From an optimization exercise on the open Yosys and OpenROAD flow, aimed at small area; shortcuts taken in it are not production practice. The RTL was checked by simulation tests, not by an equivalence proof against the original design. Some runs may be left out. An edit can pass the tests and still lose a function that they never use. Power and IR drop assume default switching activity.

`flow/design.v`:
```
module sync_high (
    input wire clk,
    input wire n_rst,
    input wire async_in,
    output reg sync_out
);
reg meta;
always_ff @( posedge clk, negedge n_rst ) 
begin : RESET_HIGH_SYNCHRONIZER
    if(n_rst == 1'b0)
    begin
        meta <= 1'b1;
        sync_out <= 1'b1;
    end
    else
    begin
        meta <= async_in;
        sync_out <= meta;
    end
end
endmodule
module sync_low (
    input wire clk,
    input wire n_rst,
    input wire async_in,
    output reg sync_out
);
reg meta;
always_ff @( posedge clk, negedge n_rst ) 
begin : RESET_LOW_SYNCHRONIZER
    if(n_rst == 1'b0)
    begin
        meta <= 1'b0;
        sync_out <= 1'b0;
    end
    else
    begin
        meta <= async_in;
        sync_out <= meta;
    end
end
endmodule
module eop_detect
(
    input wire clk,
    input wire n_rst,
    input wire d_plus_sync,
    input wire d_minus_sync,
    input wire shift_enable,
    output reg eop
);
reg pmand;
reg nxt_eop;
always_comb begin: NXT_EOP
    if(shift_enable) begin
        nxt_eop = pmand;
    end
    else begin
        nxt_eop = eop;
    end
end
always_ff @(posedge clk, negedge n_rst) begin: REGISTER
    if(!n_rst) begin
        eop <= 1'b0;
    end
    else begin
        eop <= nxt_eop;
    end
end
assign pmand = ~(d_plus_sync | d_minus_sync);
endmodule
module decoder
(
    input wire clk,
    input wire n_rst,
    input wire d_plus_sync,
    input wire shift_enable,
    output reg d_orig
);
reg old_data;
reg new_data;
reg nxt_old;
reg nxt_new;
always_comb begin : NEXT_VALUE
    nxt_old = old_data;
    nxt_new = new_data;
    if(shift_enable) begin
       nxt_new = d_plus_sync;
       nxt_old = new_data; 
    end
end
always_ff @(posedge clk, negedge n_rst) begin
    if(!n_rst) begin
       new_data <= 1'b1;
       old_data <= 1'b1; 
    end
    else begin
        new_data <= nxt_new;
        old_data <= nxt_old; 
    end
end
assign d_orig = ~(new_data ^ old_data);
endmodule
module edge_detector
(
    input wire clk,
    input wire n_rst,
    input wire d_plus_sync,
    output reg d_edge
);
reg old_d_plus;
always_ff @(posedge clk, negedge n_rst) begin
    if(!n_rst) begin
        old_d_plus <= 1'b1;
    end
    else begin
        old_d_plus <= d_plus_sync;
    end
end
assign d_edge = (old_d_plus & (!d_plus_sync)) | ((!old_d_plus) & d_plus_sync);
endmodule
module flex_counter_rx #(
    NUM_CNT_BITS = 4
) (
    input reg clk,
    input reg n_rst,
    input reg clear,
    input reg count_enable,
    input reg [NUM_CNT_BITS-1:0] rollover_val,
    output reg [NUM_CNT_BITS-1:0] count_out,
    output reg rollover_flag
);
reg [NUM_CNT_BITS-1:0] next_output;
reg next_rollover_flag;
always_ff @(posedge clk, negedge n_rst) 
begin : OUTPUT
    if(n_rst == 0)  
    begin
        count_out <= 0;
        rollover_flag <= 0;
    end
    else
    begin
        count_out <= next_output;
        rollover_flag <= next_rollover_flag;
    end
end
always_comb 
begin : NEXT_STATE
    if(clear == 1)
    begin
      next_output = 0;
      next_rollover_flag = 0;
    end
    else if(count_enable == 1'b1)
    begin
        if(count_out == rollover_val)
        begin
            next_output = 1;
            next_rollover_flag = 0;
        end
        else if(count_out == rollover_val-1)
        begin
            next_output = count_out + 1;
            next_rollover_flag = 1;
        end
        else
        begin
            next_output = count_out + 1;
            next_rollover_flag = 0;
        end
    end
    else
    begin
        next_output = count_out;
        next_rollover_flag = rollover_flag;
    end
end
endmodule
module timer
(
    input wire clk,
    input wire n_rst,
    input wire d_edge,
    input wire disable_timer,
    output reg shift_enable,
    output reg byte_received
);
typedef enum logic [1:0] { STROBE_CLEAR, COUNT_TO_4, COUNT_TO_8 } statetype1;
typedef enum logic [2:0] { BYTE_IDLE, BYTE_CLEAR, BYTE_WAIT_ONE_BIT, BYTE_COUNT, BYTE_RESET } statetype2;
statetype1 state1;
statetype1 nxt_state1;
statetype2 state2;
statetype2 nxt_state2;
reg strobe_clear;
reg strobe_enable;
reg [3:0] strobe_rollovervalue;
reg [3:0] strobe_count;
reg shift_enable1;
reg byte_disable;
reg byte_enable;
reg byte_clear;
reg [3:0] byte_rollovervalue;
reg [3:0] byte_count;
always_comb begin: SHIFT_ENABLE_NEXT_STATE
    nxt_state1 = state1;
    case(state1)
        STROBE_CLEAR: begin
            nxt_state1 = COUNT_TO_4;
        end
        COUNT_TO_4: begin
            if(shift_enable)
                nxt_state1 = COUNT_TO_8;
        end
        COUNT_TO_8: begin
            if(d_edge)
                nxt_state1 = COUNT_TO_4;
        end
    endcase
end
always_ff @(posedge clk, negedge n_rst) begin: SHIFT_ENABLE_REGISTER
    if(!n_rst) begin
        state1 <= STROBE_CLEAR;
    end
    else begin
        state1 <= nxt_state1;
    end
end
always_comb begin:  SHIFT_ENABLE_OUTPUT_LOGIC
    strobe_clear = 1'b0;
    strobe_enable = 1'b0;
    strobe_rollovervalue = '0;
    case(state1)
        STROBE_CLEAR: begin
            strobe_clear = 1'b1;
        end
        COUNT_TO_4: begin
            strobe_enable = 1'b1;
            strobe_rollovervalue = 4'd1;
        end
        COUNT_TO_8: begin
            strobe_enable = 1'b1;
            strobe_rollovervalue = 4'd8;
        end
    endcase
    if(d_edge)
        strobe_clear = 1'b1;
end
flex_counter_rx
CORE1(
    .clk(clk),
    .n_rst(n_rst),
    .clear(strobe_clear),
    .count_enable(strobe_enable),
    .rollover_val(strobe_rollovervalue),
    .count_out(strobe_count),
    .rollover_flag(shift_enable1)
);
always_comb begin: SHIFT_ENABLE
    if(d_edge)
        shift_enable = 1'b0;
    else
        shift_enable = shift_enable1;
end
always_comb begin: BYTE_RECEIVED_NEXT_STATE
    nxt_state2 = state2;
    case(state2)
        BYTE_IDLE: begin
            if(d_edge)
                nxt_state2 = BYTE_CLEAR;
        end
        BYTE_CLEAR: begin
            nxt_state2 = BYTE_WAIT_ONE_BIT;
        end
        BYTE_WAIT_ONE_BIT: begin
            if(shift_enable)
                nxt_state2 = BYTE_COUNT;
        end
        BYTE_COUNT: begin
            if(disable_timer)
                nxt_state2 = BYTE_IDLE;
            else if(byte_received)
                nxt_state2 = BYTE_RESET;
        end
        BYTE_RESET: begin
            nxt_state2 = BYTE_COUNT;
        end
    endcase
end
always_ff @(posedge clk, negedge n_rst) begin: BYTE_RECEIVED_REGISTER
    if(!n_rst) begin
        state2 <= BYTE_IDLE;
    end
    else begin
        state2 <= nxt_state2;
    end
end
always_comb begin:  BYTE_RECEIVED_OUTPUT_LOGIC
    byte_disable = 1'b0;
    byte_clear = 1'b0;
    byte_rollovervalue = '0;
    case(state2)
        BYTE_IDLE: begin
            byte_disable = 1'b1;
        end
        BYTE_CLEAR: begin
            byte_clear = 1'b1;
        end
        BYTE_WAIT_ONE_BIT: begin
            byte_disable = 1'b1;
        end
        BYTE_COUNT: begin
            byte_rollovervalue = 4'd8;
        end
        BYTE_RESET: begin
            byte_clear = 1'b1;
        end
    endcase
end
always_comb begin: BYTE_TIMER_ENABLE_LOGIC
    byte_enable = 1'b0;
    if(byte_disable)
        byte_enable = 1'b0;
    else if(shift_enable)
        byte_enable = 1'b1;
end
flex_counter_rx
CORE2(
    .clk(clk),
    .n_rst(n_rst),
    .clear(byte_clear),
    .count_enable(byte_enable),
    .rollover_val(byte_rollovervalue),
    .count_out(byte_count),
    .rollover_flag(byte_received)
);
endmodule
module rcu
(
    input wire clk,
    input wire n_rst,
    input wire d_edge,
    input wire shift_enable,
    input wire byte_received,
    input wire [7:0] p_out,
    input wire [7:0] old_2_byte,
    input wire [7:0] new_2_byte,
    input wire eop,
    input wire done_2,
    input wire done_64,
    output reg disable_timer,
    output reg rcving,
    output reg flush,
    output reg r_error,
    output reg store_pid,
    output reg load_buf,
    output reg w_enable,
    output reg ready
);
typedef enum logic [4:0] { IDLE, EIDLE, RESET, READING_SYNC, CHECKING_SYNC, READ_PID, CHECKSTORE_PID,
                            READ_DATA, RECEIVED_DATA, STORE_DATA, WAIT_FOR_EOP, READ_ADRESS, RECEIVED_ADRESS,
                            ADRESS_DONE, ADRESS_CHECK, ADRESS_CORRECT, WAIT, EOP1, ERROR, ERROR_EOP1  
                            } statetype;
statetype state;
statetype nxt_state;
always_comb begin: NEXT_STATE
    nxt_state = state;
    case(state)
        IDLE: begin
            if(d_edge)
                nxt_state = RESET;
        end
        EIDLE: begin
            if(d_edge)
                nxt_state = RESET;
        end
        RESET: begin
            nxt_state = READING_SYNC;
        end
        READING_SYNC: begin
            if(byte_received)
                nxt_state = CHECKING_SYNC;
        end
        CHECKING_SYNC: begin
            if(p_out == 8'b10000000)
                nxt_state = READ_PID;
            else
                nxt_state = ERROR;
        end
        READ_PID: begin
            if(byte_received)
                nxt_state = CHECKSTORE_PID;
        end
        CHECKSTORE_PID: begin
            if((p_out == 8'b11010010) || (p_out == 8'b01011010) || (p_out == 8'b00011110))
                nxt_state = WAIT;
            else if((p_out == 8'b11100001) || (p_out == 8'b01101001))
                nxt_state = READ_ADRESS;
            else if((p_out == 8'b11000011) || (p_out == 8'b01001011))
                nxt_state = READ_DATA;
            else
                nxt_state = ERROR;
        end
        WAIT: begin
            if(eop && shift_enable)
                nxt_state = EOP1;
        end
        READ_ADRESS: begin
            if(byte_received)
                nxt_state = RECEIVED_ADRESS;
            else if(eop && shift_enable)
                nxt_state = ERROR_EOP1;
        end
        RECEIVED_ADRESS: begin
            nxt_state = ADRESS_DONE;
        end
        ADRESS_DONE: begin
            if(!done_2)
                nxt_state = READ_ADRESS;
            else
                nxt_state = ADRESS_CHECK;
        end
        ADRESS_CHECK: begin
            if((old_2_byte[6:0] == 7'b0000001) && ({new_2_byte[2:0], old_2_byte[7]} == 4'b0001))
                nxt_state = ADRESS_CORRECT;
            else
                nxt_state = ERROR;
        end
        ADRESS_CORRECT: begin
            if(eop && shift_enable)
                nxt_state = EOP1;
        end
        READ_DATA: begin
            if(byte_received)
                nxt_state = RECEIVED_DATA;
            else if(eop && shift_enable)
                nxt_state = ERROR_EOP1;
        end
        RECEIVED_DATA: begin
            if(!done_2)
                nxt_state = WAIT_FOR_EOP;
            else
                nxt_state = STORE_DATA;
        end
        STORE_DATA: begin
            if(!done_64)
                nxt_state = WAIT_FOR_EOP;
            else
                nxt_state = ERROR;
        end
        WAIT_FOR_EOP: begin
            if(!eop && shift_enable)
                nxt_state = READ_DATA;
            else if(eop && shift_enable && done_2)
                nxt_state = EOP1;
            else if(eop && shift_enable && !done_2)
                nxt_state = ERROR_EOP1;
        end
        EOP1: begin
            if(eop && shift_enable)
                nxt_state = IDLE;
        end
        ERROR: begin
            if(eop && shift_enable)
                nxt_state = ERROR_EOP1;
        end
        ERROR_EOP1: begin
            if(eop && shift_enable)
                nxt_state = EIDLE;
        end
    endcase
end
always_ff @(posedge clk, negedge n_rst) begin: STATE_REGISTER
    if(!n_rst)
        state <= IDLE;
    else
        state <= nxt_state;
end
always_comb begin: OUTPUT_LOGIC
    disable_timer = 1'b0;
    rcving = 1'b0;
    flush = 1'b0;
    r_error = 1'b0;
    store_pid = 1'b0;
    load_buf = 1'b0;
    w_enable = 1'b0;
    ready = 1'b0;
    case(state)
        IDLE: begin
            disable_timer = 1'b1;
        end
        EIDLE: begin
            r_error = 1'b1;
            disable_timer = 1'b1;
        end
        RESET: begin
            rcving = 1'b1;
            flush = 1'b1;
        end
        READING_SYNC: begin
            rcving = 1'b1;
        end
        CHECKING_SYNC: begin
            rcving = 1'b1;
        end
        READ_PID: begin
            rcving = 1'b1;
        end
        CHECKSTORE_PID: begin
            rcving = 1'b1;
            store_pid = 1'b1;
        end
        WAIT: begin
            rcving = 1'b1;
        end
        READ_ADRESS: begin
            rcving = 1'b1;
        end
        RECEIVED_ADRESS: begin
            rcving = 1'b1;
            load_buf = 1'b1;
        end
        ADRESS_DONE: begin
            rcving = 1'b1;
        end
        ADRESS_CHECK: begin
            rcving = 1'b1;
        end
        ADRESS_CORRECT: begin
            rcving = 1'b1;
        end
        READ_DATA: begin
            rcving = 1'b1;
        end
        RECEIVED_DATA: begin
            rcving = 1'b1;
            load_buf = 1'b1;
        end
        STORE_DATA: begin
            rcving = 1'b1;
            w_enable = 1'b1;
            ready = 1'b1;
        end
        WAIT_FOR_EOP: begin
            rcving = 1'b1;
        end
        ERROR: begin
            r_error = 1'b1;
            rcving = 1'b1;
        end
        ERROR_EOP1: begin
            r_error = 1'b1;
        end
    endcase
end
endmodule
module flex_stp_sr # (
    NUM_BITS = 4,
    SHIFT_MSB = 1
) (
    input wire clk,
    input wire n_rst,
    input wire shift_enable,
    input wire serial_in,
    output reg [NUM_BITS-1:0] parallel_out
);
reg [NUM_BITS-1:0] next_output;
always_ff @(posedge clk, negedge n_rst) 
begin : SHIFT_REG_FLIPFLOP
    if(n_rst == 0)
    begin
        parallel_out <= '1;
    end
    else
    begin
        parallel_out <= next_output;
    end
end
always_comb begin : NEXT_OUTPUT
    if(shift_enable)
    begin
        if(SHIFT_MSB)
        begin
            next_output = { parallel_out [NUM_BITS-2:0], serial_in};
        end
        else
        begin
            next_output = {serial_in,  parallel_out[NUM_BITS-1:1]};
        end
    end
    else
    begin
        next_output = parallel_out;
    end
end
endmodule
module stp_sr_8_lsb
(
  input wire clk,
  input wire n_rst,
  input wire d_orig,
  input wire shift_enable,
  output wire [7:0] p_out 
);
  flex_stp_sr #(
    .SHIFT_MSB(0),
    .NUM_BITS(8)
    )
  CORE(
    .clk(clk),
    .n_rst(n_rst),
    .serial_in(d_orig),
    .shift_enable(shift_enable),
    .parallel_out(p_out)
  );
endmodule
module rx_data_ready_reg
(
    input wire clk,
    input wire n_rst,
    input wire ready,
    input wire [6:0] buffer_occupancy,
    output reg rx_data_ready
);
typedef enum logic  { RIDLE, READY } statetype;
statetype nxt_state;
statetype state;
always_comb begin: NEXT_STATE_LOGIC
    nxt_state = state;
    case(state)
        RIDLE: begin
            if(ready)
                nxt_state = READY;
        end
        READY: begin
            if(buffer_occupancy == '0)
                nxt_state = RIDLE;
        end
    endcase
end
always_comb begin: OUTPUT_LOGIC
    rx_data_ready = 0;
    if(state == READY)
        rx_data_ready = 1;
end
always_ff @(posedge clk, negedge n_rst) begin : REGISTER
    if(!n_rst)
    begin
        state <= RIDLE;
    end
    else
    begin
        state <= nxt_state;
    end
end
endmodule
module rx_packet_reg
(
    input wire clk,
    input wire n_rst,
    input wire store_pid,
    input wire [7:0] p_out,
    output reg [3:0] rx_packet
);
reg [3:0] nxt_rx_packet;
always_comb begin : NXT_RX_PACKET
    nxt_rx_packet = rx_packet;
    if(store_pid) begin
        case (p_out)
        8'b11100001: begin  
            nxt_rx_packet = 4'b0001;
        end
        8'b01101001: begin  
            nxt_rx_packet = 4'b1001;
        end
        8'b11000011: begin  
            nxt_rx_packet = 4'b0011;
        end
        8'b01001011: begin  
            nxt_rx_packet = 4'b1011;
        end
        8'b11010010: begin  
            nxt_rx_packet = 4'b0010;
        end
        8'b01011010: begin  
            nxt_rx_packet = 4'b1010;
        end
        8'b00011110: begin  
            nxt_rx_packet = 4'b1110;
        end  
        endcase
    end
end
always_ff @(posedge clk, negedge n_rst) begin : REGISTER
    if(!n_rst)
    begin
        rx_packet <= '0;
    end
    else
    begin
        rx_packet <= nxt_rx_packet;
    end
end
endmodule
module store_2_byte_buffer
(
    input wire clk,
    input wire n_rst,
    input wire load_buf,
    input wire flush,
    input wire [7:0] p_out,
    output reg [7:0] new_2_byte,
    output reg [7:0] old_2_byte,
    output reg [7:0] rcv_data
);
reg [7:0] nxt_new_2_byte;
reg [7:0] nxt_old_2_byte;
reg [7:0] nxt_rcv_data;
always_comb begin: NXT_VALUE
    nxt_new_2_byte = new_2_byte;
    nxt_old_2_byte = old_2_byte;
    nxt_rcv_data = rcv_data;
    if(flush) begin
        nxt_new_2_byte = '0;
        nxt_old_2_byte = '0;
        nxt_rcv_data = '0;
    end
    else if(load_buf) begin
        nxt_new_2_byte = p_out;
        nxt_old_2_byte = new_2_byte;
        nxt_rcv_data = old_2_byte;
    end
end
always_ff @(posedge clk, negedge n_rst) begin: REGISTER
    if(!n_rst) begin
        new_2_byte <= '0;
        old_2_byte <= '0;
        rcv_data <= '0;
    end
    else begin
        new_2_byte <= nxt_new_2_byte;
        old_2_byte <= nxt_old_2_byte;
        rcv_data <= nxt_rcv_data;
    end
end
endmodule
module count_to_2
(
    input wire clk,
    input wire n_rst,
    input wire flush, 
    input wire load_buf,
    output reg done_2
);
reg [1:0] count;
reg [1:0] nxt_count;
always_comb begin: NEXT_COUNT
    nxt_count = count;
    if(flush)
        nxt_count = '0;
    else if(load_buf) begin
        if(count == 2'b10)
            nxt_count = count;
        else
            nxt_count = count + 1;
    end
end
always_ff @(posedge clk, negedge n_rst) begin: REGISTER
    if(!n_rst)
        count <= '0;
    else
        count <= nxt_count;
end
always_comb begin: OUTPUT_LOGIC
    if(count == 2'b10)
        done_2 = 1'b1;
    else
        done_2 = 1'b0;
end
endmodule
module count_to_64
(
    input wire clk,
    input wire n_rst,
    input wire flush,
    input wire w_enable,
    output reg done_64
);
reg [6:0] count;
reg [6:0] nxt_count;
always_comb begin: NEXT_COUNT
    nxt_count = count;
    if(flush)
        nxt_count = '0;
    else if(w_enable) begin
        if(count == 7'd64)
            nxt_count = count;
        else
            nxt_count = count + 1;
    end
end
always_ff @(posedge clk, negedge n_rst) begin: REGISTER
    if(!n_rst)
        count <= '0;
    else
        count <= nxt_count;
end
always_comb begin: OUTPUT_LOGIC
    if(count == 7'd64)
        done_64 = 1'b1;
    else
        done_64 = 1'b0;
end
endmodule
module rcv_block
(
    input wire clk,
    input wire n_rst,
    input wire d_plus,
    input wire d_minus,
    input wire [6:0] buffer_occupancy,
    output reg rx_error,
    output reg rx_transfer_active,
    output reg flush,
    output reg rx_data_ready,
    output reg [3:0] rx_packet,
    output reg w_enable,
    output reg [7:0] rcv_data
);
reg d_plus_sync;
reg d_minus_sync;
reg eop;
reg shift_enable;
reg byte_received;
reg d_orig;
reg d_edge;
reg disable_timer;
reg [7:0] p_out;
reg [7:0] new_2_byte;
reg [7:0] old_2_byte;
reg done_2;
reg done_64;
reg store_pid;
reg load_buf;
reg ready;
sync_high SYNC_HIGH(
    .clk(clk),
    .n_rst(n_rst),
    .async_in(d_plus),
    .sync_out(d_plus_sync)
);
sync_low SYNC_LOW(
    .clk(clk),
    .n_rst(n_rst),
    .async_in(d_minus),
    .sync_out(d_minus_sync)
);
eop_detect EOP_DETECTOR(
    .clk(clk),
    .n_rst(n_rst),
    .d_plus_sync(d_plus_sync),
    .d_minus_sync(d_minus_sync),
    .shift_enable(shift_enable),
    .eop(eop)
);
decoder DECODER(
    .clk(clk),
    .n_rst(n_rst),
    .d_plus_sync(d_plus_sync),
    .shift_enable(shift_enable),
    .d_orig(d_orig)
);
edge_detector EDGE_DETECTOR(
    .clk(clk),
    .n_rst(n_rst),
    .d_plus_sync(d_plus_sync),
    .d_edge(d_edge)
);
timer TIMER(
    .clk(clk),
    .n_rst(n_rst),
    .d_edge(d_edge),
    .disable_timer(disable_timer),
    .shift_enable(shift_enable),
    .byte_received(byte_received)
);
rcu RCU(
    .clk(clk),
    .n_rst(n_rst),
    .d_edge(d_edge),
    .shift_enable(shift_enable),
    .byte_received(byte_received),
    .p_out(p_out),
    .old_2_byte(old_2_byte),
    .new_2_byte(new_2_byte),
    .eop(eop),
    .done_2(done_2),
    .done_64(done_64),
    .disable_timer(disable_timer),
    .rcving(rx_transfer_active),
    .flush(flush),
    .r_error(rx_error),
    .store_pid(store_pid),
    .load_buf(load_buf),
    .w_enable(w_enable),
    .ready(ready)
);
stp_sr_8_lsb SHIFT_REGISTER(
    .clk(clk),
    .n_rst(n_rst),
    .d_orig(d_orig),
    .shift_enable(shift_enable),
    .p_out(p_out)
);
rx_data_ready_reg READY(
    .clk(clk),
    .n_rst(n_rst),
    .ready(ready),
    .buffer_occupancy(buffer_occupancy),
    .rx_data_ready(rx_data_ready)
);
rx_packet_reg PACKET(
    .clk(clk),
    .n_rst(n_rst),
    .store_pid(store_pid),
    .p_out(p_out),
    .rx_packet(rx_packet)
);
store_2_byte_buffer STORE_2_BYTE(
    .clk(clk),
    .n_rst(n_rst),
    .load_buf(load_buf),
    .flush(flush),
    .p_out(p_out),
    .new_2_byte(new_2_byte),
    .old_2_byte(old_2_byte),
    .rcv_data(rcv_data)
);
count_to_2 COUNT_TO_2(
    .clk(clk),
    .n_rst(n_rst),
    .flush(flush),
    .load_buf(load_buf),
    .done_2(done_2)
);
count_to_64 COUNT_TO_64(
    .clk(clk),
    .n_rst(n_rst),
    .flush(flush),
    .w_enable(w_enable),
    .done_64(done_64)
);
endmodule
module flex_counter #(
    parameter NUM_CNT_BITS = 4
)
(
    input logic clk,
    input logic n_rst,
    input logic clear,
    input logic count_enable,
    input logic [NUM_CNT_BITS - 1:0] rollover_val,
    output logic [NUM_CNT_BITS - 1:0] count_out,
    output logic rollover_flag
);
logic [NUM_CNT_BITS - 1:0] count_next;
logic rollover_flag_next;
always_ff @( posedge clk, negedge n_rst ) begin
    if (!n_rst) begin
        count_out <= '0;
        rollover_flag <= '0;
    end
    else begin
        count_out <= count_next;
        rollover_flag <= rollover_flag_next;
    end
end
always_comb begin
    if(clear) begin
        count_next = '0;
    end
    else if (count_enable) begin
        if (rollover_val == count_out) begin
            count_next = 4'b1;               
        end
        else begin
            count_next = count_out + 1;
        end
    end
    else begin
        count_next = count_out;
    end
    if (clear) begin
        rollover_flag_next = 0;
    end
    else if (rollover_val == count_next) begin
        rollover_flag_next = 1;  
    end          
    else begin
        rollover_flag_next = 0;
    end
end
endmodule
module flex_pts_sr #(
    parameter NUM_BITS = 4,
    parameter SHIFT_MSB = 1
) (
    input logic clk,
    input logic n_rst,
    input logic shift_enable,
    input logic load_enable,
    input logic [NUM_BITS - 1:0] parallel_in,
    output logic serial_out
);
    logic [NUM_BITS - 1:0] next_parallel_out;
    logic [NUM_BITS - 1:0] parallel_out;
    always_ff @( posedge clk, negedge n_rst ) begin
        if(!n_rst) begin
            parallel_out <= '1;
        end
        else begin
            parallel_out <= next_parallel_out;
        end
    end
    always_comb begin
        if (load_enable) begin
            next_parallel_out = parallel_in;
        end
        else if (shift_enable) begin
            if (SHIFT_MSB) begin
                next_parallel_out = {parallel_out[NUM_BITS - 2:0], 1'b1};
            end
            else begin
                next_parallel_out = {1'b1, parallel_out[NUM_BITS - 1:1]};
            end
        end
        else begin
            next_parallel_out = parallel_out;
        end
    end
    always_comb begin
        if(!n_rst) begin
            serial_out = '1;
        end
        else begin
            if (SHIFT_MSB) begin
                serial_out = parallel_out[NUM_BITS - 1];
            end
            else begin
                serial_out = parallel_out[0];
            end
        end
    end
endmodule
module pts_sr_8_lsb
(
  input logic clk,
  input logic n_rst,
  input logic strobe,
  input logic strobe_middle,
  input logic [7:0] d_par,
  input logic pts_load_enable,
  input logic pts_shift_enable,
  output logic d_orig 
);
  flex_pts_sr #(
    .NUM_BITS(8),
    .SHIFT_MSB(0)
  )
  CORE(
    .clk(clk),
    .n_rst(n_rst),
    .parallel_in(d_par),
    .load_enable(pts_load_enable),
    .shift_enable(strobe),
    .serial_out(d_orig)
  );
endmodule
module packet_selecter (
    input logic sync_start,
    input logic pid_start,
    input logic [7:0] tx_packet_data,
    input logic [3:0] tx_packet,
    input logic crc_start,
    output logic [7:0] d_par
);
always_comb begin : selecter
    d_par = tx_packet_data;
    if (pid_start) begin
        case (tx_packet)
            4'b0001: begin
                d_par = 8'b11100001;
            end
            4'b1001: begin
                d_par = 8'b01101001;
            end
            4'b0010: begin
                d_par = 8'b11010010;
            end
            4'b1010: begin
                d_par = 8'b01011010;
            end
            4'b1110: begin
                d_par = 8'b00011110;
            end
            4'b0011: begin
                d_par = 8'b11000011;
            end
        endcase
    end
    if (sync_start) begin
        d_par = 8'b10000000;
    end
    if (crc_start) begin
        d_par = 8'b00000000;
    end
end
endmodule
module encoder (
    input logic clk,
    input logic strobe_middle,
    input logic strobe,
    input logic n_rst,
    input logic d_orig,
    output logic d_encoded
);
logic next_d_encoded;
always_ff @( posedge clk, negedge n_rst ) begin
    if (!n_rst) begin
        d_encoded <= '1;
    end
    else begin
        d_encoded <= next_d_encoded;
    end
end
always_comb begin
    if(strobe_middle) begin
        if (d_orig) begin
            next_d_encoded = d_encoded;       
        end
        else begin
            next_d_encoded = !d_encoded;        
        end
    end
    else begin
        next_d_encoded = d_encoded;  
    end
end
endmodule
module d_plus_selecter (
    input logic d_encoded,
    input logic eop,
    input logic idle,
    output logic d_plus_out
);
always_comb begin
    if (eop) begin
        d_plus_out = 0;
    end
    else if (idle) begin
        d_plus_out = 1;
    end
    else begin
        d_plus_out = d_encoded;
    end
end
endmodule
module d_minus_selecter (
    input logic d_encoded,
    input logic eop,
    input logic idle,
    output logic d_minus_out
);
always_comb begin
    if (eop) begin
        d_minus_out = 0;
    end
    else if (idle) begin
        d_minus_out = 0;
    end
    else begin
        d_minus_out = !d_encoded;
    end
end
endmodule
module timer_transmit(
  input logic clk,
  input logic n_rst,
  input logic timer_enable,
  input logic timer_clear,
  input logic tx_transfer_active,
  output logic byte_transmitted,
  output logic strobe,
  output logic strobe_middle
);
logic rollover_flag_8;
logic rollover_flag_9;
logic timer1_enable;
logic timer2_enable;
logic timer_inner_clear;
logic [3:0] count_out_bit;
typedef enum bit [3:0] { IDLE, CT8_1, CT8_1_CLEAR, CT8_2, CT8_2_CLEAR, CT9, CT9_CLEAR } stateType;
stateType state;
stateType next_state;
always_ff @( posedge clk, negedge n_rst ) begin
    if (!n_rst) begin
        state <= IDLE;
    end
    else begin
        state <= next_state;
    end
end
assign byte_transmitted = (rollover_flag_8 || rollover_flag_9);
always_comb begin : NXT_LOGIC
    next_state = state;
      case (state)
          IDLE: begin
              next_state = CT8_1;
          end
          CT8_1: begin
              if (rollover_flag_8) begin
                  next_state = CT8_1_CLEAR;
              end
          end
          CT8_1_CLEAR: begin
            next_state = CT8_2;
          end
          CT8_2: begin
              if (rollover_flag_8) begin
                  next_state = CT8_2_CLEAR;
              end
          end
          CT8_2_CLEAR: begin
            next_state = CT9;
          end
          CT9: begin
              if (rollover_flag_9) begin
                  next_state = CT9_CLEAR;
              end
          end
          CT9_CLEAR: begin
            next_state = CT8_1;
          end
      endcase
end
always_comb begin : OUTPUT
  timer1_enable = 0;
  timer2_enable = 0;
  timer_inner_clear = 0;
  case (state)
      CT8_1: begin
          timer1_enable = 1;
      end
      CT8_1_CLEAR: begin
          timer_inner_clear = 1;
      end
      CT8_2: begin
          timer1_enable = 1;
      end
      CT8_2_CLEAR: begin
          timer_inner_clear = 1;
      end
      CT9: begin
          timer2_enable = 1;
      end
      CT9_CLEAR: begin
          timer_inner_clear = 1;
      end
  endcase
end
assign strobe_middle = tx_transfer_active ? (count_out_bit == 4'd4) : 0;
flex_counter #(
  .NUM_CNT_BITS(4)
) bit_counter_bit(
  .clk(clk),
  .n_rst(n_rst),
  .clear(timer_clear),
  .count_enable(timer1_enable || timer2_enable),
  .rollover_val(4'd8),
  .count_out(count_out_bit),
  .rollover_flag(strobe)
);
flex_counter #(
  .NUM_CNT_BITS(4)
) bit_counter_byte_8(
  .clk(clk),
  .n_rst(n_rst),
  .clear(timer_clear || timer_inner_clear),
  .count_enable(timer1_enable && strobe),
  .rollover_val(4'd8),
  .count_out(),
  .rollover_flag(rollover_flag_8)
);
flex_counter #(
  .NUM_CNT_BITS(4)
) bit_counter_byte_9(
  .clk(clk),
  .n_rst(n_rst),
  .clear(timer_clear || timer_inner_clear),
  .count_enable(timer2_enable && strobe),
  .rollover_val(4'd9),
  .count_out(),
  .rollover_flag(rollover_flag_9)
);
endmodule
module tmu (
    input logic clk,
    input logic n_rst,
    input logic strobe,
    input logic byte_transmitted,
    input logic [6:0] buffer_occupancy,
    input logic [3:0] tx_packet,
    output logic get_tx_packet_data,
    output logic tx_transfer_active,
    output logic tx_error,
    output logic timer_enable,
    output logic pid_start,
    output logic sync_start,
    output logic idle,
    output logic pts_load_enable,
    output logic pts_shift_enable,
    output logic timer_clear,
    output logic eop,
    output logic crc_start
);
    typedef enum bit [4:0] { IDLE, SYNC_load, SYNC, PID_load, PID, DATA_load, DATA, DATA_check, CRC_load_1, CRC_1, CRC_load_2, CRC_2, EOP_1, EOP_2, ERROR, IDLE_d_1, IDLE_d_2, IDLE_d_3} stateType;
    stateType state;
    stateType next_state;
    always_ff @( posedge clk, negedge n_rst ) begin
        if (!n_rst) begin
            state <= IDLE;
        end
        else begin
            state <= next_state;
        end
    end
    always_comb begin : NXT_LOGIC
    next_state = state;
        case (state)
            IDLE: begin
                if (tx_packet != 0) begin
                    if ((tx_packet == 4'b0011) && (!buffer_occupancy)) begin
                        next_state = ERROR;
                    end                    
                    else begin
                        next_state = SYNC_load; 
                    end 
                end
            end
            SYNC_load: begin
                next_state = SYNC;
            end
            SYNC: begin
                if (byte_transmitted) begin
                    next_state = PID_load;  
                end
            end
            PID_load: begin
                next_state = PID;
            end
            PID: begin
                if (byte_transmitted) begin
                    if ((tx_packet == 4'b0011) || (tx_packet == 4'b1011)) begin
                        next_state = DATA_load;
                    end
                    else if ((tx_packet == 4'b0001) || (tx_packet == 4'b1001)) begin
                        next_state = CRC_load_1;
                    end
                    else begin
                        next_state = EOP_1;
                    end
                end
            end
            DATA_load: begin
                next_state = DATA;
            end
            DATA: begin
                if (byte_transmitted) begin
                    next_state = DATA_check;
                end
            end
            DATA_check: begin
                if (buffer_occupancy) begin
                    next_state = DATA_load;
                end
                else begin
                    next_state = CRC_load_1;
                end
            end
            CRC_load_1: begin
                next_state = CRC_1;
            end
            CRC_1: begin
                if (byte_transmitted) begin
                    next_state = CRC_load_2;
                end
            end
            CRC_load_2: begin
                next_state = CRC_2;
            end
            CRC_2: begin
                if (byte_transmitted) begin
                    next_state = EOP_1;
                end
            end
            EOP_1: begin
                if (strobe) begin
                    next_state = EOP_2;
                end
            end
            EOP_2: begin
                if (strobe) begin
                    next_state = IDLE_d_1;
                end
            end
            IDLE_d_1: begin
                next_state = IDLE_d_2;
            end
            IDLE_d_2: begin
                next_state = IDLE_d_3;
            end
            IDLE_d_3: begin
                next_state = IDLE;
            end
            ERROR: begin
                if (byte_transmitted) begin
                    next_state = IDLE;
                end
            end
        endcase
    end
    always_comb begin : OUTPUT
        timer_enable = 0;
        timer_clear = 0;
        sync_start = 0;
        pid_start = 0;
        get_tx_packet_data = 0;
        tx_error = 0;
        eop = 0;
        tx_transfer_active = 0;
        pts_load_enable = 0;
        pts_shift_enable = 0;
        idle = 0;
        crc_start = 0;
        case (state)
            IDLE: begin
                timer_clear = 1;
                idle = 1;
            end
            SYNC_load: begin
                tx_transfer_active = 1;
                pts_load_enable = 1;
                sync_start = 1;
            end
            SYNC: begin
                timer_enable = 1;
                tx_transfer_active = 1;
                pts_shift_enable = 1;
            end
            PID_load: begin
                tx_transfer_active = 1;
                pts_load_enable = 1;
                pid_start = 1;
            end
            PID: begin
                timer_enable = 1;
                tx_transfer_active = 1;
                pts_shift_enable = 1;
            end
            DATA_load: begin
                tx_transfer_active = 1;
                pts_load_enable = 1;
            end
            DATA: begin
                tx_transfer_active = 1;
                pts_shift_enable = 1;
                timer_enable = 1;
            end
            DATA_check: begin
                get_tx_packet_data = 1;
                tx_transfer_active = 1;
            end
            CRC_load_1: begin
                tx_transfer_active = 1;
                pts_load_enable = 1;
                crc_start = 1;
            end
            CRC_1: begin
                timer_enable = 1;
                tx_transfer_active = 1;
                pts_shift_enable = 1;
            end
            CRC_load_2: begin
                tx_transfer_active = 1;
                pts_load_enable = 1;
                crc_start = 1;
            end
            CRC_2: begin
                timer_enable = 1;
                tx_transfer_active = 1;
                pts_shift_enable = 1;
            end
            EOP_1: begin
                eop = 1;
                tx_transfer_active = 1;
            end
            EOP_2: begin
                eop = 1;
                tx_transfer_active = 1;
            end
            ERROR: begin
                tx_error = 1;
                tx_transfer_active = 1;
                pts_load_enable = 1;
            end
            IDLE_d_1: begin
                idle = 1;
            end
            IDLE_d_2: begin
                idle = 1;
            end
            IDLE_d_3: begin
                idle = 1;
            end
        endcase
    end
endmodule
module usb_transmitter (
  input logic clk,
  input logic n_rst,
  input logic [6:0] buffer_occupancy,
  input logic [3:0] tx_packet,
  input logic [7:0] tx_packet_data,
  output logic get_tx_packet_data,
  output logic tx_transfer_active,
  output logic tx_error,
  output logic d_plus_out,
  output logic d_minus_out
);
  logic [7:0] d_par;
  logic d_orig;
  logic d_encoded;
  logic eop;
  logic timer_clear;
  logic timer_enable;
  logic byte_transmitted;
  logic strobe;
  logic sync_start;
  logic pid_start;
  logic idle;
  logic pts_load_enable;
  logic pts_shift_enable;
  logic crc_start;
  logic strobe_middle;
  packet_selecter packet_selecter (
    .sync_start(sync_start),
    .pid_start(pid_start),
    .tx_packet_data(tx_packet_data),
    .tx_packet(tx_packet),
    .d_par(d_par),
    .crc_start(crc_start)
  );
  pts_sr_8_lsb pts_sr_8_lsb (
    .clk(clk),
    .n_rst(n_rst),
    .strobe(strobe),
    .strobe_middle(strobe_middle),
    .pts_load_enable(pts_load_enable),
    .pts_shift_enable(pts_shift_enable),
    .d_par(d_par),
    .d_orig(d_orig)
  );
  encoder encoder (
    .clk(clk),
    .strobe(strobe),
    .strobe_middle(strobe_middle),
    .n_rst(n_rst),
    .d_orig(d_orig),
    .d_encoded(d_encoded)
  );
  d_plus_selecter d_plus_selecter (
    .eop(eop),
    .d_encoded(d_encoded),
    .d_plus_out(d_plus_out),
    .idle(idle)
  );
  d_minus_selecter d_minus_selecter (
    .eop(eop),
    .d_encoded(d_encoded),
    .d_minus_out(d_minus_out),
    .idle(idle)
  );
  timer_transmit timer(
    .clk(clk),
    .n_rst(n_rst),
    .timer_enable(timer_enable),
    .timer_clear(timer_clear),
    .tx_transfer_active(tx_transfer_active),
    .byte_transmitted(byte_transmitted),
    .strobe(strobe),
    .strobe_middle(strobe_middle)
  );
  tmu tmu(
    .clk(clk),
    .n_rst(n_rst),
    .byte_transmitted(byte_transmitted),
    .pts_load_enable(pts_load_enable),
    .pts_shift_enable(pts_shift_enable),
    .strobe(strobe),
    .buffer_occupancy(buffer_occupancy),
    .sync_start(sync_start),
    .pid_start(pid_start),
    .timer_enable(timer_enable),
    .timer_clear(timer_clear),
    .get_tx_packet_data(get_tx_packet_data),
    .tx_transfer_active(tx_transfer_active),
    .tx_error(tx_error),
    .eop(eop),
    .tx_packet(tx_packet),
    .idle(idle),
    .crc_start(crc_start)
  );
endmodule
module buffer (
    input logic clk,
    input logic n_rst,
    input logic store_tx_data,
    input logic store_rx_packet_data,
    input logic get_rx_data,
    input logic get_tx_packet_data,
    input logic [7:0] tx_data,
    input logic [7:0] rx_packet_data,
    input logic clear,
    input logic flush,
    output logic [6:0] buffer_occupancy,
    output logic [7:0] rx_data,
    output logic [7:0] tx_packet_data
);
logic [6:0] store_ptr, get_ptr;
logic [6:0] hw;           
logic [7:0] mem [63:0];   
logic clr, we;
logic [7:0] wd;
assign clr = flush | clear;
assign we  = store_rx_packet_data | store_tx_data;
assign wd  = store_tx_data ? tx_data : rx_packet_data;
always_ff @(posedge clk, negedge n_rst) begin
    if (!n_rst) begin
        store_ptr <= '0;
        get_ptr <= '0;
        hw <= '0;
    end else begin
        if (clr)
            store_ptr <= '0;
        else if (we && !store_ptr[6])
            store_ptr <= store_ptr + 7'd1;
        if (clr)
            get_ptr <= '0;
        else if ((get_rx_data || get_tx_packet_data) && !get_ptr[6] && buffer_occupancy != 7'd0)
            get_ptr <= get_ptr + 7'd1;
        if (we && !hw[6] && store_ptr[5:0] == hw[5:0])
            hw <= hw + 7'd1;
    end
end
always_ff @(posedge clk) begin
    if (we)
        mem[store_ptr[5:0]] <= wd;
end
logic [63:0] sel;
always_comb begin
    sel = '0;
    sel[get_ptr[5:0]] = (get_ptr[5:0] != hw[5:0]) | hw[6];
end
always_comb begin
    rx_data = '0;
    for (int i = 0; i < 64; i++)
        rx_data = rx_data | ({8{sel[i]}} & mem[i]);
end
assign tx_packet_data = rx_data;
logic [6:0] diff;
assign diff = store_ptr - get_ptr;
assign buffer_occupancy = (diff == 7'd64) ? 7'd64 : {1'b0, diff[5:0]};
endmodule
module ahb_slave
(
  input  logic clk,
  input  logic n_rst,
  input  logic hsel,
  input  logic [3:0] haddr,
  input  logic [1:0] htrans,
  input  logic [1:0] hsize,
  input  logic hwrite,
  input  logic [31:0] hwdata,
  output logic [31:0] hrdata,
  output logic hresp,
  output logic hready,
  input  logic [3:0] rx_packet,
  input  logic rx_data_ready,
  input  logic rx_transfer_active,
  input  logic rx_error,
  output logic dmode,
  input  logic [6:0] buffer_occupancy,
  input  logic [7:0] rx_data,
  output logic get_rx_data,
  output logic store_tx_data,
  output logic [7:0] tx_data,
  output logic clear,
  output logic [3:0] tx_packet,
  input  logic tx_transfer_active,
  input  logic tx_error
);
  localparam logic [2:0] D_IDLE = 3'b000, D_WR = 3'b001, D_RD = 3'b010,
                         D_B1 = 3'b100, D_B2 = 3'b101, D_B3 = 3'b110, D_B4 = 3'b111;
  logic [7:0] sd0, sd1, sd2, sd3;      
  logic [4:0] st4;                     
  logic [1:0] st5;                     
  logic       er6, er7;                
  logic [6:0] oc8;                     
  logic       ws9;                     
  logic [7:0] sd10, sd11, sd12, sd13;
  logic [2:0] ds;
  logic       read, write;
  logic [1:0] txs, fls;                
  logic       a_hi;                    
  logic [1:0] a_lo;                    
  logic [3:0] p_haddr;
  logic       p_hwrite, p_hsize;
  assign hresp  = hsel & ((hwrite & (haddr[3:2] == 2'b01 | haddr[3:1] == 3'b100)) |
                          (haddr[3:1] == 3'b111) | (hsize == 2'b11));
  assign hready = ~hresp;
  assign dmode  = rx_transfer_active;
  assign clear  = sd13[0];
  assign get_rx_data   = read;
  assign store_tx_data = write;
  always_comb begin
    case (sd12)
      8'd1:    tx_packet = 4'b0011;
      8'd2:    tx_packet = 4'b0010;
      8'd3:    tx_packet = 4'b1010;
      8'd4:    tx_packet = 4'b1110;
      default: tx_packet = 4'b0000;
    endcase
  end
  always_comb begin
    case (ds[1:0])
      2'd0: tx_data = sd0;
      2'd1: tx_data = sd1;
      2'd2: tx_data = sd2;
      default: tx_data = sd3;
    endcase
  end
  logic ok;           
  logic [3:0] na;     
  assign ok = hsel & ~hresp;
  always_comb begin
    na = haddr;
    if (hsize[0]) na[0] = 1'b0;
    if (hsize[1]) na[1:0] = 2'b00;
  end
  logic wr;
  logic w10, w11, w12, w13;
  logic [7:0] d13;
  assign wr  = hsel & p_hwrite & a_hi;
  assign w10 = wr & (a_lo == 2'd2);
  assign w11 = wr & (a_lo == 2'd3) & ~p_hsize | wr & (a_lo == 2'd2) & p_hsize;
  assign w12 = wr & (a_lo == 2'd0);
  assign w13 = wr & (a_lo == 2'd1) | wr & (a_lo == 2'd0) & p_hsize;
  assign d13 = (p_hsize & (a_lo == 2'd1)) ? hwdata[7:0] : hwdata[15:8];
  logic [7:0] n10;
  always_comb begin
    n10 = sd10;
    if (read && ((ds == D_B1 && sd11[0]) || (ds == D_B2 && sd11[1]) || ds == D_B4))
      n10 = '0;
    if (w10) n10 = hwdata[23:16];
  end
  logic [7:0] l0, l1, l2, l3;
  always_comb begin
    case (haddr[3:2])
      2'd0: begin l0 = sd0; l1 = sd1; l2 = sd2; l3 = sd3; end
      2'd1: begin l0 = {3'b0, st4}; l1 = {6'b0, st5}; l2 = {7'b0, er6}; l3 = {7'b0, er7}; end
      2'd2: begin l0 = {1'b0, oc8}; l1 = {7'b0, ws9}; l2 = sd10; l3 = sd11; end
      default: begin l0 = sd12; l1 = sd13; l2 = 8'd0; l3 = 8'd0; end
    endcase
  end
  logic [3:0] len;
  always_comb begin
    case (hsize)
      2'd0: len = 4'b0001 << haddr[1:0];
      2'd1: len = haddr[1] ? 4'b1100 : 4'b0011;
      default: len = 4'b1111;
    endcase
  end
  always_ff @(posedge clk, negedge n_rst) begin
    if (!n_rst) begin
      sd0 <= '0; sd1 <= '0; sd2 <= '0; sd3 <= '0;
      st4 <= '0; st5 <= '0; er6 <= 1'b0; er7 <= 1'b0; oc8 <= '0; ws9 <= 1'b0;
      sd10 <= '0; sd11 <= '0; sd12 <= '0; sd13 <= '0;
      ds <= D_IDLE; read <= 1'b0; write <= 1'b0;
      txs <= 2'd0; fls <= 2'd0;
      a_hi <= 1'b0; a_lo <= 2'd0;
      p_haddr <= '0; p_hwrite <= 1'b0; p_hsize <= 1'b0;
      hrdata <= '0;
    end else begin
      p_haddr  <= haddr;
      p_hwrite <= hwrite;
      p_hsize  <= hsize[0];
      if (ok) begin
        a_hi <= (na > 4'd9);
        a_lo <= na[1:0];
      end
      st4 <= {rx_packet == 4'b1010, rx_packet == 4'b0010, rx_packet == 4'b0001,
              rx_packet == 4'b1001, rx_data_ready};
      st5 <= {tx_transfer_active, rx_transfer_active};
      er6 <= rx_error;
      er7 <= tx_error;
      oc8 <= buffer_occupancy;
      if (write) ws9 <= (ds != D_B4);
      if (ds == D_WR) begin
        {sd3, sd2, sd1, sd0} <= hwdata;
      end
      if (read) begin
        case (ds[1:0])
          2'd0: sd0 <= rx_data;
          2'd1: sd1 <= rx_data;
          2'd2: sd2 <= rx_data;
          default: sd3 <= rx_data;
        endcase
      end
      sd10 <= n10;
      if (w11) sd11 <= hwdata[31:24];
      else if (hsel && htrans != 2'b00 && hsize != 2'b11) sd11 <= {5'b0, hsize == 2'd2, hsize == 2'd1, hsize == 2'd0};
      if (w12) sd12 <= hwdata[7:0];
      else if (txs == 2'd3) sd12 <= '0;
      if (w13) sd13 <= d13;
      else if (fls == 2'd3) sd13 <= '0;
      case (txs)
        2'd0: if (ok && hwrite && haddr == 4'd12) txs <= 2'd1;
        2'd1: if (tx_transfer_active) txs <= 2'd2;
        2'd2: if (!tx_transfer_active) txs <= 2'd3;
        default: txs <= 2'd0;
      endcase
      case (fls)
        2'd0: if (ok && hwrite && haddr == 4'd13) fls <= 2'd1;
        2'd1: fls <= 2'd2;
        2'd2: if (buffer_occupancy == 7'd0) fls <= 2'd3;
        default: fls <= 2'd0;
      endcase
      case (ds)
        D_IDLE: begin
          if (n10[0]) ds <= D_RD;
          else if (ok && hwrite && na == 4'd0) ds <= D_WR;
        end
        D_WR: begin ds <= D_B1; write <= 1'b1; end
        D_RD: begin ds <= D_B1; read <= 1'b1; end
        D_B1: begin
          ds <= sd11[0] ? D_IDLE : D_B2;
          if (sd11[0]) begin read <= 1'b0; write <= 1'b0; end
        end
        D_B2: begin
          ds <= sd11[1] ? D_IDLE : D_B3;
          if (sd11[1]) begin read <= 1'b0; write <= 1'b0; end
        end
        D_B3: ds <= D_B4;
        default: begin ds <= D_IDLE; read <= 1'b0; write <= 1'b0; end
      endcase
      if (ok && !hwrite) begin
        if (p_hwrite && p_haddr == haddr)
          hrdata <= hwdata;
        else
          hrdata <= {len[3] ? l3 : 8'd0, len[2] ? l2 : 8'd0, len[1] ? l1 : 8'd0, len[0] ? l0 : 8'd0};
      end
    end
  end
endmodule
module usb_top_level(
    input logic clk,
    input logic n_rst,
    input logic hsel,
    input logic [3:0] haddr,
    input logic [1:0] htrans,
    input logic  [1:0] hsize,
    input logic hwrite,
    input logic [31:0] hwdata,
    output logic [31:0] hrdata,
    output logic hresp,
    output logic hready,
    output logic d_mode,
    input logic d_plus_in,
    input logic d_minus_in,
    output logic d_plus_out,
    output logic d_minus_out,
    output logic [6:0] buffer_occupancy,
    output logic get_rx_data,
    output logic [3:0] tx_packet,
    output logic tx_transfer_active
);
logic [3:0] rx_packet;
logic rx_data_ready;
logic rx_transfer_active;
logic rx_error;
logic store_rx_packet_data;
logic [7:0] rx_packet_data;
logic flush;
logic [7:0] rx_data;
logic store_tx_data;
logic [7:0] tx_data;
logic clear;
logic tx_error;
logic get_tx_packet_data;
logic [7:0] tx_packet_data;
ahb_slave AHB_SLAVE(
    .clk(clk),
    .n_rst(n_rst),
    .hsel(hsel),
    .hwrite(hwrite),
    .hsize(hsize),
    .haddr(haddr),
    .htrans(htrans),
    .hwdata(hwdata),
    .hrdata(hrdata),
    .hresp(hresp),
    .hready(hready),
    .dmode(d_mode),
    .rx_packet(rx_packet),
    .rx_data_ready(rx_data_ready),
    .rx_transfer_active(rx_transfer_active),
    .rx_error(rx_error),
    .buffer_occupancy(buffer_occupancy),
    .rx_data(rx_data),
    .get_rx_data(get_rx_data),
    .store_tx_data(store_tx_data),
    .tx_data(tx_data),
    .clear(clear),
    .tx_packet(tx_packet),
    .tx_transfer_active(tx_transfer_active),
    .tx_error(tx_error)
);
buffer BUFFER(
    .clk(clk),
    .n_rst(n_rst),
    .store_tx_data(store_tx_data),
    .store_rx_packet_data(store_rx_packet_data),
    .get_rx_data(get_rx_data),
    .get_tx_packet_data(get_tx_packet_data),
    .tx_data(tx_data),
    .rx_packet_data(rx_packet_data),
    .clear(clear),
    .flush(flush),
    .buffer_occupancy(buffer_occupancy),
    .rx_data(rx_data),
    .tx_packet_data(tx_packet_data)
);
usb_transmitter TRANSMITTER(
    .clk(clk),
    .n_rst(n_rst),
    .buffer_occupancy(buffer_occupancy),
    .tx_packet(tx_packet),
    .tx_packet_data(tx_packet_data),
    .get_tx_packet_data(get_tx_packet_data),
    .tx_transfer_active(tx_transfer_active),
    .tx_error(tx_error),
    .d_plus_out(d_plus_out),
    .d_minus_out(d_minus_out)
);
rcv_block RECEIVER(
    .clk(clk),
    .n_rst(n_rst),
    .d_plus(d_plus_in),
    .d_minus(d_minus_in),
    .buffer_occupancy(buffer_occupancy),
    .rx_error(rx_error),
    .rx_transfer_active(rx_transfer_active),
    .flush(flush),
    .rx_data_ready(rx_data_ready),
    .rx_packet(rx_packet),
    .w_enable(store_rx_packet_data),
    .rcv_data(rx_packet_data)
);
endmodule
```
`flow/run.sh`:
```
#!/bin/bash
# synth_recipe.tcl (not shown) runs the flow's synth.tcl, then flattens the netlist and writes it again
# the make line also repeats each setting of config.mk as NAME=value (left out here)
make -C /OpenROAD-flow-scripts/flow DESIGN_CONFIG=/design/flow/config.mk WORK_HOME=/design/flow/orfs CLKGATE_MAP_FILE= SYNTH_SCRIPT=/design/flow/synth_recipe.tcl finish
```
`flow/config.mk`:
```
export PLATFORM = sky130hd
export DESIGN_NAME = usb_top_level
export DESIGN_NICKNAME = usb_top_level
export VERILOG_FILES = /design/flow/design.v
export SDC_FILE = /design/flow/constraint.sdc
export NUM_CORES = 4
export LEC_CHECK = 0
export CAP_MARGIN = 20
export CORE_MARGIN = 2
export CORE_UTILIZATION = 45
export SLEW_MARGIN = 20
```
`flow/constraint.sdc`:
```
create_clock -name core_clock -period 10.0 [get_ports {clk}]
set_input_delay 2.0000 -clock core_clock [delete_from_list [all_inputs] [get_ports {clk}]]
set_output_delay 2.0000 -clock core_clock [all_outputs]
set_load 0.01 [all_outputs]
```
==> run_1/congestion_map.png <==
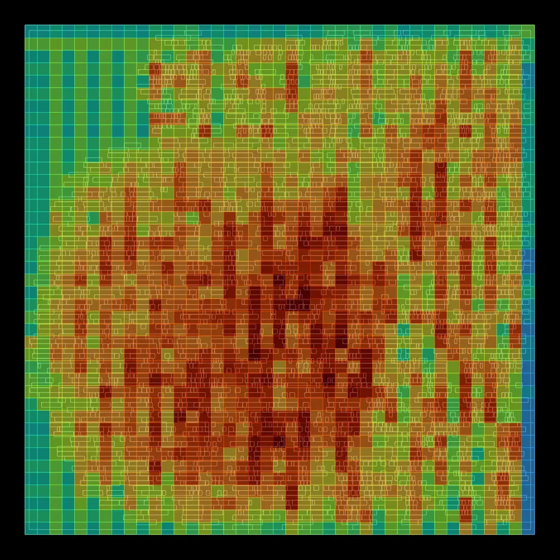
GRT Util Overall: 32.09%
M1 GR Usage: 42.97%
routed len/inst: 31.42 µm

==> run_1/class_map.png <==
Scale: 2 px per µm.
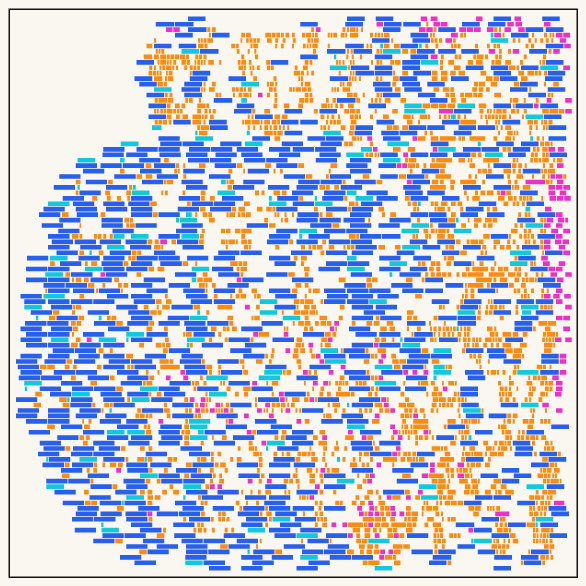
Key: cyan = clock drivers and dummy loads [cells 159]; magenta = remaining buffers and delay cells [cells 213]; blue = sequential cells [cells 770]; orange = remaining logic cells [cells 1986]
standard-cell rows: 102
Util after Layout: 52.68%
final instance area: 0.04074 mm²

==> run_1/chip.png <==
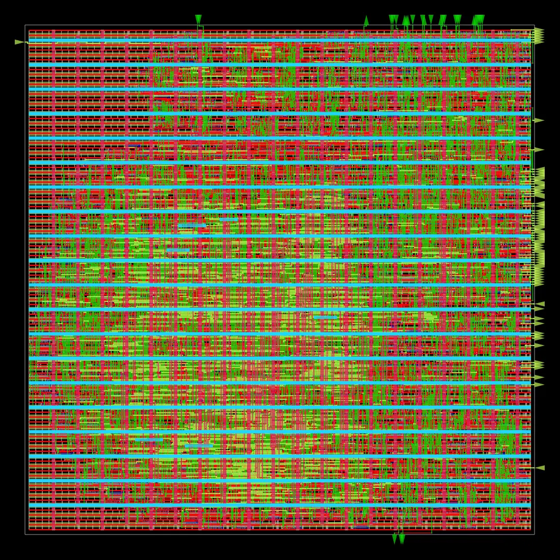
die area: 0.08020 mm²
Total Wirelength: 131000 µm

==> run_1/clock_wires.png <==
Scale: 1.5 px per µm.
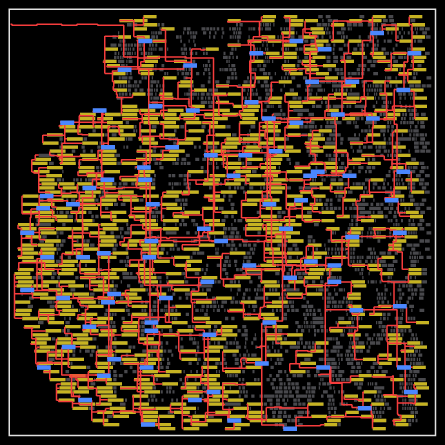
Key: red = clock wires [length 9970 µm]; yellow = flip-flops [count 770]; blue = clock-net drivers [count 86]
Position of the flops: all over the die.
clock skew: 0.03714 ns
clock distribution power: 3.35 mW
clock share of power: 31.1%
later-pin clock latency in the skew report: 0.66 ns

==> flow_metrics.py, run 1 <==
metrics = {
    "worst_setup_path": {
        "crit_type": "reg -> out",
        "cpPeakStageDelay_ns": 0.84,
        "worst-r2r-setup-slack_ns": 4.24,
        "cp-start-kind": "flip-flop",
        "worst-path-buf-inv": 2,
        "r2r_start": "BUFFER.get_ptr[0]",
        "r2r_end": "AHB_SLAVE.sd2[1]",
        "path_cells": "clkinv_1, ha_1, nor2b_1, o21ai_0, nor3b_1, nor2_1, nor4_1, o21ai_0, nor3_1, clkdlybuf4s50_1",
        "path_common_cell": "o21ai_0",
        "slowest_stage": "dfrtp_1",
        "cp_top_family": "simple AND/OR/NAND/NOR gates",
        "end_kind": "output port",
        "crit_arrival_ns": 4.77,
        "r2r_cells": 13,
        "cp.required_ns": 8.00,
        "cp_max_fo": 25,
    },
    "power": {
        "p_per_area_mw_per_mm2": 264.2,
        "finalPower_mw": 10.76,
        "ir_drop_mv": 0.1546,
        "power_leakage_nw": 14.60,
    },
    "grt": {
        "antenna_found_initial": 9,
        "grt_overflow_total": 0,
        "top_usage_layer": "met2",
        "use_met2_pct": 48.99,
        "grt_pass1_wl_um": 187700,
        "grt_pass1_vias": 26310,
        "met3_usage_pct": 7.866,
        "grt_max_degree": 155,
    },
    "synth": {
        "ys_types": 92,
        "ys_ff_latch": 770,
        "netlist_area_mm2": 0.03508,
        "synthArstFlopShare_pct": 33.51,
        "synthAdderAreaFrac_pct": 1.234,
        "synth_ff_type": "edfxtp_1",
        "syn-num-nets": 3021,
        "synth_compound_area_share_pct": 15.78,
        "synth_top_family_by_area": "compound AO/OA/AOI/OAI gates",
        "synthMuxAreaShare_pct": 3.556,
        "yosysWarnings": 27,
        "avgSynthCellArea_um2": 11.93,
        "synth-xor-area-share_pct": 1.298,
        "synth-edff-count": 512,
        "syn_inst": 2941,
        "synth-simple-area-share_pct": 13.00,
        "synth.yosys.seq_area_share_pct": 62.31,
    },
    "timing": {
        "period_needed_ns": 6.774,
        "hold_viol_final": 0,
        "rsz0062_at_grt": "no",
        "slew_headroom_pct": 15.70,
        "setup_violations": 0,
        "fin_crit_sh_pct": 67.74,
        "tightest_slew_ns": 1.260,
        "fin_ws_ns": 3.226,
        "maxSlewViolCount": 0,
        "fin_setup_tns_ns": 0,
        "max_freq_mhz": 147.6,
    },
    "clock_tree": {
        "cts_htree_levels": 3,
        "cts_buffer_depth": 3,
        "path_clk_slew_ns": 0.06,
        "postCtsHoldBufs": 0,
        "cts_tree": "done",
        "cts_resized": 0,
        "postCtsSetupBuffers": 0,
        "clockRootBuffer": "clkbuf_16",
        "cts_buffers": 86,
        "cts.sinks": 770,
    },
    "status": {
        "status": "timing/DRC/antenna clean",
    },
    "placed_design": {
        "gp_congestion": 1.026,
        "port_buffers": 95,
        "dp_hpwl_um": 87180,
        "dp_slack_ns": 3.979,
    },
    "detailed_routing": {
        "drcViolationCount": 0,
        "initialDrtViolationCount": 3813,
        "dr.pass1.iters": 6,
        "postRouteAntennaNets": 0,
        "num_vias": 27250,
        "vias_per_cell": 6.536,
    },
    "die": {
        "io_pins": 96,
        "core-area_mm2": 0.07734,
        "start_util_pct": 45.36,
        "die-height_um": 283.2,
        "die_x_um": 283.2,
    },
    "layout": {
        "layout-drive-gt1-share_pct": 13.43,
        "layout.nets": 3137,
        "area_delta_synth_final_pct": 16.15,
        "largest_reg_flops": 512,
    },
    "run": {
        "drv_cap": 0,
    },
    "min_path": {
        "hold_start": "RECEIVER.SYNC_HIGH.meta",
        "min_to": "RECEIVER.SYNC_HIGH.sync_out",
        "holdPathStages": 0,
        "hp-class": "reg -> reg",
    },
}
==> run 1: how the worst max path moves through the flow <==
stage | start | to | slack, ns | cells after the start
after floorplan | hsize[1] | hresp | 5.22 | 5
after global placement | haddr[3] | hresp | 3.93 | 7
after detailed placement | haddr[3] | hresp | 3.98 | 7
final | BUFFER.get_ptr[2] | buffer_occupancy[6] | 3.23 | 10
after global routing | BUFFER.get_ptr[2] | buffer_occupancy[6] | 2.88 | 10
after CTS | BUFFER.get_ptr[2] | buffer_occupancy[6] | 3.29 | 10
==> run 1: layer usage <==
layer,vias up,routed length (µm)
li1,11510,-
met2,1739,57870
met5,-,71
met3,391,14850
met4,12,7448
met1,13600,50770
==> run 1: report_power, final <==
group	internal, mW	switching (mW)
clock network	2.00	1.35
registers	3.95	0.414
logic	1.03	2.03
==> run 1: layout make-up <==
class                           count  area [µm²]
Inverter                           64       240.2
Antenna cell                        1       2.502
Clock buffer                      111        2379
Tap cell                         1040        1301
Multi-Input combinational cell   1922       12470
Timing Repair Buffer              213        1884
Fill cell                        6652       36600
Sequential cell                   770       21860
Clock inverter                     48       608.1
==> run 1: worst register-to-register path: cells and delay by family, from the launching register on <==
kind	cells	cell delay, ns
buffers and inverters	4	1.39
AO/OA/AOI/OAI	4	1.58
flip-flops	1	0.32
adder cells (fa/ha/maj)	1	0.48
AND/OR/NAND/NOR	4	1.85
==> run 1: cell usage after synthesis (26+ instances only) <==
master / number / area [µm²]
ha_1: 33 / 412.9
a211oi_1: 42 / 315.3
nand4_1: 30 / 187.7
a31oi_1: 35 / 219.0
xor2_1: 26 / 227.7
nor2_1: 254 / 953.4
dfrtp_1: 236 / 5906
buf_2: 26 / 130.1
a22o_1: 48 / 420.4
mux2i_1: 47 / 470.5
nand3_1: 65 / 325.3
o21ai_0: 187 / 935.9
mux2_2: 41 / 461.7
nor2b_1: 27 / 168.9
a21oi_1: 204 / 1021
a22oi_1: 78 / 585.6
xnor2_1: 26 / 227.7
nand2_1: 187 / 701.9
o22ai_1: 34 / 212.7
and3_1: 38 / 237.7
clkbuf_1: 133 / 499.2
inv_1: 63 / 236.5
o211ai_1: 28 / 210.2
nand2b_1: 40 / 250.2
edfxtp_1: 512 / 15370
nor3_1: 83 / 415.4
==> run 1: through the flow <==
| step | hold WS (ns) | cells | instance area [µm²] |
|---|---|---|---|
| 2_1_floorplan | 0.3312 | 2941 | 35080 |
| 3_3_place_gp | 0.3323 | 4003 | 37630 |
| 3_5_place_dp | 0.3464 | 4006 | 37700 |
| 4_1_cts | 0.3554 | 4165 | 40680 |
| 5_1_grt | 0.3654 | 4168 | 40740 |
| 6_report | 0.3546 | 4169 | 40740 |
==> run 1: cell families after synthesis <==
| family | Yosys count |
|---|---|
| AND/OR/NAND/NOR | 896 |
| adder cells (fa/ha/maj) | 34 |
| buffers and inverters | 249 |
| AO/OA/AOI/OAI | 838 |
| XOR/XNOR | 52 |
| flip-flops | 770 |
| multiplexers | 102 |
==> run 1: layout by cell type, fill, tap and decap left out, types with 40 or more instances in the layout <==
cell and instances:
nand2b_1 40, a21oi_1 204, dfrtp_1 234, clkbuf_16 90
nor3_1 82, nor2_1 233, nand2_1 187, clkdlybuf4s50_1 93
mux2_2 41, mux2i_1 46, a22o_1 48, a22oi_1 78
o21ai_0 186, edfxtp_1 512, buf_4 114, nand3_1 65
inv_1 63
## Run 2: files that changed since run 1, shown whole
removed: flow/run.sh
==> flow/design.v <==
module rcv_block
(
    input  wire clk,
    input  wire n_rst,
    input  wire d_plus,
    input  wire d_minus,
    input  wire [6:0] buffer_occupancy,
    output reg  rx_error,
    output reg  rx_transfer_active,
    output reg  flush,
    output reg  rx_data_ready,
    output reg  [3:0] rx_packet,
    output reg  w_enable,
    output reg  [7:0] rcv_data
);
localparam logic [4:0]
    IDLE = 5'd0, EIDLE = 5'd1, RESET = 5'd2, READING_SYNC = 5'd3, CHECKING_SYNC = 5'd4,
    READ_PID = 5'd5, CHECKSTORE_PID = 5'd6, READ_DATA = 5'd7, RECEIVED_DATA = 5'd8,
    STORE_DATA = 5'd9, WAIT_FOR_EOP = 5'd10, READ_ADRESS = 5'd11, RECEIVED_ADRESS = 5'd12,
    ADRESS_DONE = 5'd13, ADRESS_CHECK = 5'd14, ADRESS_CORRECT = 5'd15, WAIT = 5'd16,
    EOP1 = 5'd17, ERROR = 5'd18, ERROR_EOP1 = 5'd19;
reg dp_meta, dp_sync, dm_meta, dm_sync, dp_old;
reg new_data, old_data, eop;
wire d_edge = dp_old ^ dp_sync;
wire shift_enable;
wire d_orig = ~(new_data ^ old_data);
always_ff @(posedge clk, negedge n_rst) begin
    if (!n_rst) begin
        dp_meta <= 1'b1; dp_sync <= 1'b1;
        dm_meta <= 1'b0; dm_sync <= 1'b0;
        dp_old <= 1'b1;
        new_data <= 1'b1; old_data <= 1'b1;
        eop <= 1'b0;
    end else begin
        dp_meta <= d_plus;  dp_sync <= dp_meta;
        dm_meta <= d_minus; dm_sync <= dm_meta;
        dp_old <= dp_sync;
        if (shift_enable) begin
            new_data <= dp_sync;
            old_data <= new_data;
            eop <= ~(dp_sync | dm_sync);
        end
    end
end
reg [1:0] s1;
reg [3:0] c1;
reg f1;
assign shift_enable = f1 & ~d_edge;
always_ff @(posedge clk, negedge n_rst) begin
    if (!n_rst) begin
        s1 <= 2'd0; c1 <= 4'd0; f1 <= 1'b0;
    end else begin
        case (s1)
            2'd0: s1 <= 2'd1;
            2'd1: if (shift_enable) s1 <= 2'd2;
            default: if (d_edge) s1 <= 2'd1;
        endcase
        if (s1 == 2'd0 || d_edge) begin
            c1 <= 4'd0; f1 <= 1'b0;
        end else if (s1 == 2'd1) begin
            if (c1 == 4'd1)      begin c1 <= 4'd1; f1 <= 1'b0; end
            else if (c1 == 4'd0) begin c1 <= 4'd1; f1 <= 1'b1; end
            else                 begin c1 <= c1 + 4'd1; f1 <= 1'b0; end
        end else begin
            if (c1 == 4'd8)      begin c1 <= 4'd1; f1 <= 1'b0; end
            else if (c1 == 4'd7) begin c1 <= 4'd8; f1 <= 1'b1; end
            else                 begin c1 <= c1 + 4'd1; f1 <= 1'b0; end
        end
    end
end
reg [2:0] s2;
reg [3:0] c2;
reg byte_received;
wire disable_timer;
always_ff @(posedge clk, negedge n_rst) begin
    if (!n_rst) begin
        s2 <= 3'd0; c2 <= 4'd0; byte_received <= 1'b0;
    end else begin
        case (s2)
            3'd0: if (d_edge) s2 <= 3'd1;
            3'd1: s2 <= 3'd2;
            3'd2: if (shift_enable) s2 <= 3'd3;
            3'd3: if (disable_timer) s2 <= 3'd0; else if (byte_received) s2 <= 3'd4;
            default: s2 <= 3'd3;
        endcase
        if (s2 == 3'd1 || s2 == 3'd4) begin
            c2 <= 4'd0; byte_received <= 1'b0;
        end else if (s2 == 3'd3 && shift_enable) begin
            if (c2 == 4'd8)      begin c2 <= 4'd1; byte_received <= 1'b0; end
            else if (c2 == 4'd7) begin c2 <= 4'd8; byte_received <= 1'b1; end
            else                 begin c2 <= c2 + 4'd1; byte_received <= 1'b0; end
        end
    end
end
reg [7:0] p_out;
always_ff @(posedge clk, negedge n_rst) begin
    if (!n_rst)
        p_out <= 8'hff;
    else if (shift_enable)
        p_out <= {d_orig, p_out[7:1]};
end
reg [4:0] state, nxt;
reg done_2, done_64;
reg [7:0] new_2_byte, old_2_byte;
wire es = eop & shift_enable;
always_comb begin
    nxt = state;
    case (state)
        IDLE, EIDLE:     if (d_edge) nxt = RESET;
        RESET:           nxt = READING_SYNC;
        READING_SYNC:    if (byte_received) nxt = CHECKING_SYNC;
        CHECKING_SYNC:   nxt = (p_out == 8'b10000000) ? READ_PID : ERROR;
        READ_PID:        if (byte_received) nxt = CHECKSTORE_PID;
        CHECKSTORE_PID: begin
            if (p_out == 8'b11010010 || p_out == 8'b01011010 || p_out == 8'b00011110)
                nxt = WAIT;
            else if (p_out == 8'b11100001 || p_out == 8'b01101001)
                nxt = READ_ADRESS;
            else if (p_out == 8'b11000011 || p_out == 8'b01001011)
                nxt = READ_DATA;
            else
                nxt = ERROR;
        end
        WAIT, ADRESS_CORRECT: if (es) nxt = EOP1;
        READ_ADRESS: begin
            if (byte_received) nxt = RECEIVED_ADRESS;
            else if (es) nxt = ERROR_EOP1;
        end
        RECEIVED_ADRESS: nxt = ADRESS_DONE;
        ADRESS_DONE:     nxt = done_2 ? ADRESS_CHECK : READ_ADRESS;
        ADRESS_CHECK:    nxt = (old_2_byte[6:0] == 7'b0000001 && {new_2_byte[2:0], old_2_byte[7]} == 4'b0001)
                               ? ADRESS_CORRECT : ERROR;
        READ_DATA: begin
            if (byte_received) nxt = RECEIVED_DATA;
            else if (es) nxt = ERROR_EOP1;
        end
        RECEIVED_DATA:   nxt = done_2 ? STORE_DATA : WAIT_FOR_EOP;
        STORE_DATA:      nxt = done_64 ? ERROR : WAIT_FOR_EOP;
        WAIT_FOR_EOP: begin
            if (!eop && shift_enable) nxt = READ_DATA;
            else if (es) nxt = done_2 ? EOP1 : ERROR_EOP1;
        end
        EOP1:            if (es) nxt = IDLE;
        ERROR:           if (es) nxt = ERROR_EOP1;
        ERROR_EOP1:      if (es) nxt = EIDLE;
        default: ;
    endcase
end
wire load_buf  = (state == RECEIVED_ADRESS) | (state == RECEIVED_DATA);
wire store_pid = (state == CHECKSTORE_PID);
assign disable_timer = (state == IDLE) | (state == EIDLE);
always_comb begin
    flush    = (state == RESET);
    w_enable = (state == STORE_DATA);
    rx_error = (state == EIDLE) | (state == ERROR) | (state == ERROR_EOP1);
    rx_transfer_active = (state >= RESET) & (state <= ERROR) & (state != EOP1);
end
reg [1:0] n2;
reg [6:0] n64;
assign done_2  = n2[1];
assign done_64 = n64[6];
reg rdy;
assign rx_data_ready = rdy;
always_ff @(posedge clk, negedge n_rst) begin
    if (!n_rst) begin
        state <= IDLE;
        n2 <= 2'd0;
        n64 <= 7'd0;
        rdy <= 1'b0;
        rx_packet <= 4'd0;
    end else begin
        state <= nxt;
        if (flush) n2 <= 2'd0;
        else if (load_buf && !n2[1]) n2 <= n2 + 2'd1;
        if (flush) n64 <= 7'd0;
        else if (w_enable && !n64[6]) n64 <= n64 + 7'd1;
        if (!rdy) begin
            if (w_enable) rdy <= 1'b1;
        end else if (buffer_occupancy == 7'd0)
            rdy <= 1'b0;
        if (store_pid) begin
            case (p_out)
                8'b11100001: rx_packet <= 4'b0001;
                8'b01101001: rx_packet <= 4'b1001;
                8'b11000011: rx_packet <= 4'b0011;
                8'b01001011: rx_packet <= 4'b1011;
                8'b11010010: rx_packet <= 4'b0010;
                8'b01011010: rx_packet <= 4'b1010;
                8'b00011110: rx_packet <= 4'b1110;
                default: ;
            endcase
        end
    end
end
reg pend;
always_ff @(posedge clk, negedge n_rst) begin
    if (!n_rst)
        pend <= 1'b0;
    else
        pend <= load_buf;
end
always_ff @(posedge clk) begin
    if (pend) begin
        new_2_byte <= p_out;
        old_2_byte <= new_2_byte;
    end
end
assign rcv_data = old_2_byte;
endmodule
module usb_transmitter (
  input  logic clk,
  input  logic n_rst,
  input  logic [6:0] buffer_occupancy,
  input  logic [3:0] tx_packet,
  input  logic [7:0] tx_packet_data,
  output logic get_tx_packet_data,
  output logic tx_transfer_active,
  output logic tx_error,
  output logic d_plus_out,
  output logic d_minus_out
);
  typedef enum logic [4:0] { IDLE, SYNC_load, SYNC, PID_load, PID, DATA_load, DATA, DATA_check,
                             CRC_load_1, CRC_1, CRC_load_2, CRC_2, EOP_1, EOP_2, ERROR,
                             IDLE_d_1, IDLE_d_2, IDLE_d_3 } stateType;
  stateType state, next_state;
  logic byte_transmitted, strobe;
  logic [3:0] cbit;           
  logic [3:0] cbyte;          
  logic [2:0] ts;             
  logic [7:0] sr;
  logic d_encoded;
  logic timer_clear, load, sync_start, pid_start, crc_start, eop, idle;
  always_comb begin
    timer_clear = (state == IDLE);
    load        = (state == SYNC_load) | (state == PID_load) | (state == DATA_load) |
                  (state == CRC_load_1) | (state == CRC_load_2) | (state == ERROR);
    sync_start  = (state == SYNC_load);
    pid_start   = (state == PID_load);
    crc_start   = (state == CRC_load_1) | (state == CRC_load_2);
    eop         = (state == EOP_1) | (state == EOP_2);
    idle        = (state == IDLE) | (state == IDLE_d_1) | (state == IDLE_d_2) | (state == IDLE_d_3);
    get_tx_packet_data = (state == DATA_check);
    tx_error    = (state == ERROR);
    tx_transfer_active = ~idle;
  end
  always_comb begin
    next_state = state;
    case (state)
      IDLE: begin
        if (tx_packet != 4'd0) begin
          if (tx_packet == 4'b0011 && buffer_occupancy == 7'd0) next_state = ERROR;
          else next_state = SYNC_load;
        end
      end
      SYNC_load:  next_state = SYNC;
      SYNC:       if (byte_transmitted) next_state = PID_load;
      PID_load:   next_state = PID;
      PID: begin
        if (byte_transmitted) begin
          if (tx_packet == 4'b0011 || tx_packet == 4'b1011) next_state = DATA_load;
          else if (tx_packet == 4'b0001 || tx_packet == 4'b1001) next_state = CRC_load_1;
          else next_state = EOP_1;
        end
      end
      DATA_load:  next_state = DATA;
      DATA:       if (byte_transmitted) next_state = DATA_check;
      DATA_check: next_state = (buffer_occupancy != 7'd0) ? DATA_load : CRC_load_1;
      CRC_load_1: next_state = CRC_1;
      CRC_1:      if (byte_transmitted) next_state = CRC_load_2;
      CRC_load_2: next_state = CRC_2;
      CRC_2:      if (byte_transmitted) next_state = EOP_1;
      EOP_1:      if (strobe) next_state = EOP_2;
      EOP_2:      if (strobe) next_state = IDLE_d_1;
      IDLE_d_1:   next_state = IDLE_d_2;
      IDLE_d_2:   next_state = IDLE_d_3;
      IDLE_d_3:   next_state = IDLE;
      ERROR:      if (byte_transmitted) next_state = IDLE;
      default: ;
    endcase
  end
  logic [7:0] d_par;
  always_comb begin
    d_par = tx_packet_data;
    if (pid_start) begin
      case (tx_packet)
        4'b0001: d_par = 8'b11100001;
        4'b1001: d_par = 8'b01101001;
        4'b0010: d_par = 8'b11010010;
        4'b1010: d_par = 8'b01011010;
        4'b1110: d_par = 8'b00011110;
        4'b0011: d_par = 8'b11000011;
        default: ;
      endcase
    end
    if (sync_start) d_par = 8'b10000000;
    if (crc_start)  d_par = 8'b00000000;
  end
  logic counting, ct9, tclr;
  assign counting = (ts == 3'd1) | (ts == 3'd3) | (ts == 3'd5);
  assign ct9  = (ts == 3'd5);
  assign tclr = (ts == 3'd2) | (ts == 3'd4) | (ts == 3'd6);
  logic [3:0] cbit_n, cbyte_n;
  always_comb begin
    if (timer_clear) cbit_n = 4'd0;
    else if (counting) cbit_n = (cbit == 4'd8) ? 4'd1 : cbit + 4'd1;
    else cbit_n = cbit;
    if (timer_clear || tclr) cbyte_n = 4'd0;
    else if (counting && strobe) cbyte_n = (cbyte == {1'b1, 2'b00, ct9}) ? 4'd1 : cbyte + 4'd1;
    else cbyte_n = cbyte;
  end
  always_ff @(posedge clk, negedge n_rst) begin
    if (!n_rst) begin
      state <= IDLE;
      ts <= 3'd0;
      cbit <= 4'd0;
      strobe <= 1'b0;
      cbyte <= 4'd0;
      byte_transmitted <= 1'b0;
      d_encoded <= 1'b1;
    end else begin
      state <= next_state;
      case (ts)
        3'd0: ts <= 3'd1;
        3'd1, 3'd3, 3'd5: if (byte_transmitted) ts <= ts + 3'd1;
        3'd2, 3'd4: ts <= ts + 3'd1;
        default: ts <= 3'd1;
      endcase
      cbit <= cbit_n;
      strobe <= ~timer_clear & (cbit_n == 4'd8);
      cbyte <= cbyte_n;
      byte_transmitted <= ~(timer_clear | tclr) & (cbyte_n == {1'b1, 2'b00, ct9});
      if (tx_transfer_active && cbit == 4'd4 && !sr[0])
        d_encoded <= ~d_encoded;
    end
  end
  always_ff @(posedge clk) begin
    if (load) sr <= d_par;
    else if (strobe) sr <= {1'b1, sr[7:1]};
  end
  assign d_plus_out  = ~eop & (idle | d_encoded);
  assign d_minus_out = ~eop & ~idle & ~d_encoded;
endmodule
module buffer (
    input logic clk,
    input logic n_rst,
    input logic store_tx_data,
    input logic store_rx_packet_data,
    input logic get_rx_data,
    input logic get_tx_packet_data,
    input logic [7:0] tx_data,
    input logic [7:0] rx_packet_data,
    input logic clear,
    input logic flush,
    output logic [6:0] buffer_occupancy,
    output logic [7:0] rx_data,
    output logic [7:0] tx_packet_data
);
logic [6:0] store_ptr, get_ptr;
logic [6:0] hw;           
logic [7:0] mem [63:0];   
logic clr, we;
logic [7:0] wd;
assign clr = flush | clear;
assign we  = store_rx_packet_data | store_tx_data;
assign wd  = store_tx_data ? tx_data : rx_packet_data;
always_ff @(posedge clk, negedge n_rst) begin
    if (!n_rst) begin
        store_ptr <= '0;
        get_ptr <= '0;
        hw <= '0;
    end else begin
        if (clr)
            store_ptr <= '0;
        else if (we && !store_ptr[6])
            store_ptr <= store_ptr + 7'd1;
        if (clr)
            get_ptr <= '0;
        else if ((get_rx_data || get_tx_packet_data) && !get_ptr[6] && buffer_occupancy != 7'd0)
            get_ptr <= get_ptr + 7'd1;
        if (we && !hw[6] && store_ptr[5:0] == hw[5:0])
            hw <= hw + 7'd1;
    end
end
always_ff @(posedge clk) begin
    if (we)
        mem[store_ptr[5:0]] <= wd;
end
logic [511:0] mflat;
always_comb
    for (int i = 0; i < 64; i++)
        mflat[i * 8 +: 8] = mem[i];
buffer_rd RD (
    .m(mflat),
    .g(get_ptr[5:0]),
    .v((get_ptr[5:0] != hw[5:0]) | hw[6]),
    .rx(rx_data)
);
assign tx_packet_data = rx_data;
logic [6:0] diff;
assign diff = store_ptr - get_ptr;
assign buffer_occupancy = (diff == 7'd64) ? 7'd64 : {1'b0, diff[5:0]};
endmodule
module buffer_rd (
    input  logic [511:0] m,
    input  logic [5:0] g,
    input  logic v,
    output logic [7:0] rx
);
assign rx = v ? m[g * 8 +: 8] : 8'd0;
endmodule
module ahb_slave
(
  input  logic clk,
  input  logic n_rst,
  input  logic hsel,
  input  logic [3:0] haddr,
  input  logic [1:0] htrans,
  input  logic [1:0] hsize,
  input  logic hwrite,
  input  logic [31:0] hwdata,
  output logic [31:0] hrdata,
  output logic hresp,
  output logic hready,
  input  logic [3:0] rx_packet,
  input  logic rx_data_ready,
  input  logic rx_transfer_active,
  input  logic rx_error,
  output logic dmode,
  input  logic [6:0] buffer_occupancy,
  input  logic [7:0] rx_data,
  output logic get_rx_data,
  output logic store_tx_data,
  output logic [7:0] tx_data,
  output logic clear,
  output logic [3:0] tx_packet,
  input  logic tx_transfer_active,
  input  logic tx_error
);
  localparam logic [2:0] D_IDLE = 3'b000, D_WR = 3'b001, D_RD = 3'b010,
                         D_B1 = 3'b100, D_B2 = 3'b101, D_B3 = 3'b110, D_B4 = 3'b111;
  logic [7:0] sd0, sd1, sd2, sd3;      
  logic [4:0] st4;                     
  logic [1:0] st5;                     
  logic       er6, er7;                
  logic [6:0] oc8;                     
  logic       ws9;                     
  logic [7:0] sd10, sd11, sd12, sd13;
  logic [2:0] ds;
  logic       read, write;
  logic [1:0] txs, fls;                
  logic       a_hi;                    
  logic [1:0] a_lo;                    
  logic [3:0] p_haddr;
  logic       p_hwrite, p_hsize;
  assign hresp  = hsel & ((hwrite & (haddr[3:2] == 2'b01 | haddr[3:1] == 3'b100)) |
                          (haddr[3:1] == 3'b111) | (hsize == 2'b11));
  assign hready = ~hresp;
  assign dmode  = rx_transfer_active;
  assign clear  = sd13[0];
  assign get_rx_data   = read;
  assign store_tx_data = write;
  always_comb begin
    case (sd12)
      8'd1:    tx_packet = 4'b0011;
      8'd2:    tx_packet = 4'b0010;
      8'd3:    tx_packet = 4'b1010;
      8'd4:    tx_packet = 4'b1110;
      default: tx_packet = 4'b0000;
    endcase
  end
  always_comb begin
    case (ds[1:0])
      2'd0: tx_data = sd0;
      2'd1: tx_data = sd1;
      2'd2: tx_data = sd2;
      default: tx_data = sd3;
    endcase
  end
  logic ok;           
  logic [3:0] na;     
  assign ok = hsel & ~hresp;
  always_comb begin
    na = haddr;
    if (hsize[0]) na[0] = 1'b0;
    if (hsize[1]) na[1:0] = 2'b00;
  end
  logic wr;
  logic w10, w11, w12, w13;
  logic [7:0] d13;
  assign wr  = hsel & p_hwrite & a_hi;
  assign w10 = wr & (a_lo == 2'd2);
  assign w11 = wr & (a_lo == 2'd3) & ~p_hsize | wr & (a_lo == 2'd2) & p_hsize;
  assign w12 = wr & (a_lo == 2'd0);
  assign w13 = wr & (a_lo == 2'd1) | wr & (a_lo == 2'd0) & p_hsize;
  assign d13 = (p_hsize & (a_lo == 2'd1)) ? hwdata[7:0] : hwdata[15:8];
  logic [7:0] n10;
  always_comb begin
    n10 = sd10;
    if (read && ((ds == D_B1 && sd11[0]) || (ds == D_B2 && sd11[1]) || ds == D_B4))
      n10 = '0;
    if (w10) n10 = hwdata[23:16];
  end
  logic [7:0] l0, l1, l2, l3;
  always_comb begin
    case (haddr[3:2])
      2'd0: begin l0 = sd0; l1 = sd1; l2 = sd2; l3 = sd3; end
      2'd1: begin l0 = {3'b0, st4}; l1 = {6'b0, st5}; l2 = {7'b0, er6}; l3 = {7'b0, er7}; end
      2'd2: begin l0 = {1'b0, oc8}; l1 = {7'b0, ws9}; l2 = sd10; l3 = sd11; end
      default: begin l0 = sd12; l1 = sd13; l2 = 8'd0; l3 = 8'd0; end
    endcase
  end
  logic [3:0] len;
  always_comb begin
    case (hsize)
      2'd0: len = 4'b0001 << haddr[1:0];
      2'd1: len = haddr[1] ? 4'b1100 : 4'b0011;
      default: len = 4'b1111;
    endcase
  end
  always_ff @(posedge clk, negedge n_rst) begin
    if (!n_rst) begin
      sd0 <= '0; sd1 <= '0; sd2 <= '0; sd3 <= '0;
      st4 <= '0; st5 <= '0; er6 <= 1'b0; er7 <= 1'b0; oc8 <= '0; ws9 <= 1'b0;
      sd10 <= '0; sd11 <= '0; sd12 <= '0; sd13 <= '0;
      ds <= D_IDLE; read <= 1'b0; write <= 1'b0;
      txs <= 2'd0; fls <= 2'd0;
      a_hi <= 1'b0; a_lo <= 2'd0;
      p_haddr <= '0; p_hwrite <= 1'b0; p_hsize <= 1'b0;
      hrdata <= '0;
    end else begin
      p_haddr  <= haddr;
      p_hwrite <= hwrite;
      p_hsize  <= hsize[0];
      if (ok) begin
        a_hi <= (na > 4'd9);
        a_lo <= na[1:0];
      end
      st4 <= {rx_packet == 4'b1010, rx_packet == 4'b0010, rx_packet == 4'b0001,
              rx_packet == 4'b1001, rx_data_ready};
      st5 <= {tx_transfer_active, rx_transfer_active};
      er6 <= rx_error;
      er7 <= tx_error;
      oc8 <= buffer_occupancy;
      if (write) ws9 <= (ds != D_B4);
      if (ds == D_WR) begin
        {sd3, sd2, sd1, sd0} <= hwdata;
      end
      if (read) begin
        case (ds[1:0])
          2'd0: sd0 <= rx_data;
          2'd1: sd1 <= rx_data;
          2'd2: sd2 <= rx_data;
          default: sd3 <= rx_data;
        endcase
      end
      sd10 <= n10;
      if (w11) sd11 <= hwdata[31:24];
      else if (hsel && htrans != 2'b00 && hsize != 2'b11) sd11 <= {5'b0, hsize == 2'd2, hsize == 2'd1, hsize == 2'd0};
      if (w12) sd12 <= hwdata[7:0];
      else if (txs == 2'd3) sd12 <= '0;
      if (w13) sd13 <= d13;
      else if (fls == 2'd3) sd13 <= '0;
      case (txs)
        2'd0: if (ok && hwrite && haddr == 4'd12) txs <= 2'd1;
        2'd1: if (tx_transfer_active) txs <= 2'd2;
        2'd2: if (!tx_transfer_active) txs <= 2'd3;
        default: txs <= 2'd0;
      endcase
      case (fls)
        2'd0: if (ok && hwrite && haddr == 4'd13) fls <= 2'd1;
        2'd1: fls <= 2'd2;
        2'd2: if (buffer_occupancy == 7'd0) fls <= 2'd3;
        default: fls <= 2'd0;
      endcase
      case (ds)
        D_IDLE: begin
          if (n10[0]) ds <= D_RD;
          else if (ok && hwrite && na == 4'd0) ds <= D_WR;
        end
        D_WR: begin ds <= D_B1; write <= 1'b1; end
        D_RD: begin ds <= D_B1; read <= 1'b1; end
        D_B1: begin
          ds <= sd11[0] ? D_IDLE : D_B2;
          if (sd11[0]) begin read <= 1'b0; write <= 1'b0; end
        end
        D_B2: begin
          ds <= sd11[1] ? D_IDLE : D_B3;
          if (sd11[1]) begin read <= 1'b0; write <= 1'b0; end
        end
        D_B3: ds <= D_B4;
        default: begin ds <= D_IDLE; read <= 1'b0; write <= 1'b0; end
      endcase
      if (ok && !hwrite) begin
        if (p_hwrite && p_haddr == haddr)
          hrdata <= hwdata;
        else
          hrdata <= {len[3] ? l3 : 8'd0, len[2] ? l2 : 8'd0, len[1] ? l1 : 8'd0, len[0] ? l0 : 8'd0};
      end
    end
  end
endmodule
module usb_top_level(
    input logic clk,
    input logic n_rst,
    input logic hsel,
    input logic [3:0] haddr,
    input logic [1:0] htrans,
    input logic  [1:0] hsize,
    input logic hwrite,
    input logic [31:0] hwdata,
    output logic [31:0] hrdata,
    output logic hresp,
    output logic hready,
    output logic d_mode,
    input logic d_plus_in,
    input logic d_minus_in,
    output logic d_plus_out,
    output logic d_minus_out,
    output logic [6:0] buffer_occupancy,
    output logic get_rx_data,
    output logic [3:0] tx_packet,
    output logic tx_transfer_active
);
logic [3:0] rx_packet;
logic rx_data_ready;
logic rx_transfer_active;
logic rx_error;
logic store_rx_packet_data;
logic [7:0] rx_packet_data;
logic flush;
logic [7:0] rx_data;
logic store_tx_data;
logic [7:0] tx_data;
logic clear;
logic tx_error;
logic get_tx_packet_data;
logic [7:0] tx_packet_data;
ahb_slave AHB_SLAVE(
    .clk(clk),
    .n_rst(n_rst),
    .hsel(hsel),
    .hwrite(hwrite),
    .hsize(hsize),
    .haddr(haddr),
    .htrans(htrans),
    .hwdata(hwdata),
    .hrdata(hrdata),
    .hresp(hresp),
    .hready(hready),
    .dmode(d_mode),
    .rx_packet(rx_packet),
    .rx_data_ready(rx_data_ready),
    .rx_transfer_active(rx_transfer_active),
    .rx_error(rx_error),
    .buffer_occupancy(buffer_occupancy),
    .rx_data(rx_data),
    .get_rx_data(get_rx_data),
    .store_tx_data(store_tx_data),
    .tx_data(tx_data),
    .clear(clear),
    .tx_packet(tx_packet),
    .tx_transfer_active(tx_transfer_active),
    .tx_error(tx_error)
);
buffer BUFFER(
    .clk(clk),
    .n_rst(n_rst),
    .store_tx_data(store_tx_data),
    .store_rx_packet_data(store_rx_packet_data),
    .get_rx_data(get_rx_data),
    .get_tx_packet_data(get_tx_packet_data),
    .tx_data(tx_data),
    .rx_packet_data(rx_packet_data),
    .clear(clear),
    .flush(flush),
    .buffer_occupancy(buffer_occupancy),
    .rx_data(rx_data),
    .tx_packet_data(tx_packet_data)
);
usb_transmitter TRANSMITTER(
    .clk(clk),
    .n_rst(n_rst),
    .buffer_occupancy(buffer_occupancy),
    .tx_packet(tx_packet),
    .tx_packet_data(tx_packet_data),
    .get_tx_packet_data(get_tx_packet_data),
    .tx_transfer_active(tx_transfer_active),
    .tx_error(tx_error),
    .d_plus_out(d_plus_out),
    .d_minus_out(d_minus_out)
);
rcv_block RECEIVER(
    .clk(clk),
    .n_rst(n_rst),
    .d_plus(d_plus_in),
    .d_minus(d_minus_in),
    .buffer_occupancy(buffer_occupancy),
    .rx_error(rx_error),
    .rx_transfer_active(rx_transfer_active),
    .flush(flush),
    .rx_data_ready(rx_data_ready),
    .rx_packet(rx_packet),
    .w_enable(store_rx_packet_data),
    .rcv_data(rx_packet_data)
);
endmodule
==> flow/flow/run.sh <==
#!/bin/bash
# Layout flow: the standard synthesis, then an area-oriented re-mapping of
# the combinational logic (registers untouched), then the standard ORFS flow
# with single-drive-strength port buffers and a clock tree built from larger
# sink clusters without dummy loads.
set -euo pipefail
W=$PWD
F=$W/flow
RES=$W/orfs/results/sky130hd/usb_top_level/base
LIB=$FLOW_HOME/platforms/sky130hd/lib/sky130_fd_sc_hd__tt_025C_1v80.lib
YOSYS=$(command -v yosys || echo $FLOW_HOME/../tools/install/yosys/bin/yosys)

bash standard.sh synth > $W/synth.log 2>&1
cp $RES/1_2_yosys.v $W/std_synth.v

# Second synthesis of the same design with the buffer's read multiplexer
# (buffer_rd, no registers) replaced by a hand-placed cell netlist. It is used
# only if it keeps exactly the standard synthesis's registers.
NET=$W/std_synth.v
if python3 $F/gen_rd.py > $W/rd_gates.v 2> $W/gen_rd.log &&
   python3 $F/swap_rd.py $W/design.v $W/rd_gates.v $W/design_rd.v > $W/swap_rd.log 2>&1; then
  sed "s#$W/design.v#$W/design_rd.v#" $W/config.mk > $W/config_rd.mk
  sed -e "s#DESIGN_CONFIG=$W/config.mk#DESIGN_CONFIG=$W/config_rd.mk#" -e "s#WORK_HOME=$W/orfs #WORK_HOME=$W/orfs_rd #" standard.sh > $W/standard_rd.sh
  if bash $W/standard_rd.sh synth > $W/synth_rd.log 2>&1; then
    RD=$W/orfs_rd/results/sky130hd/usb_top_level/base/1_2_yosys.v
    python3 $F/regs.py $W/std_synth.v > $W/regs_std.txt
    python3 $F/regs.py $RD > $W/regs_rd.txt
    if cmp -s $W/regs_std.txt $W/regs_rd.txt && [ -s $W/regs_std.txt ]; then
      cp $RD $W/rd_synth.v
      NET=$W/rd_synth.v
    fi
  fi
fi
echo "remap input: $NET" > $W/remap_input.log

DU=""
for c in $(awk '/^export DONT_USE_CELLS/{f=1} f{print} f&&!/\\$/{f=0}' $FLOW_HOME/platforms/sky130hd/config.mk | grep -o 'sky130_fd_sc_hd__[a-z0-9_]*'); do
  DU="$DU -dont_use $c"
done
remap() {
  local K=$1
  sed "s/-S 0/-S $K/" $F/remap.abc > $W/remap_$K.abc
  cat > $W/remap_$K.ys <<EOF
read_liberty -ignore_miss_func $LIB
read_verilog -lib $F/keep_stubs.v
read_verilog $NET
hierarchy -top usb_top_level
chtype -map sky130_fd_sc_hd__inv_1 KEEP_inv_1 -map sky130_fd_sc_hd__nand2_1 KEEP_nand2_1 -map sky130_fd_sc_hd__nand3_1 KEEP_nand3_1 -map sky130_fd_sc_hd__nand4_1 KEEP_nand4_1 -map sky130_fd_sc_hd__nor2_1 KEEP_nor2_1 -map sky130_fd_sc_hd__nor3_1 KEEP_nor3_1 -map sky130_fd_sc_hd__a222oi_1 KEEP_a222oi_1 usb_top_level/c:BUFFER.RD.rdg_*
setattr -mod -set keep_hierarchy 1 sky130_fd_sc_hd__df* sky130_fd_sc_hd__edf*
flatten
opt_clean
setundef -zero
abc -liberty $LIB $DU -script $W/remap_$K.abc usb_top_level
opt_clean -purge
hilomap -singleton -hicell sky130_fd_sc_hd__conb_1 HI -locell sky130_fd_sc_hd__conb_1 LO
insbuf -buf sky130_fd_sc_hd__buf_4 A X
splitnets
opt_clean -purge
chtype -map KEEP_inv_1 sky130_fd_sc_hd__inv_1 -map KEEP_nand2_1 sky130_fd_sc_hd__nand2_1 -map KEEP_nand3_1 sky130_fd_sc_hd__nand3_1 -map KEEP_nand4_1 sky130_fd_sc_hd__nand4_1 -map KEEP_nor2_1 sky130_fd_sc_hd__nor2_1 -map KEEP_nor3_1 sky130_fd_sc_hd__nor3_1 -map KEEP_a222oi_1 sky130_fd_sc_hd__a222oi_1 usb_top_level
select usb_top_level
write_verilog -noattr -noexpr -nohex -nodec -selected $W/remap_$K.v
EOF
  $YOSYS -l $W/remap_$K.log -q $W/remap_$K.ys > /dev/null 2>&1
}
# three seeds of the area search in parallel; keep the smallest netlist
for K in 1 2 3; do remap $K & done
wait
best=""; barea=""
for K in 1 2 3; do
  a=$(python3 $F/cellarea.py $LIB $W/remap_$K.v || echo none)
  echo "seed $K area ${a:-none}" >> $W/remap_pick.log
  if [ "$a" != none ] && [ -s $W/remap_$K.v ] && { [ -z "$barea" ] || python3 -c "import sys; sys.exit(0 if $a < $barea else 1)"; }; then
    best=$K; barea=$a
  fi
done
echo "picked seed $best" >> $W/remap_pick.log
if [ -n "$best" ]; then cp $W/remap_$best.v $W/remap.v; else cp $NET $W/remap.v; fi
cp $W/remap.v $RES/1_2_yosys.v
rm -f $RES/1_synth.odb $RES/1_synth.sdc

export BUFFER_PORTS_ARGS="-buffer_cell sky130_fd_sc_hd__buf_1"
export CTS_ARGS="-sink_clustering_enable -repair_clock_nets -dont_use_dummy_load -buf_list sky130_fd_sc_hd__clkbuf_4 -sink_clustering_size 10 -sink_clustering_max_diameter 40"
bash standard.sh > $W/layout.log 2>&1
==> flow/flow/cellarea.py <==
#!/usr/bin/env python3
"""Print the total cell area of a mapped netlist (liberty areas)."""
import re, sys
lib = open(sys.argv[1]).read()
area = {m.group(1): float(m.group(2)) for m in
        re.finditer(r'cell\s*\(\s*"?(\w+)"?\s*\)\s*\{.*?area\s*:\s*([\d.]+)', lib, re.S)}
try:
    net = open(sys.argv[2]).read()
except OSError:
    print('none'); sys.exit(0)
tot = sum(area.get(t, 0.0) for t in re.findall(r'^\s*(sky130_fd_sc_hd__\w+)\s', net, re.M))
print('%.3f' % tot if tot > 0 else 'none')
==> flow/flow/gen_rd.py <==
#!/usr/bin/env python3
"""Write a gate-level buffer_rd (the 64-to-1 byte read multiplexer) in
sky130_fd_sc_hd cells: one-hot select from predecoded pointer halves, then
per bit an AND-OR tree of a222oi cells.  Same function as the RTL module:
rx = v ? m[g*8 +: 8] : 0."""
import sys

P = 'sky130_fd_sc_hd__'
out = []
n = [0]


def cell(typ, pins):
    n[0] += 1
    conn = ', '.join('.%s(%s)' % (k, v) for k, v in pins)
    out.append('  %s%s rdg_%d (%s);' % (P, typ, n[0], conn))


def wire(name, width=None):
    out.append('  wire %s%s;' % ('[%d:0] ' % (width - 1) if width else '', name))


out.append('module buffer_rd (m, g, v, rx);')
out.append('  input [511:0] m;')
out.append('  input [5:0] g;')
out.append('  input v;')
out.append('  output [7:0] rx;')
wire('gn', 6)
wire('lo_n', 8)
wire('hi_n', 8)
wire('sel', 64)
for k in range(6):
    cell('inv_1', [('A', 'g[%d]' % k), ('Y', 'gn[%d]' % k)])


def lit(k, bit):
    return ('g[%d]' % k) if bit else ('gn[%d]' % k)


for j in range(8):
    cell('nand3_1', [('A', lit(0, j & 1)), ('B', lit(1, j >> 1 & 1)), ('C', lit(2, j >> 2 & 1)),
                     ('Y', 'lo_n[%d]' % j)])
    cell('nand4_1', [('A', lit(3, j & 1)), ('B', lit(4, j >> 1 & 1)), ('C', lit(5, j >> 2 & 1)),
                     ('D', 'v'), ('Y', 'hi_n[%d]' % j)])
for i in range(64):
    cell('nor2_1', [('A', 'lo_n[%d]' % (i % 8)), ('B', 'hi_n[%d]' % (i // 8)), ('Y', 'sel[%d]' % i)])

for b in range(8):
    y = 'y%d' % b
    z = 'z%d' % b
    wire(y, 22)
    wire(z, 6)
    wire('w%d' % b, 2)
    for k in range(21):
        e = [3 * k, 3 * k + 1, 3 * k + 2]
        cell('a222oi_1', [('A1', 'sel[%d]' % e[0]), ('A2', 'm[%d]' % (e[0] * 8 + b)),
                          ('B1', 'sel[%d]' % e[1]), ('B2', 'm[%d]' % (e[1] * 8 + b)),
                          ('C1', 'sel[%d]' % e[2]), ('C2', 'm[%d]' % (e[2] * 8 + b)),
                          ('Y', '%s[%d]' % (y, k))])
    cell('nand2_1', [('A', 'sel[63]'), ('B', 'm[%d]' % (63 * 8 + b)), ('Y', '%s[21]' % y)])
    for q in range(5):
        cell('nand4_1', [('A', '%s[%d]' % (y, 4 * q)), ('B', '%s[%d]' % (y, 4 * q + 1)),
                         ('C', '%s[%d]' % (y, 4 * q + 2)), ('D', '%s[%d]' % (y, 4 * q + 3)),
                         ('Y', '%s[%d]' % (z, q))])
    cell('nand2_1', [('A', '%s[20]' % y), ('B', '%s[21]' % y), ('Y', '%s[5]' % z)])
    cell('nor3_1', [('A', '%s[0]' % z), ('B', '%s[1]' % z), ('C', '%s[2]' % z), ('Y', 'w%d[0]' % b)])
    cell('nor3_1', [('A', '%s[3]' % z), ('B', '%s[4]' % z), ('C', '%s[5]' % z), ('Y', 'w%d[1]' % b)])
    cell('nand2_1', [('A', 'w%d[0]' % b), ('B', 'w%d[1]' % b), ('Y', 'rx[%d]' % b)])
out.append('endmodule')
sys.stdout.write('\n'.join(out) + '\n')
==> flow/flow/keep_stubs.v <==
module KEEP_inv_1(input A, output Y); endmodule
module KEEP_nand2_1(input A, input B, output Y); endmodule
module KEEP_nand3_1(input A, input B, input C, output Y); endmodule
module KEEP_nand4_1(input A, input B, input C, input D, output Y); endmodule
module KEEP_nor2_1(input A, input B, output Y); endmodule
module KEEP_nor3_1(input A, input B, input C, output Y); endmodule
module KEEP_a222oi_1(input A1, input A2, input B1, input B2, input C1, input C2, output Y); endmodule
==> flow/flow/regs.py <==
#!/usr/bin/env python3
"""List the flip-flops of a netlist as sorted 'type name' lines."""
import re, sys
t = open(sys.argv[1]).read()
regs = re.findall(r'^\s*(sky130_fd_sc_hd__(?:df|edf|sdf|dl)\w*)\s+(\S+(?: \S+)?)\s*\(', t, re.M)
for typ, name in sorted(set((a, b.strip()) for a, b in regs), key=lambda x: x[1]):
    print(typ, name)
==> flow/flow/remap.abc <==
&get -n
&st
&deepsyn -T 60 -S 0
&dch -f
&nf -a -R 20 -C 32
&st
&deepsyn -T 60 -S 0
&dch -f
&nf -a -R 20 -C 32
&put
==> flow/flow/swap_rd.py <==
#!/usr/bin/env python3
"""Replace module buffer_rd in the design with the gate-level one."""
import re, sys
d = open(sys.argv[1]).read()
g = open(sys.argv[2]).read()
m = re.search(r'^module buffer_rd\b.*?^endmodule\b', d, re.S | re.M)
if not m:
    sys.exit('buffer_rd not found')
open(sys.argv[3], 'w').write(d[:m.start()] + g + d[m.end():])
print('swapped buffer_rd')
==> flow/standard.sh <==
#!/bin/bash
# synth_recipe.tcl (not shown) runs the flow's synth.tcl, then flattens the netlist and writes it again
# the make line also repeats each setting of config.mk as NAME=value (left out here)
make -C /OpenROAD-flow-scripts/flow DESIGN_CONFIG=/design/flow/config.mk WORK_HOME=/design/flow/orfs CLKGATE_MAP_FILE= SYNTH_SCRIPT=/design/flow/synth_recipe.tcl "${@:-finish}"
==> run_2/closeup.png <==
Window x 117 to 142, y 117 to 142 µm. Cells in grey, sequential cells in the stronger grey; small squares are vias.
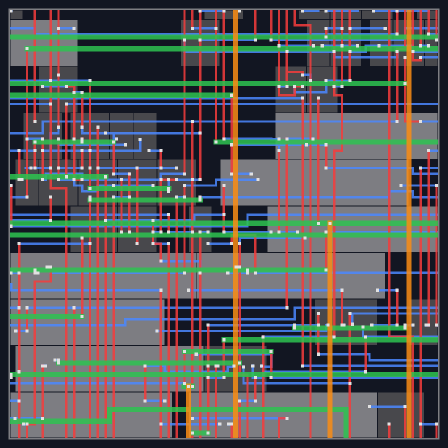
Key: green = M3; orange = M4; red = M2; blue = M1
Netlist names of flops here include `BUFFER.mem` (9). Sequential cells in the window: 9. Most frequent: edfxtp_1 (9), nand4_1 (8), inv_1 (5). 32 logic cells have their middle in the window.

==> run_2/chip.png <==
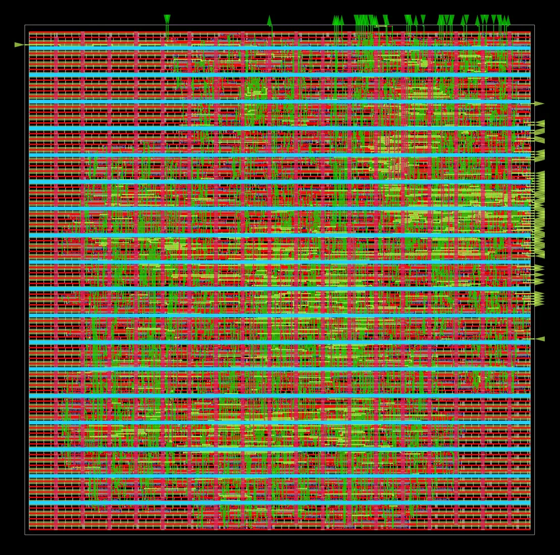
final instance area: 0.03144 mm²
DIE WIDTH: 259.3 µm
num ports: 96
die area: 0.06724 mm²
Layout Cells excl Fill: 3076

==> flow_metrics.py, run 2 <==
metrics = {
    "status": {
        "status": "timing/DRC/antenna clean",
    },
    "power": {
        "finalPower_mw": 7.572,
        "power_leakage_nw": 10.87,
        "ir_drop_mv": 0.1511,
        "p_per_area_mw_per_mm2": 240.8,
    },
    "placed_design": {
        "dp.cells": 2969,
        "port_buffers": 95,
        "gp_congestion": 0.9531,
        "placed_area_mm2": 0.03064,
        "dp_slack_ns": 4.085,
        "dp_hpwl_um": 51240,
    },
    "synth": {
        "avgSynthCellArea_um2": 14.40,
        "yosysWarnings": 8,
        "syn-num-nets": 2083,
        "syn_inst": 2037,
        "netlist_area_mm2": 0.02933,
    },
    "detailed_routing": {
        "vias_per_cell": 6.393,
        "drt-total-wl_um": 78980,
        "drcViolationCount": 0,
        "wl_per_cell_um": 25.68,
        "postRouteAntennaNets": 0,
        "dr.pass1.iters": 13,
        "num_vias": 19670,
        "initialDrtViolationCount": 3075,
    },
    "timing": {
        "setup_violations": 0,
        "fin_crit_sh_pct": 61.63,
        "tightest_slew_ns": 0.9422,
        "slew_headroom_pct": 36.70,
        "period_needed_ns": 6.163,
        "fin_setup_tns_ns": 0,
        "fin_ws_ns": 3.837,
        "maxSlewViolCount": 0,
        "rsz0062_at_grt": "no",
        "max_freq_mhz": 162.3,
        "hold_ws_ns": 0.3373,
        "clock_skew_ns": 0.1665,
        "hold_viol_final": 0,
    },
    "clock_tree": {
        "cts_htree_levels": 3,
        "insertion_delay_ns": 0.93,
        "cts_tree": "done",
        "clockRootBuffer": "clkbuf_4",
        "postCtsHoldBufs": 0,
        "cts_buffer_depth": 3,
        "cts.sinks": 758,
        "cts_buffers": 106,
        "path_clk_slew_ns": 0.09,
        "cts_resized": 0,
        "postCtsSetupBuffers": 0,
    },
    "layout": {
        "final_cell_mix": "edfxtp_1, nor2_1, a222oi_1",
        "largest_reg_flops": 512,
        "area_delta_synth_final_pct": 7.196,
        "layout_commonest_cell": "edfxtp_1",
        "layout.nets": 2268,
        "layout-drive-gt1-share_pct": 6.577,
        "final_core_util_pct": 48.78,
    },
    "worst_setup_path": {
        "crit_type": "reg -> out",
        "r2r_start": "BUFFER.get_ptr[3]",
        "cp-start-kind": "flip-flop",
        "cp_max_fo": 12,
        "path_common_cell": "maj3_1",
        "cp.required_ns": 8.00,
        "cpPeakStageDelay_ns": 0.60,
        "crit_arrival_ns": 4.16,
        "crit_start": "BUFFER.get_ptr[0]",
        "end_kind": "output port",
        "path_cells": "nor2b_1, maj3_1, maj3_1, maj3_1, maj3_1, xnor2_1, nor3b_1, buf_1",
        "slowest_stage": "xnor2_1",
    },
    "min_path": {
        "hp-class": "reg -> reg",
        "hold_start": "RECEIVER.dm_meta",
    },
    "grt": {
        "track_usage_pct": 23.28,
        "grt_overflow_total": 0,
        "antenna_found_initial": 1,
        "grt_max_degree": 67,
        "grt_pass1_wl_um": 118200,
        "grt_pass1_vias": 19200,
    },
    "run": {
        "drv_cap": 0,
    },
    "die": {
        "core-area_mm2": 0.06446,
        "start_util_pct": 45.50,
        "fp-row-count": 93,
    },
}
## run 2: changes by cell type in the layout (fill, tap and decap cells not counted), sizes merged, moves of 46 or more
cell	before	now
a222oi	25	217
a21oi	204	48
o21ai	195	58
clkdlybuf4s50	93	0
a22oi	78	18
inv	65	6
mux2i	47	1
nor2	254	300
## run 2: power by group
group          internal (mW)  switching, mW  total (mW)
Clock                  0.482          0.967        1.45
Combinational          0.508           1.35        1.86
Sequential              3.91          0.351        4.27
Total                   4.90           2.67        7.57
## run 2: path summary, 6_finish.rpt
| check | endpoint | slack (ns) | cells after the start |
|---|---|---|---|
| worst max-delay path | buffer_occupancy[6] | 3.84 | 8 |
| worst min-delay path | RECEIVER.dm_sync | 0.34 | 0 |
| worst max register to register | AHB_SLAVE.sd1[1] | 5.30 | 11 |
| worst min register to register | RECEIVER.dm_sync | 0.34 | 0 |
| max in group asynchronous | RECEIVER.c2[0] | 6.79 | 3 |
| min in group asynchronous | TRANSMITTER.state[4] | 1.18 | 1 |
## run 2: final cells by class
class                           instances  area [µm²]
Fill cell                            5589       33020
Sequential cell                       758       21670
Multi-Input combinational cell       1201        7268
Tap cell                              855        1070
Clock buffer                          106       795.8
Timing Repair Buffer                  109       465.4
Inverter                               46       172.7
Antenna cell                            1       2.502
## run 2: critical path, delay by kind of cell (launching register included)
family | cells | cell delay [ns]
flip-flops | 1 | 0.53
adder cells (fa/ha/maj) | 4 | 1.58
AND/OR/NAND/NOR | 2 | 0.41
buffers and inverters | 1 | 0.17
XOR/XNOR | 1 | 0.60
## run 2: layer usage
metal  up-vias  global-route usage, %  wire length (µm)
li1       8576                      -                 -
met1      9843                  32.67             32330
met2      1076                  36.39             36760
met3       170                  4.540              7469
met4         0                  8.254              2423
met5         -                      0                 0
## Run 3: what changed since run 2
--- a/flow/design.v
+++ b/flow/design.v
@@ -74,7 +74,7 @@
 wire disable_timer;
 always_ff @(posedge clk, negedge n_rst) begin
     if (!n_rst) begin
-        s2 <= 3'd0; c2 <= 4'd0; byte_received <= 1'b0;
+        s2 <= 3'd0;
     end else begin
         case (s2)
             3'd0: if (d_edge) s2 <= 3'd1;
@@ -83,13 +83,15 @@
             3'd3: if (disable_timer) s2 <= 3'd0; else if (byte_received) s2 <= 3'd4;
             default: s2 <= 3'd3;
         endcase
-        if (s2 == 3'd1 || s2 == 3'd4) begin
-            c2 <= 4'd0; byte_received <= 1'b0;
-        end else if (s2 == 3'd3 && shift_enable) begin
-            if (c2 == 4'd8)      begin c2 <= 4'd1; byte_received <= 1'b0; end
-            else if (c2 == 4'd7) begin c2 <= 4'd8; byte_received <= 1'b1; end
-            else                 begin c2 <= c2 + 4'd1; byte_received <= 1'b0; end
-        end
+    end
+end
+always_ff @(posedge clk) begin
+    if (s2 == 3'd1 || s2 == 3'd4) begin
+        c2 <= 4'd0; byte_received <= 1'b0;
+    end else if (s2 == 3'd3 && shift_enable) begin
+        if (c2 == 4'd8)      begin c2 <= 4'd1; byte_received <= 1'b0; end
+        else if (c2 == 4'd7) begin c2 <= 4'd8; byte_received <= 1'b1; end
+        else                 begin c2 <= c2 + 4'd1; byte_received <= 1'b0; end
     end
 end
 reg [7:0] p_out;
@@ -161,19 +163,19 @@
 assign done_64 = n64[6];
 reg rdy;
 assign rx_data_ready = rdy;
+always_ff @(posedge clk) begin
+    if (flush) n2 <= 2'd0;
+    else if (load_buf && !n2[1]) n2 <= n2 + 2'd1;
+    if (flush) n64 <= 7'd0;
+    else if (w_enable && !n64[6]) n64 <= n64 + 7'd1;
+end
 always_ff @(posedge clk, negedge n_rst) begin
     if (!n_rst) begin
         state <= IDLE;
-        n2 <= 2'd0;
-        n64 <= 7'd0;
         rdy <= 1'b0;
         rx_packet <= 4'd0;
     end else begin
         state <= nxt;
-        if (flush) n2 <= 2'd0;
-        else if (load_buf && !n2[1]) n2 <= n2 + 2'd1;
-        if (flush) n64 <= 7'd0;
-        else if (w_enable && !n64[6]) n64 <= n64 + 7'd1;
         if (!rdy) begin
             if (w_enable) rdy <= 1'b1;
         end else if (buffer_occupancy == 7'd0)
@@ -312,10 +314,6 @@
     if (!n_rst) begin
       state <= IDLE;
       ts <= 3'd0;
-      cbit <= 4'd0;
-      strobe <= 1'b0;
-      cbyte <= 4'd0;
-      byte_transmitted <= 1'b0;
       d_encoded <= 1'b1;
     end else begin
       state <= next_state;
@@ -325,15 +323,17 @@
         3'd2, 3'd4: ts <= ts + 3'd1;
         default: ts <= 3'd1;
       endcase
-      cbit <= cbit_n;
-      strobe <= ~timer_clear & (cbit_n == 4'd8);
-      cbyte <= cbyte_n;
-      byte_transmitted <= ~(timer_clear | tclr) & (cbyte_n == {1'b1, 2'b00, ct9});
       if (tx_transfer_active && cbit == 4'd4 && !sr[0])
         d_encoded <= ~d_encoded;
     end
   end
   always_ff @(posedge clk) begin
+    cbit <= cbit_n;
+    strobe <= ~timer_clear & (cbit_n == 4'd8);
+    cbyte <= cbyte_n;
+    byte_transmitted <= ~(timer_clear | tclr) & (cbyte_n == {1'b1, 2'b00, ct9});
+  end
+  always_ff @(posedge clk) begin
     if (load) sr <= d_par;
     else if (strobe) sr <= {1'b1, sr[7:1]};
   end
==> run_3/chip.png <==
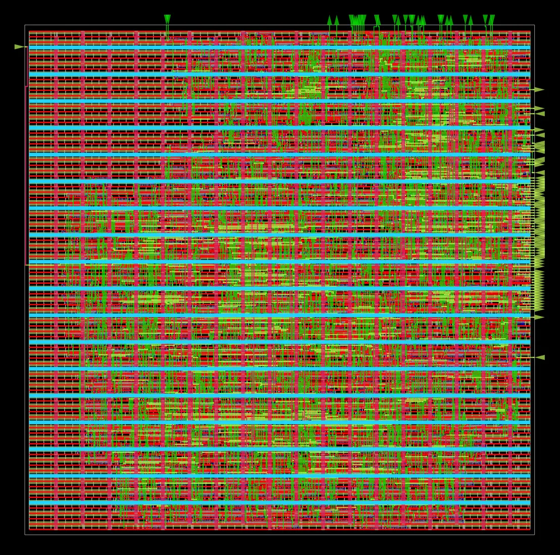
die area: 0.06707 mm²
Die H: 259.0 µm

==> run_3/route_heat.png <==
Scale: 1.5 px per µm. The die is cut into 26 by 26 equal tiles; dark blue is low, red is high, scaled to the fullest tile. Values are wire area over tile area, all layers added.
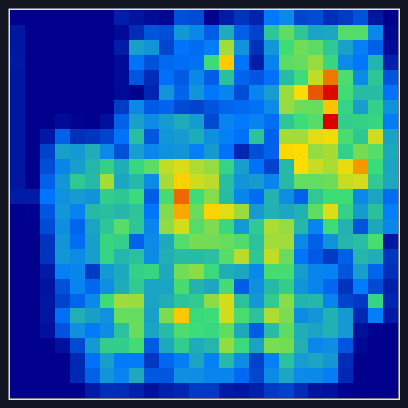
The mean over all tiles is 0.19. The emptiest ninth of the die: north-west. The fullest tile reaches 0.67. 16% of the tiles are nearly empty. 18% of the tiles are over half the peak.

==> flow_metrics.py, run 3 <==
metrics = {
    "status": {
        "status": "timing/DRC/antenna clean",
    },
    "detailed_routing": {
        "dr.pass1.iters": 12,
        "wl_per_cell_um": 25.26,
        "drt-total-wl_um": 77820,
        "vias_per_cell": 6.304,
        "drcViolationCount": 0,
        "initialDrtViolationCount": 2944,
        "postRouteAntennaNets": 0,
    },
    "placed_design": {
        "port_buffers": 95,
        "dp.cells": 2969,
        "dp_slack_ns": 4.081,
        "gp_congestion": 0.9246,
    },
    "timing": {
        "tightest_slew_ns": 1.031,
        "hold_viol_final": 0,
        "period_needed_ns": 5.939,
        "max_freq_mhz": 168.4,
        "rsz0062_at_grt": "no",
        "fin_crit_sh_pct": 59.39,
        "slew_headroom_pct": 30.87,
    },
    "power": {
        "p_per_area_mw_per_mm2": 245.1,
        "power_leakage_nw": 10.68,
        "ir_drop_mv": 0.1394,
    },
    "grt": {
        "track_usage_pct": 22.94,
        "grt_pass1_vias": 18960,
        "grt_pass1_wl_um": 116000,
        "antenna_found_initial": 1,
    },
    "die": {
        "io_pins": 96,
        "fp-row-count": 93,
        "start_util_pct": 45.46,
        "core-area_mm2": 0.06435,
    },
    "worst_setup_path": {
        "crit_arrival_ns": 3.94,
        "cp.required_ns": 8.00,
        "r2r_end": "TRANSMITTER.sr[3]",
        "cp-start-kind": "flip-flop",
        "end_kind": "output port",
        "worst-r2r-setup-slack_ns": 5.20,
        "r2r_cells": 10,
        "cp_max_fo": 10,
        "crit_start": "BUFFER.get_ptr[1]",
        "crit_end": "buffer_occupancy[6]",
    },
    "layout": {
        "final_cell_mix": "edfxtp_1, nor2_1, a222oi_1",
        "layout-drive-gt1-share_pct": 6.658,
    },
    "clock_tree": {
        "postCtsHoldBufs": 0,
        "cts_resized": 0,
        "cts_htree_levels": 3,
        "postCtsSetupBuffers": 0,
    },
    "synth": {
        "yosysWarnings": 8,
    },
    "min_path": {
        "hp-class": "reg -> reg",
    },
}
-- run 3: cell count changes in the layout (fill, tap and decap cells not counted), moves of 8 or more --
cell,previous run,this run
o22ai_1,40,31
nand3_1,41,33
nor2b_1,10,18
dfrtp_1,208,184
dfxtp_1,0,24
-- run 3: where the power goes --
part	leakage (nW)	internal (mW)	total [mW]	switching [mW]
combinational	2.68	0.536	1.84	1.30
clock	0.501	0.496	1.46	0.965
sequential	7.50	4.01	4.40	0.391
-- run 3: area by class of cell --
class | count | area, µm²
clock buffer | 109 | 818.3
multi-input combinational | 1198 | 7322
timing repair buffer | 109 | 478.0
sequential | 758 | 21550
fill | 5588 | 32920
tap | 855 | 1070
inverter | 49 | 183.9
antenna | 2 | 5.005
-- run 3: worst min-delay path by stage --
| stage | from | endpoint | slack [ns] | cells past startpoint |
|---|---|---|---|---|
| floorplan | RECEIVER.dm_meta | RECEIVER.dm_sync | 0.33 | 0 |
| global placement | RECEIVER.dm_meta | RECEIVER.dm_sync | 0.35 | 0 |
| detailed placement | RECEIVER.dm_meta | RECEIVER.dm_sync | 0.34 | 0 |
| CTS | RECEIVER.dp_meta | RECEIVER.dp_sync | 0.33 | 0 |
| global route | RECEIVER.dp_meta | RECEIVER.dp_sync | 0.32 | 0 |
| finish | RECEIVER.dp_meta | RECEIVER.dp_sync | 0.32 | 0 |
-- run 3: per-stage QoR --
step / hold slack (ns) / power [mW] / cell area [µm²]
CTS: 0.3324 / 7.724 / 31420
global placement: 0.3456 / 6.235 / 30600
floorplan: 0.3312 / 5.458 / 29250
global route: 0.3237 / 8.078 / 31420
detailed placement: 0.3434 / 6.287 / 30600
finish: 0.3249 / 7.701 / 31430
-- run 3: critical path: stages (launching register included) --
cell     delay (ns)
dfrtp_1        0.51
xnor2_1        0.34
a21oi_1        0.16
maj3_1         0.41
maj3_1         0.41
maj3_1         0.38
xnor2_1        0.23
nor3b_1        0.42
buf_1          0.20
-- run 3: routing by layer --
| layer | global-route usage, % | vias to the layer above | share of wire [%] | routed length, µm |
|---|---|---|---|---|
| met5 | 0 | - | 0 | 0 |
| met4 | 8.654 | 0 | 3.2 | 2524 |
| met3 | 4.403 | 160 | 10 | 7781 |
| met2 | 35.80 | 1029 | 46 | 36150 |
| met1 | 32.08 | 9650 | 40 | 31360 |
| li1 | - | 8576 | - | - |

re-timing with driven ports:
The results above use ideal ports. As a check the final layouts listed here were re-extracted and re-timed, cells and wires unchanged.
Step 1 sets driving cells, clkbuf_16 on the clock port and buf_2 on the other inputs (assumed; they add their load-dependent delay and slew).
Step 2 adds t to the input delays and takes it off the output delays; t is the mean of the earliest and latest rising clock arrival at the registers after step 1. Input paths then give back, and output paths get back, about the clock's delay inside the block.
a / b / c = no drivers / after step 1 / after step 2; a / b = the first two.
run | shift t [ns] | setup slack, ns | latest minus earliest clock arrival (ns)
run 1 | 0.710 | 3.226 / 3.156 / 3.867 | 0.038 / 0.037
run 2 | 0.894 | 3.837 / 3.774 / 4.162 | 0.193 / 0.192
run 3 | 0.891 | 4.061 / 4.005 / 3.981 | 0.144 / 0.144
After both steps every run listed still meets setup and hold. The setup slack of run 3, which loses most, moves by -0.056 ns with the drivers and by -0.080 ns with both steps.
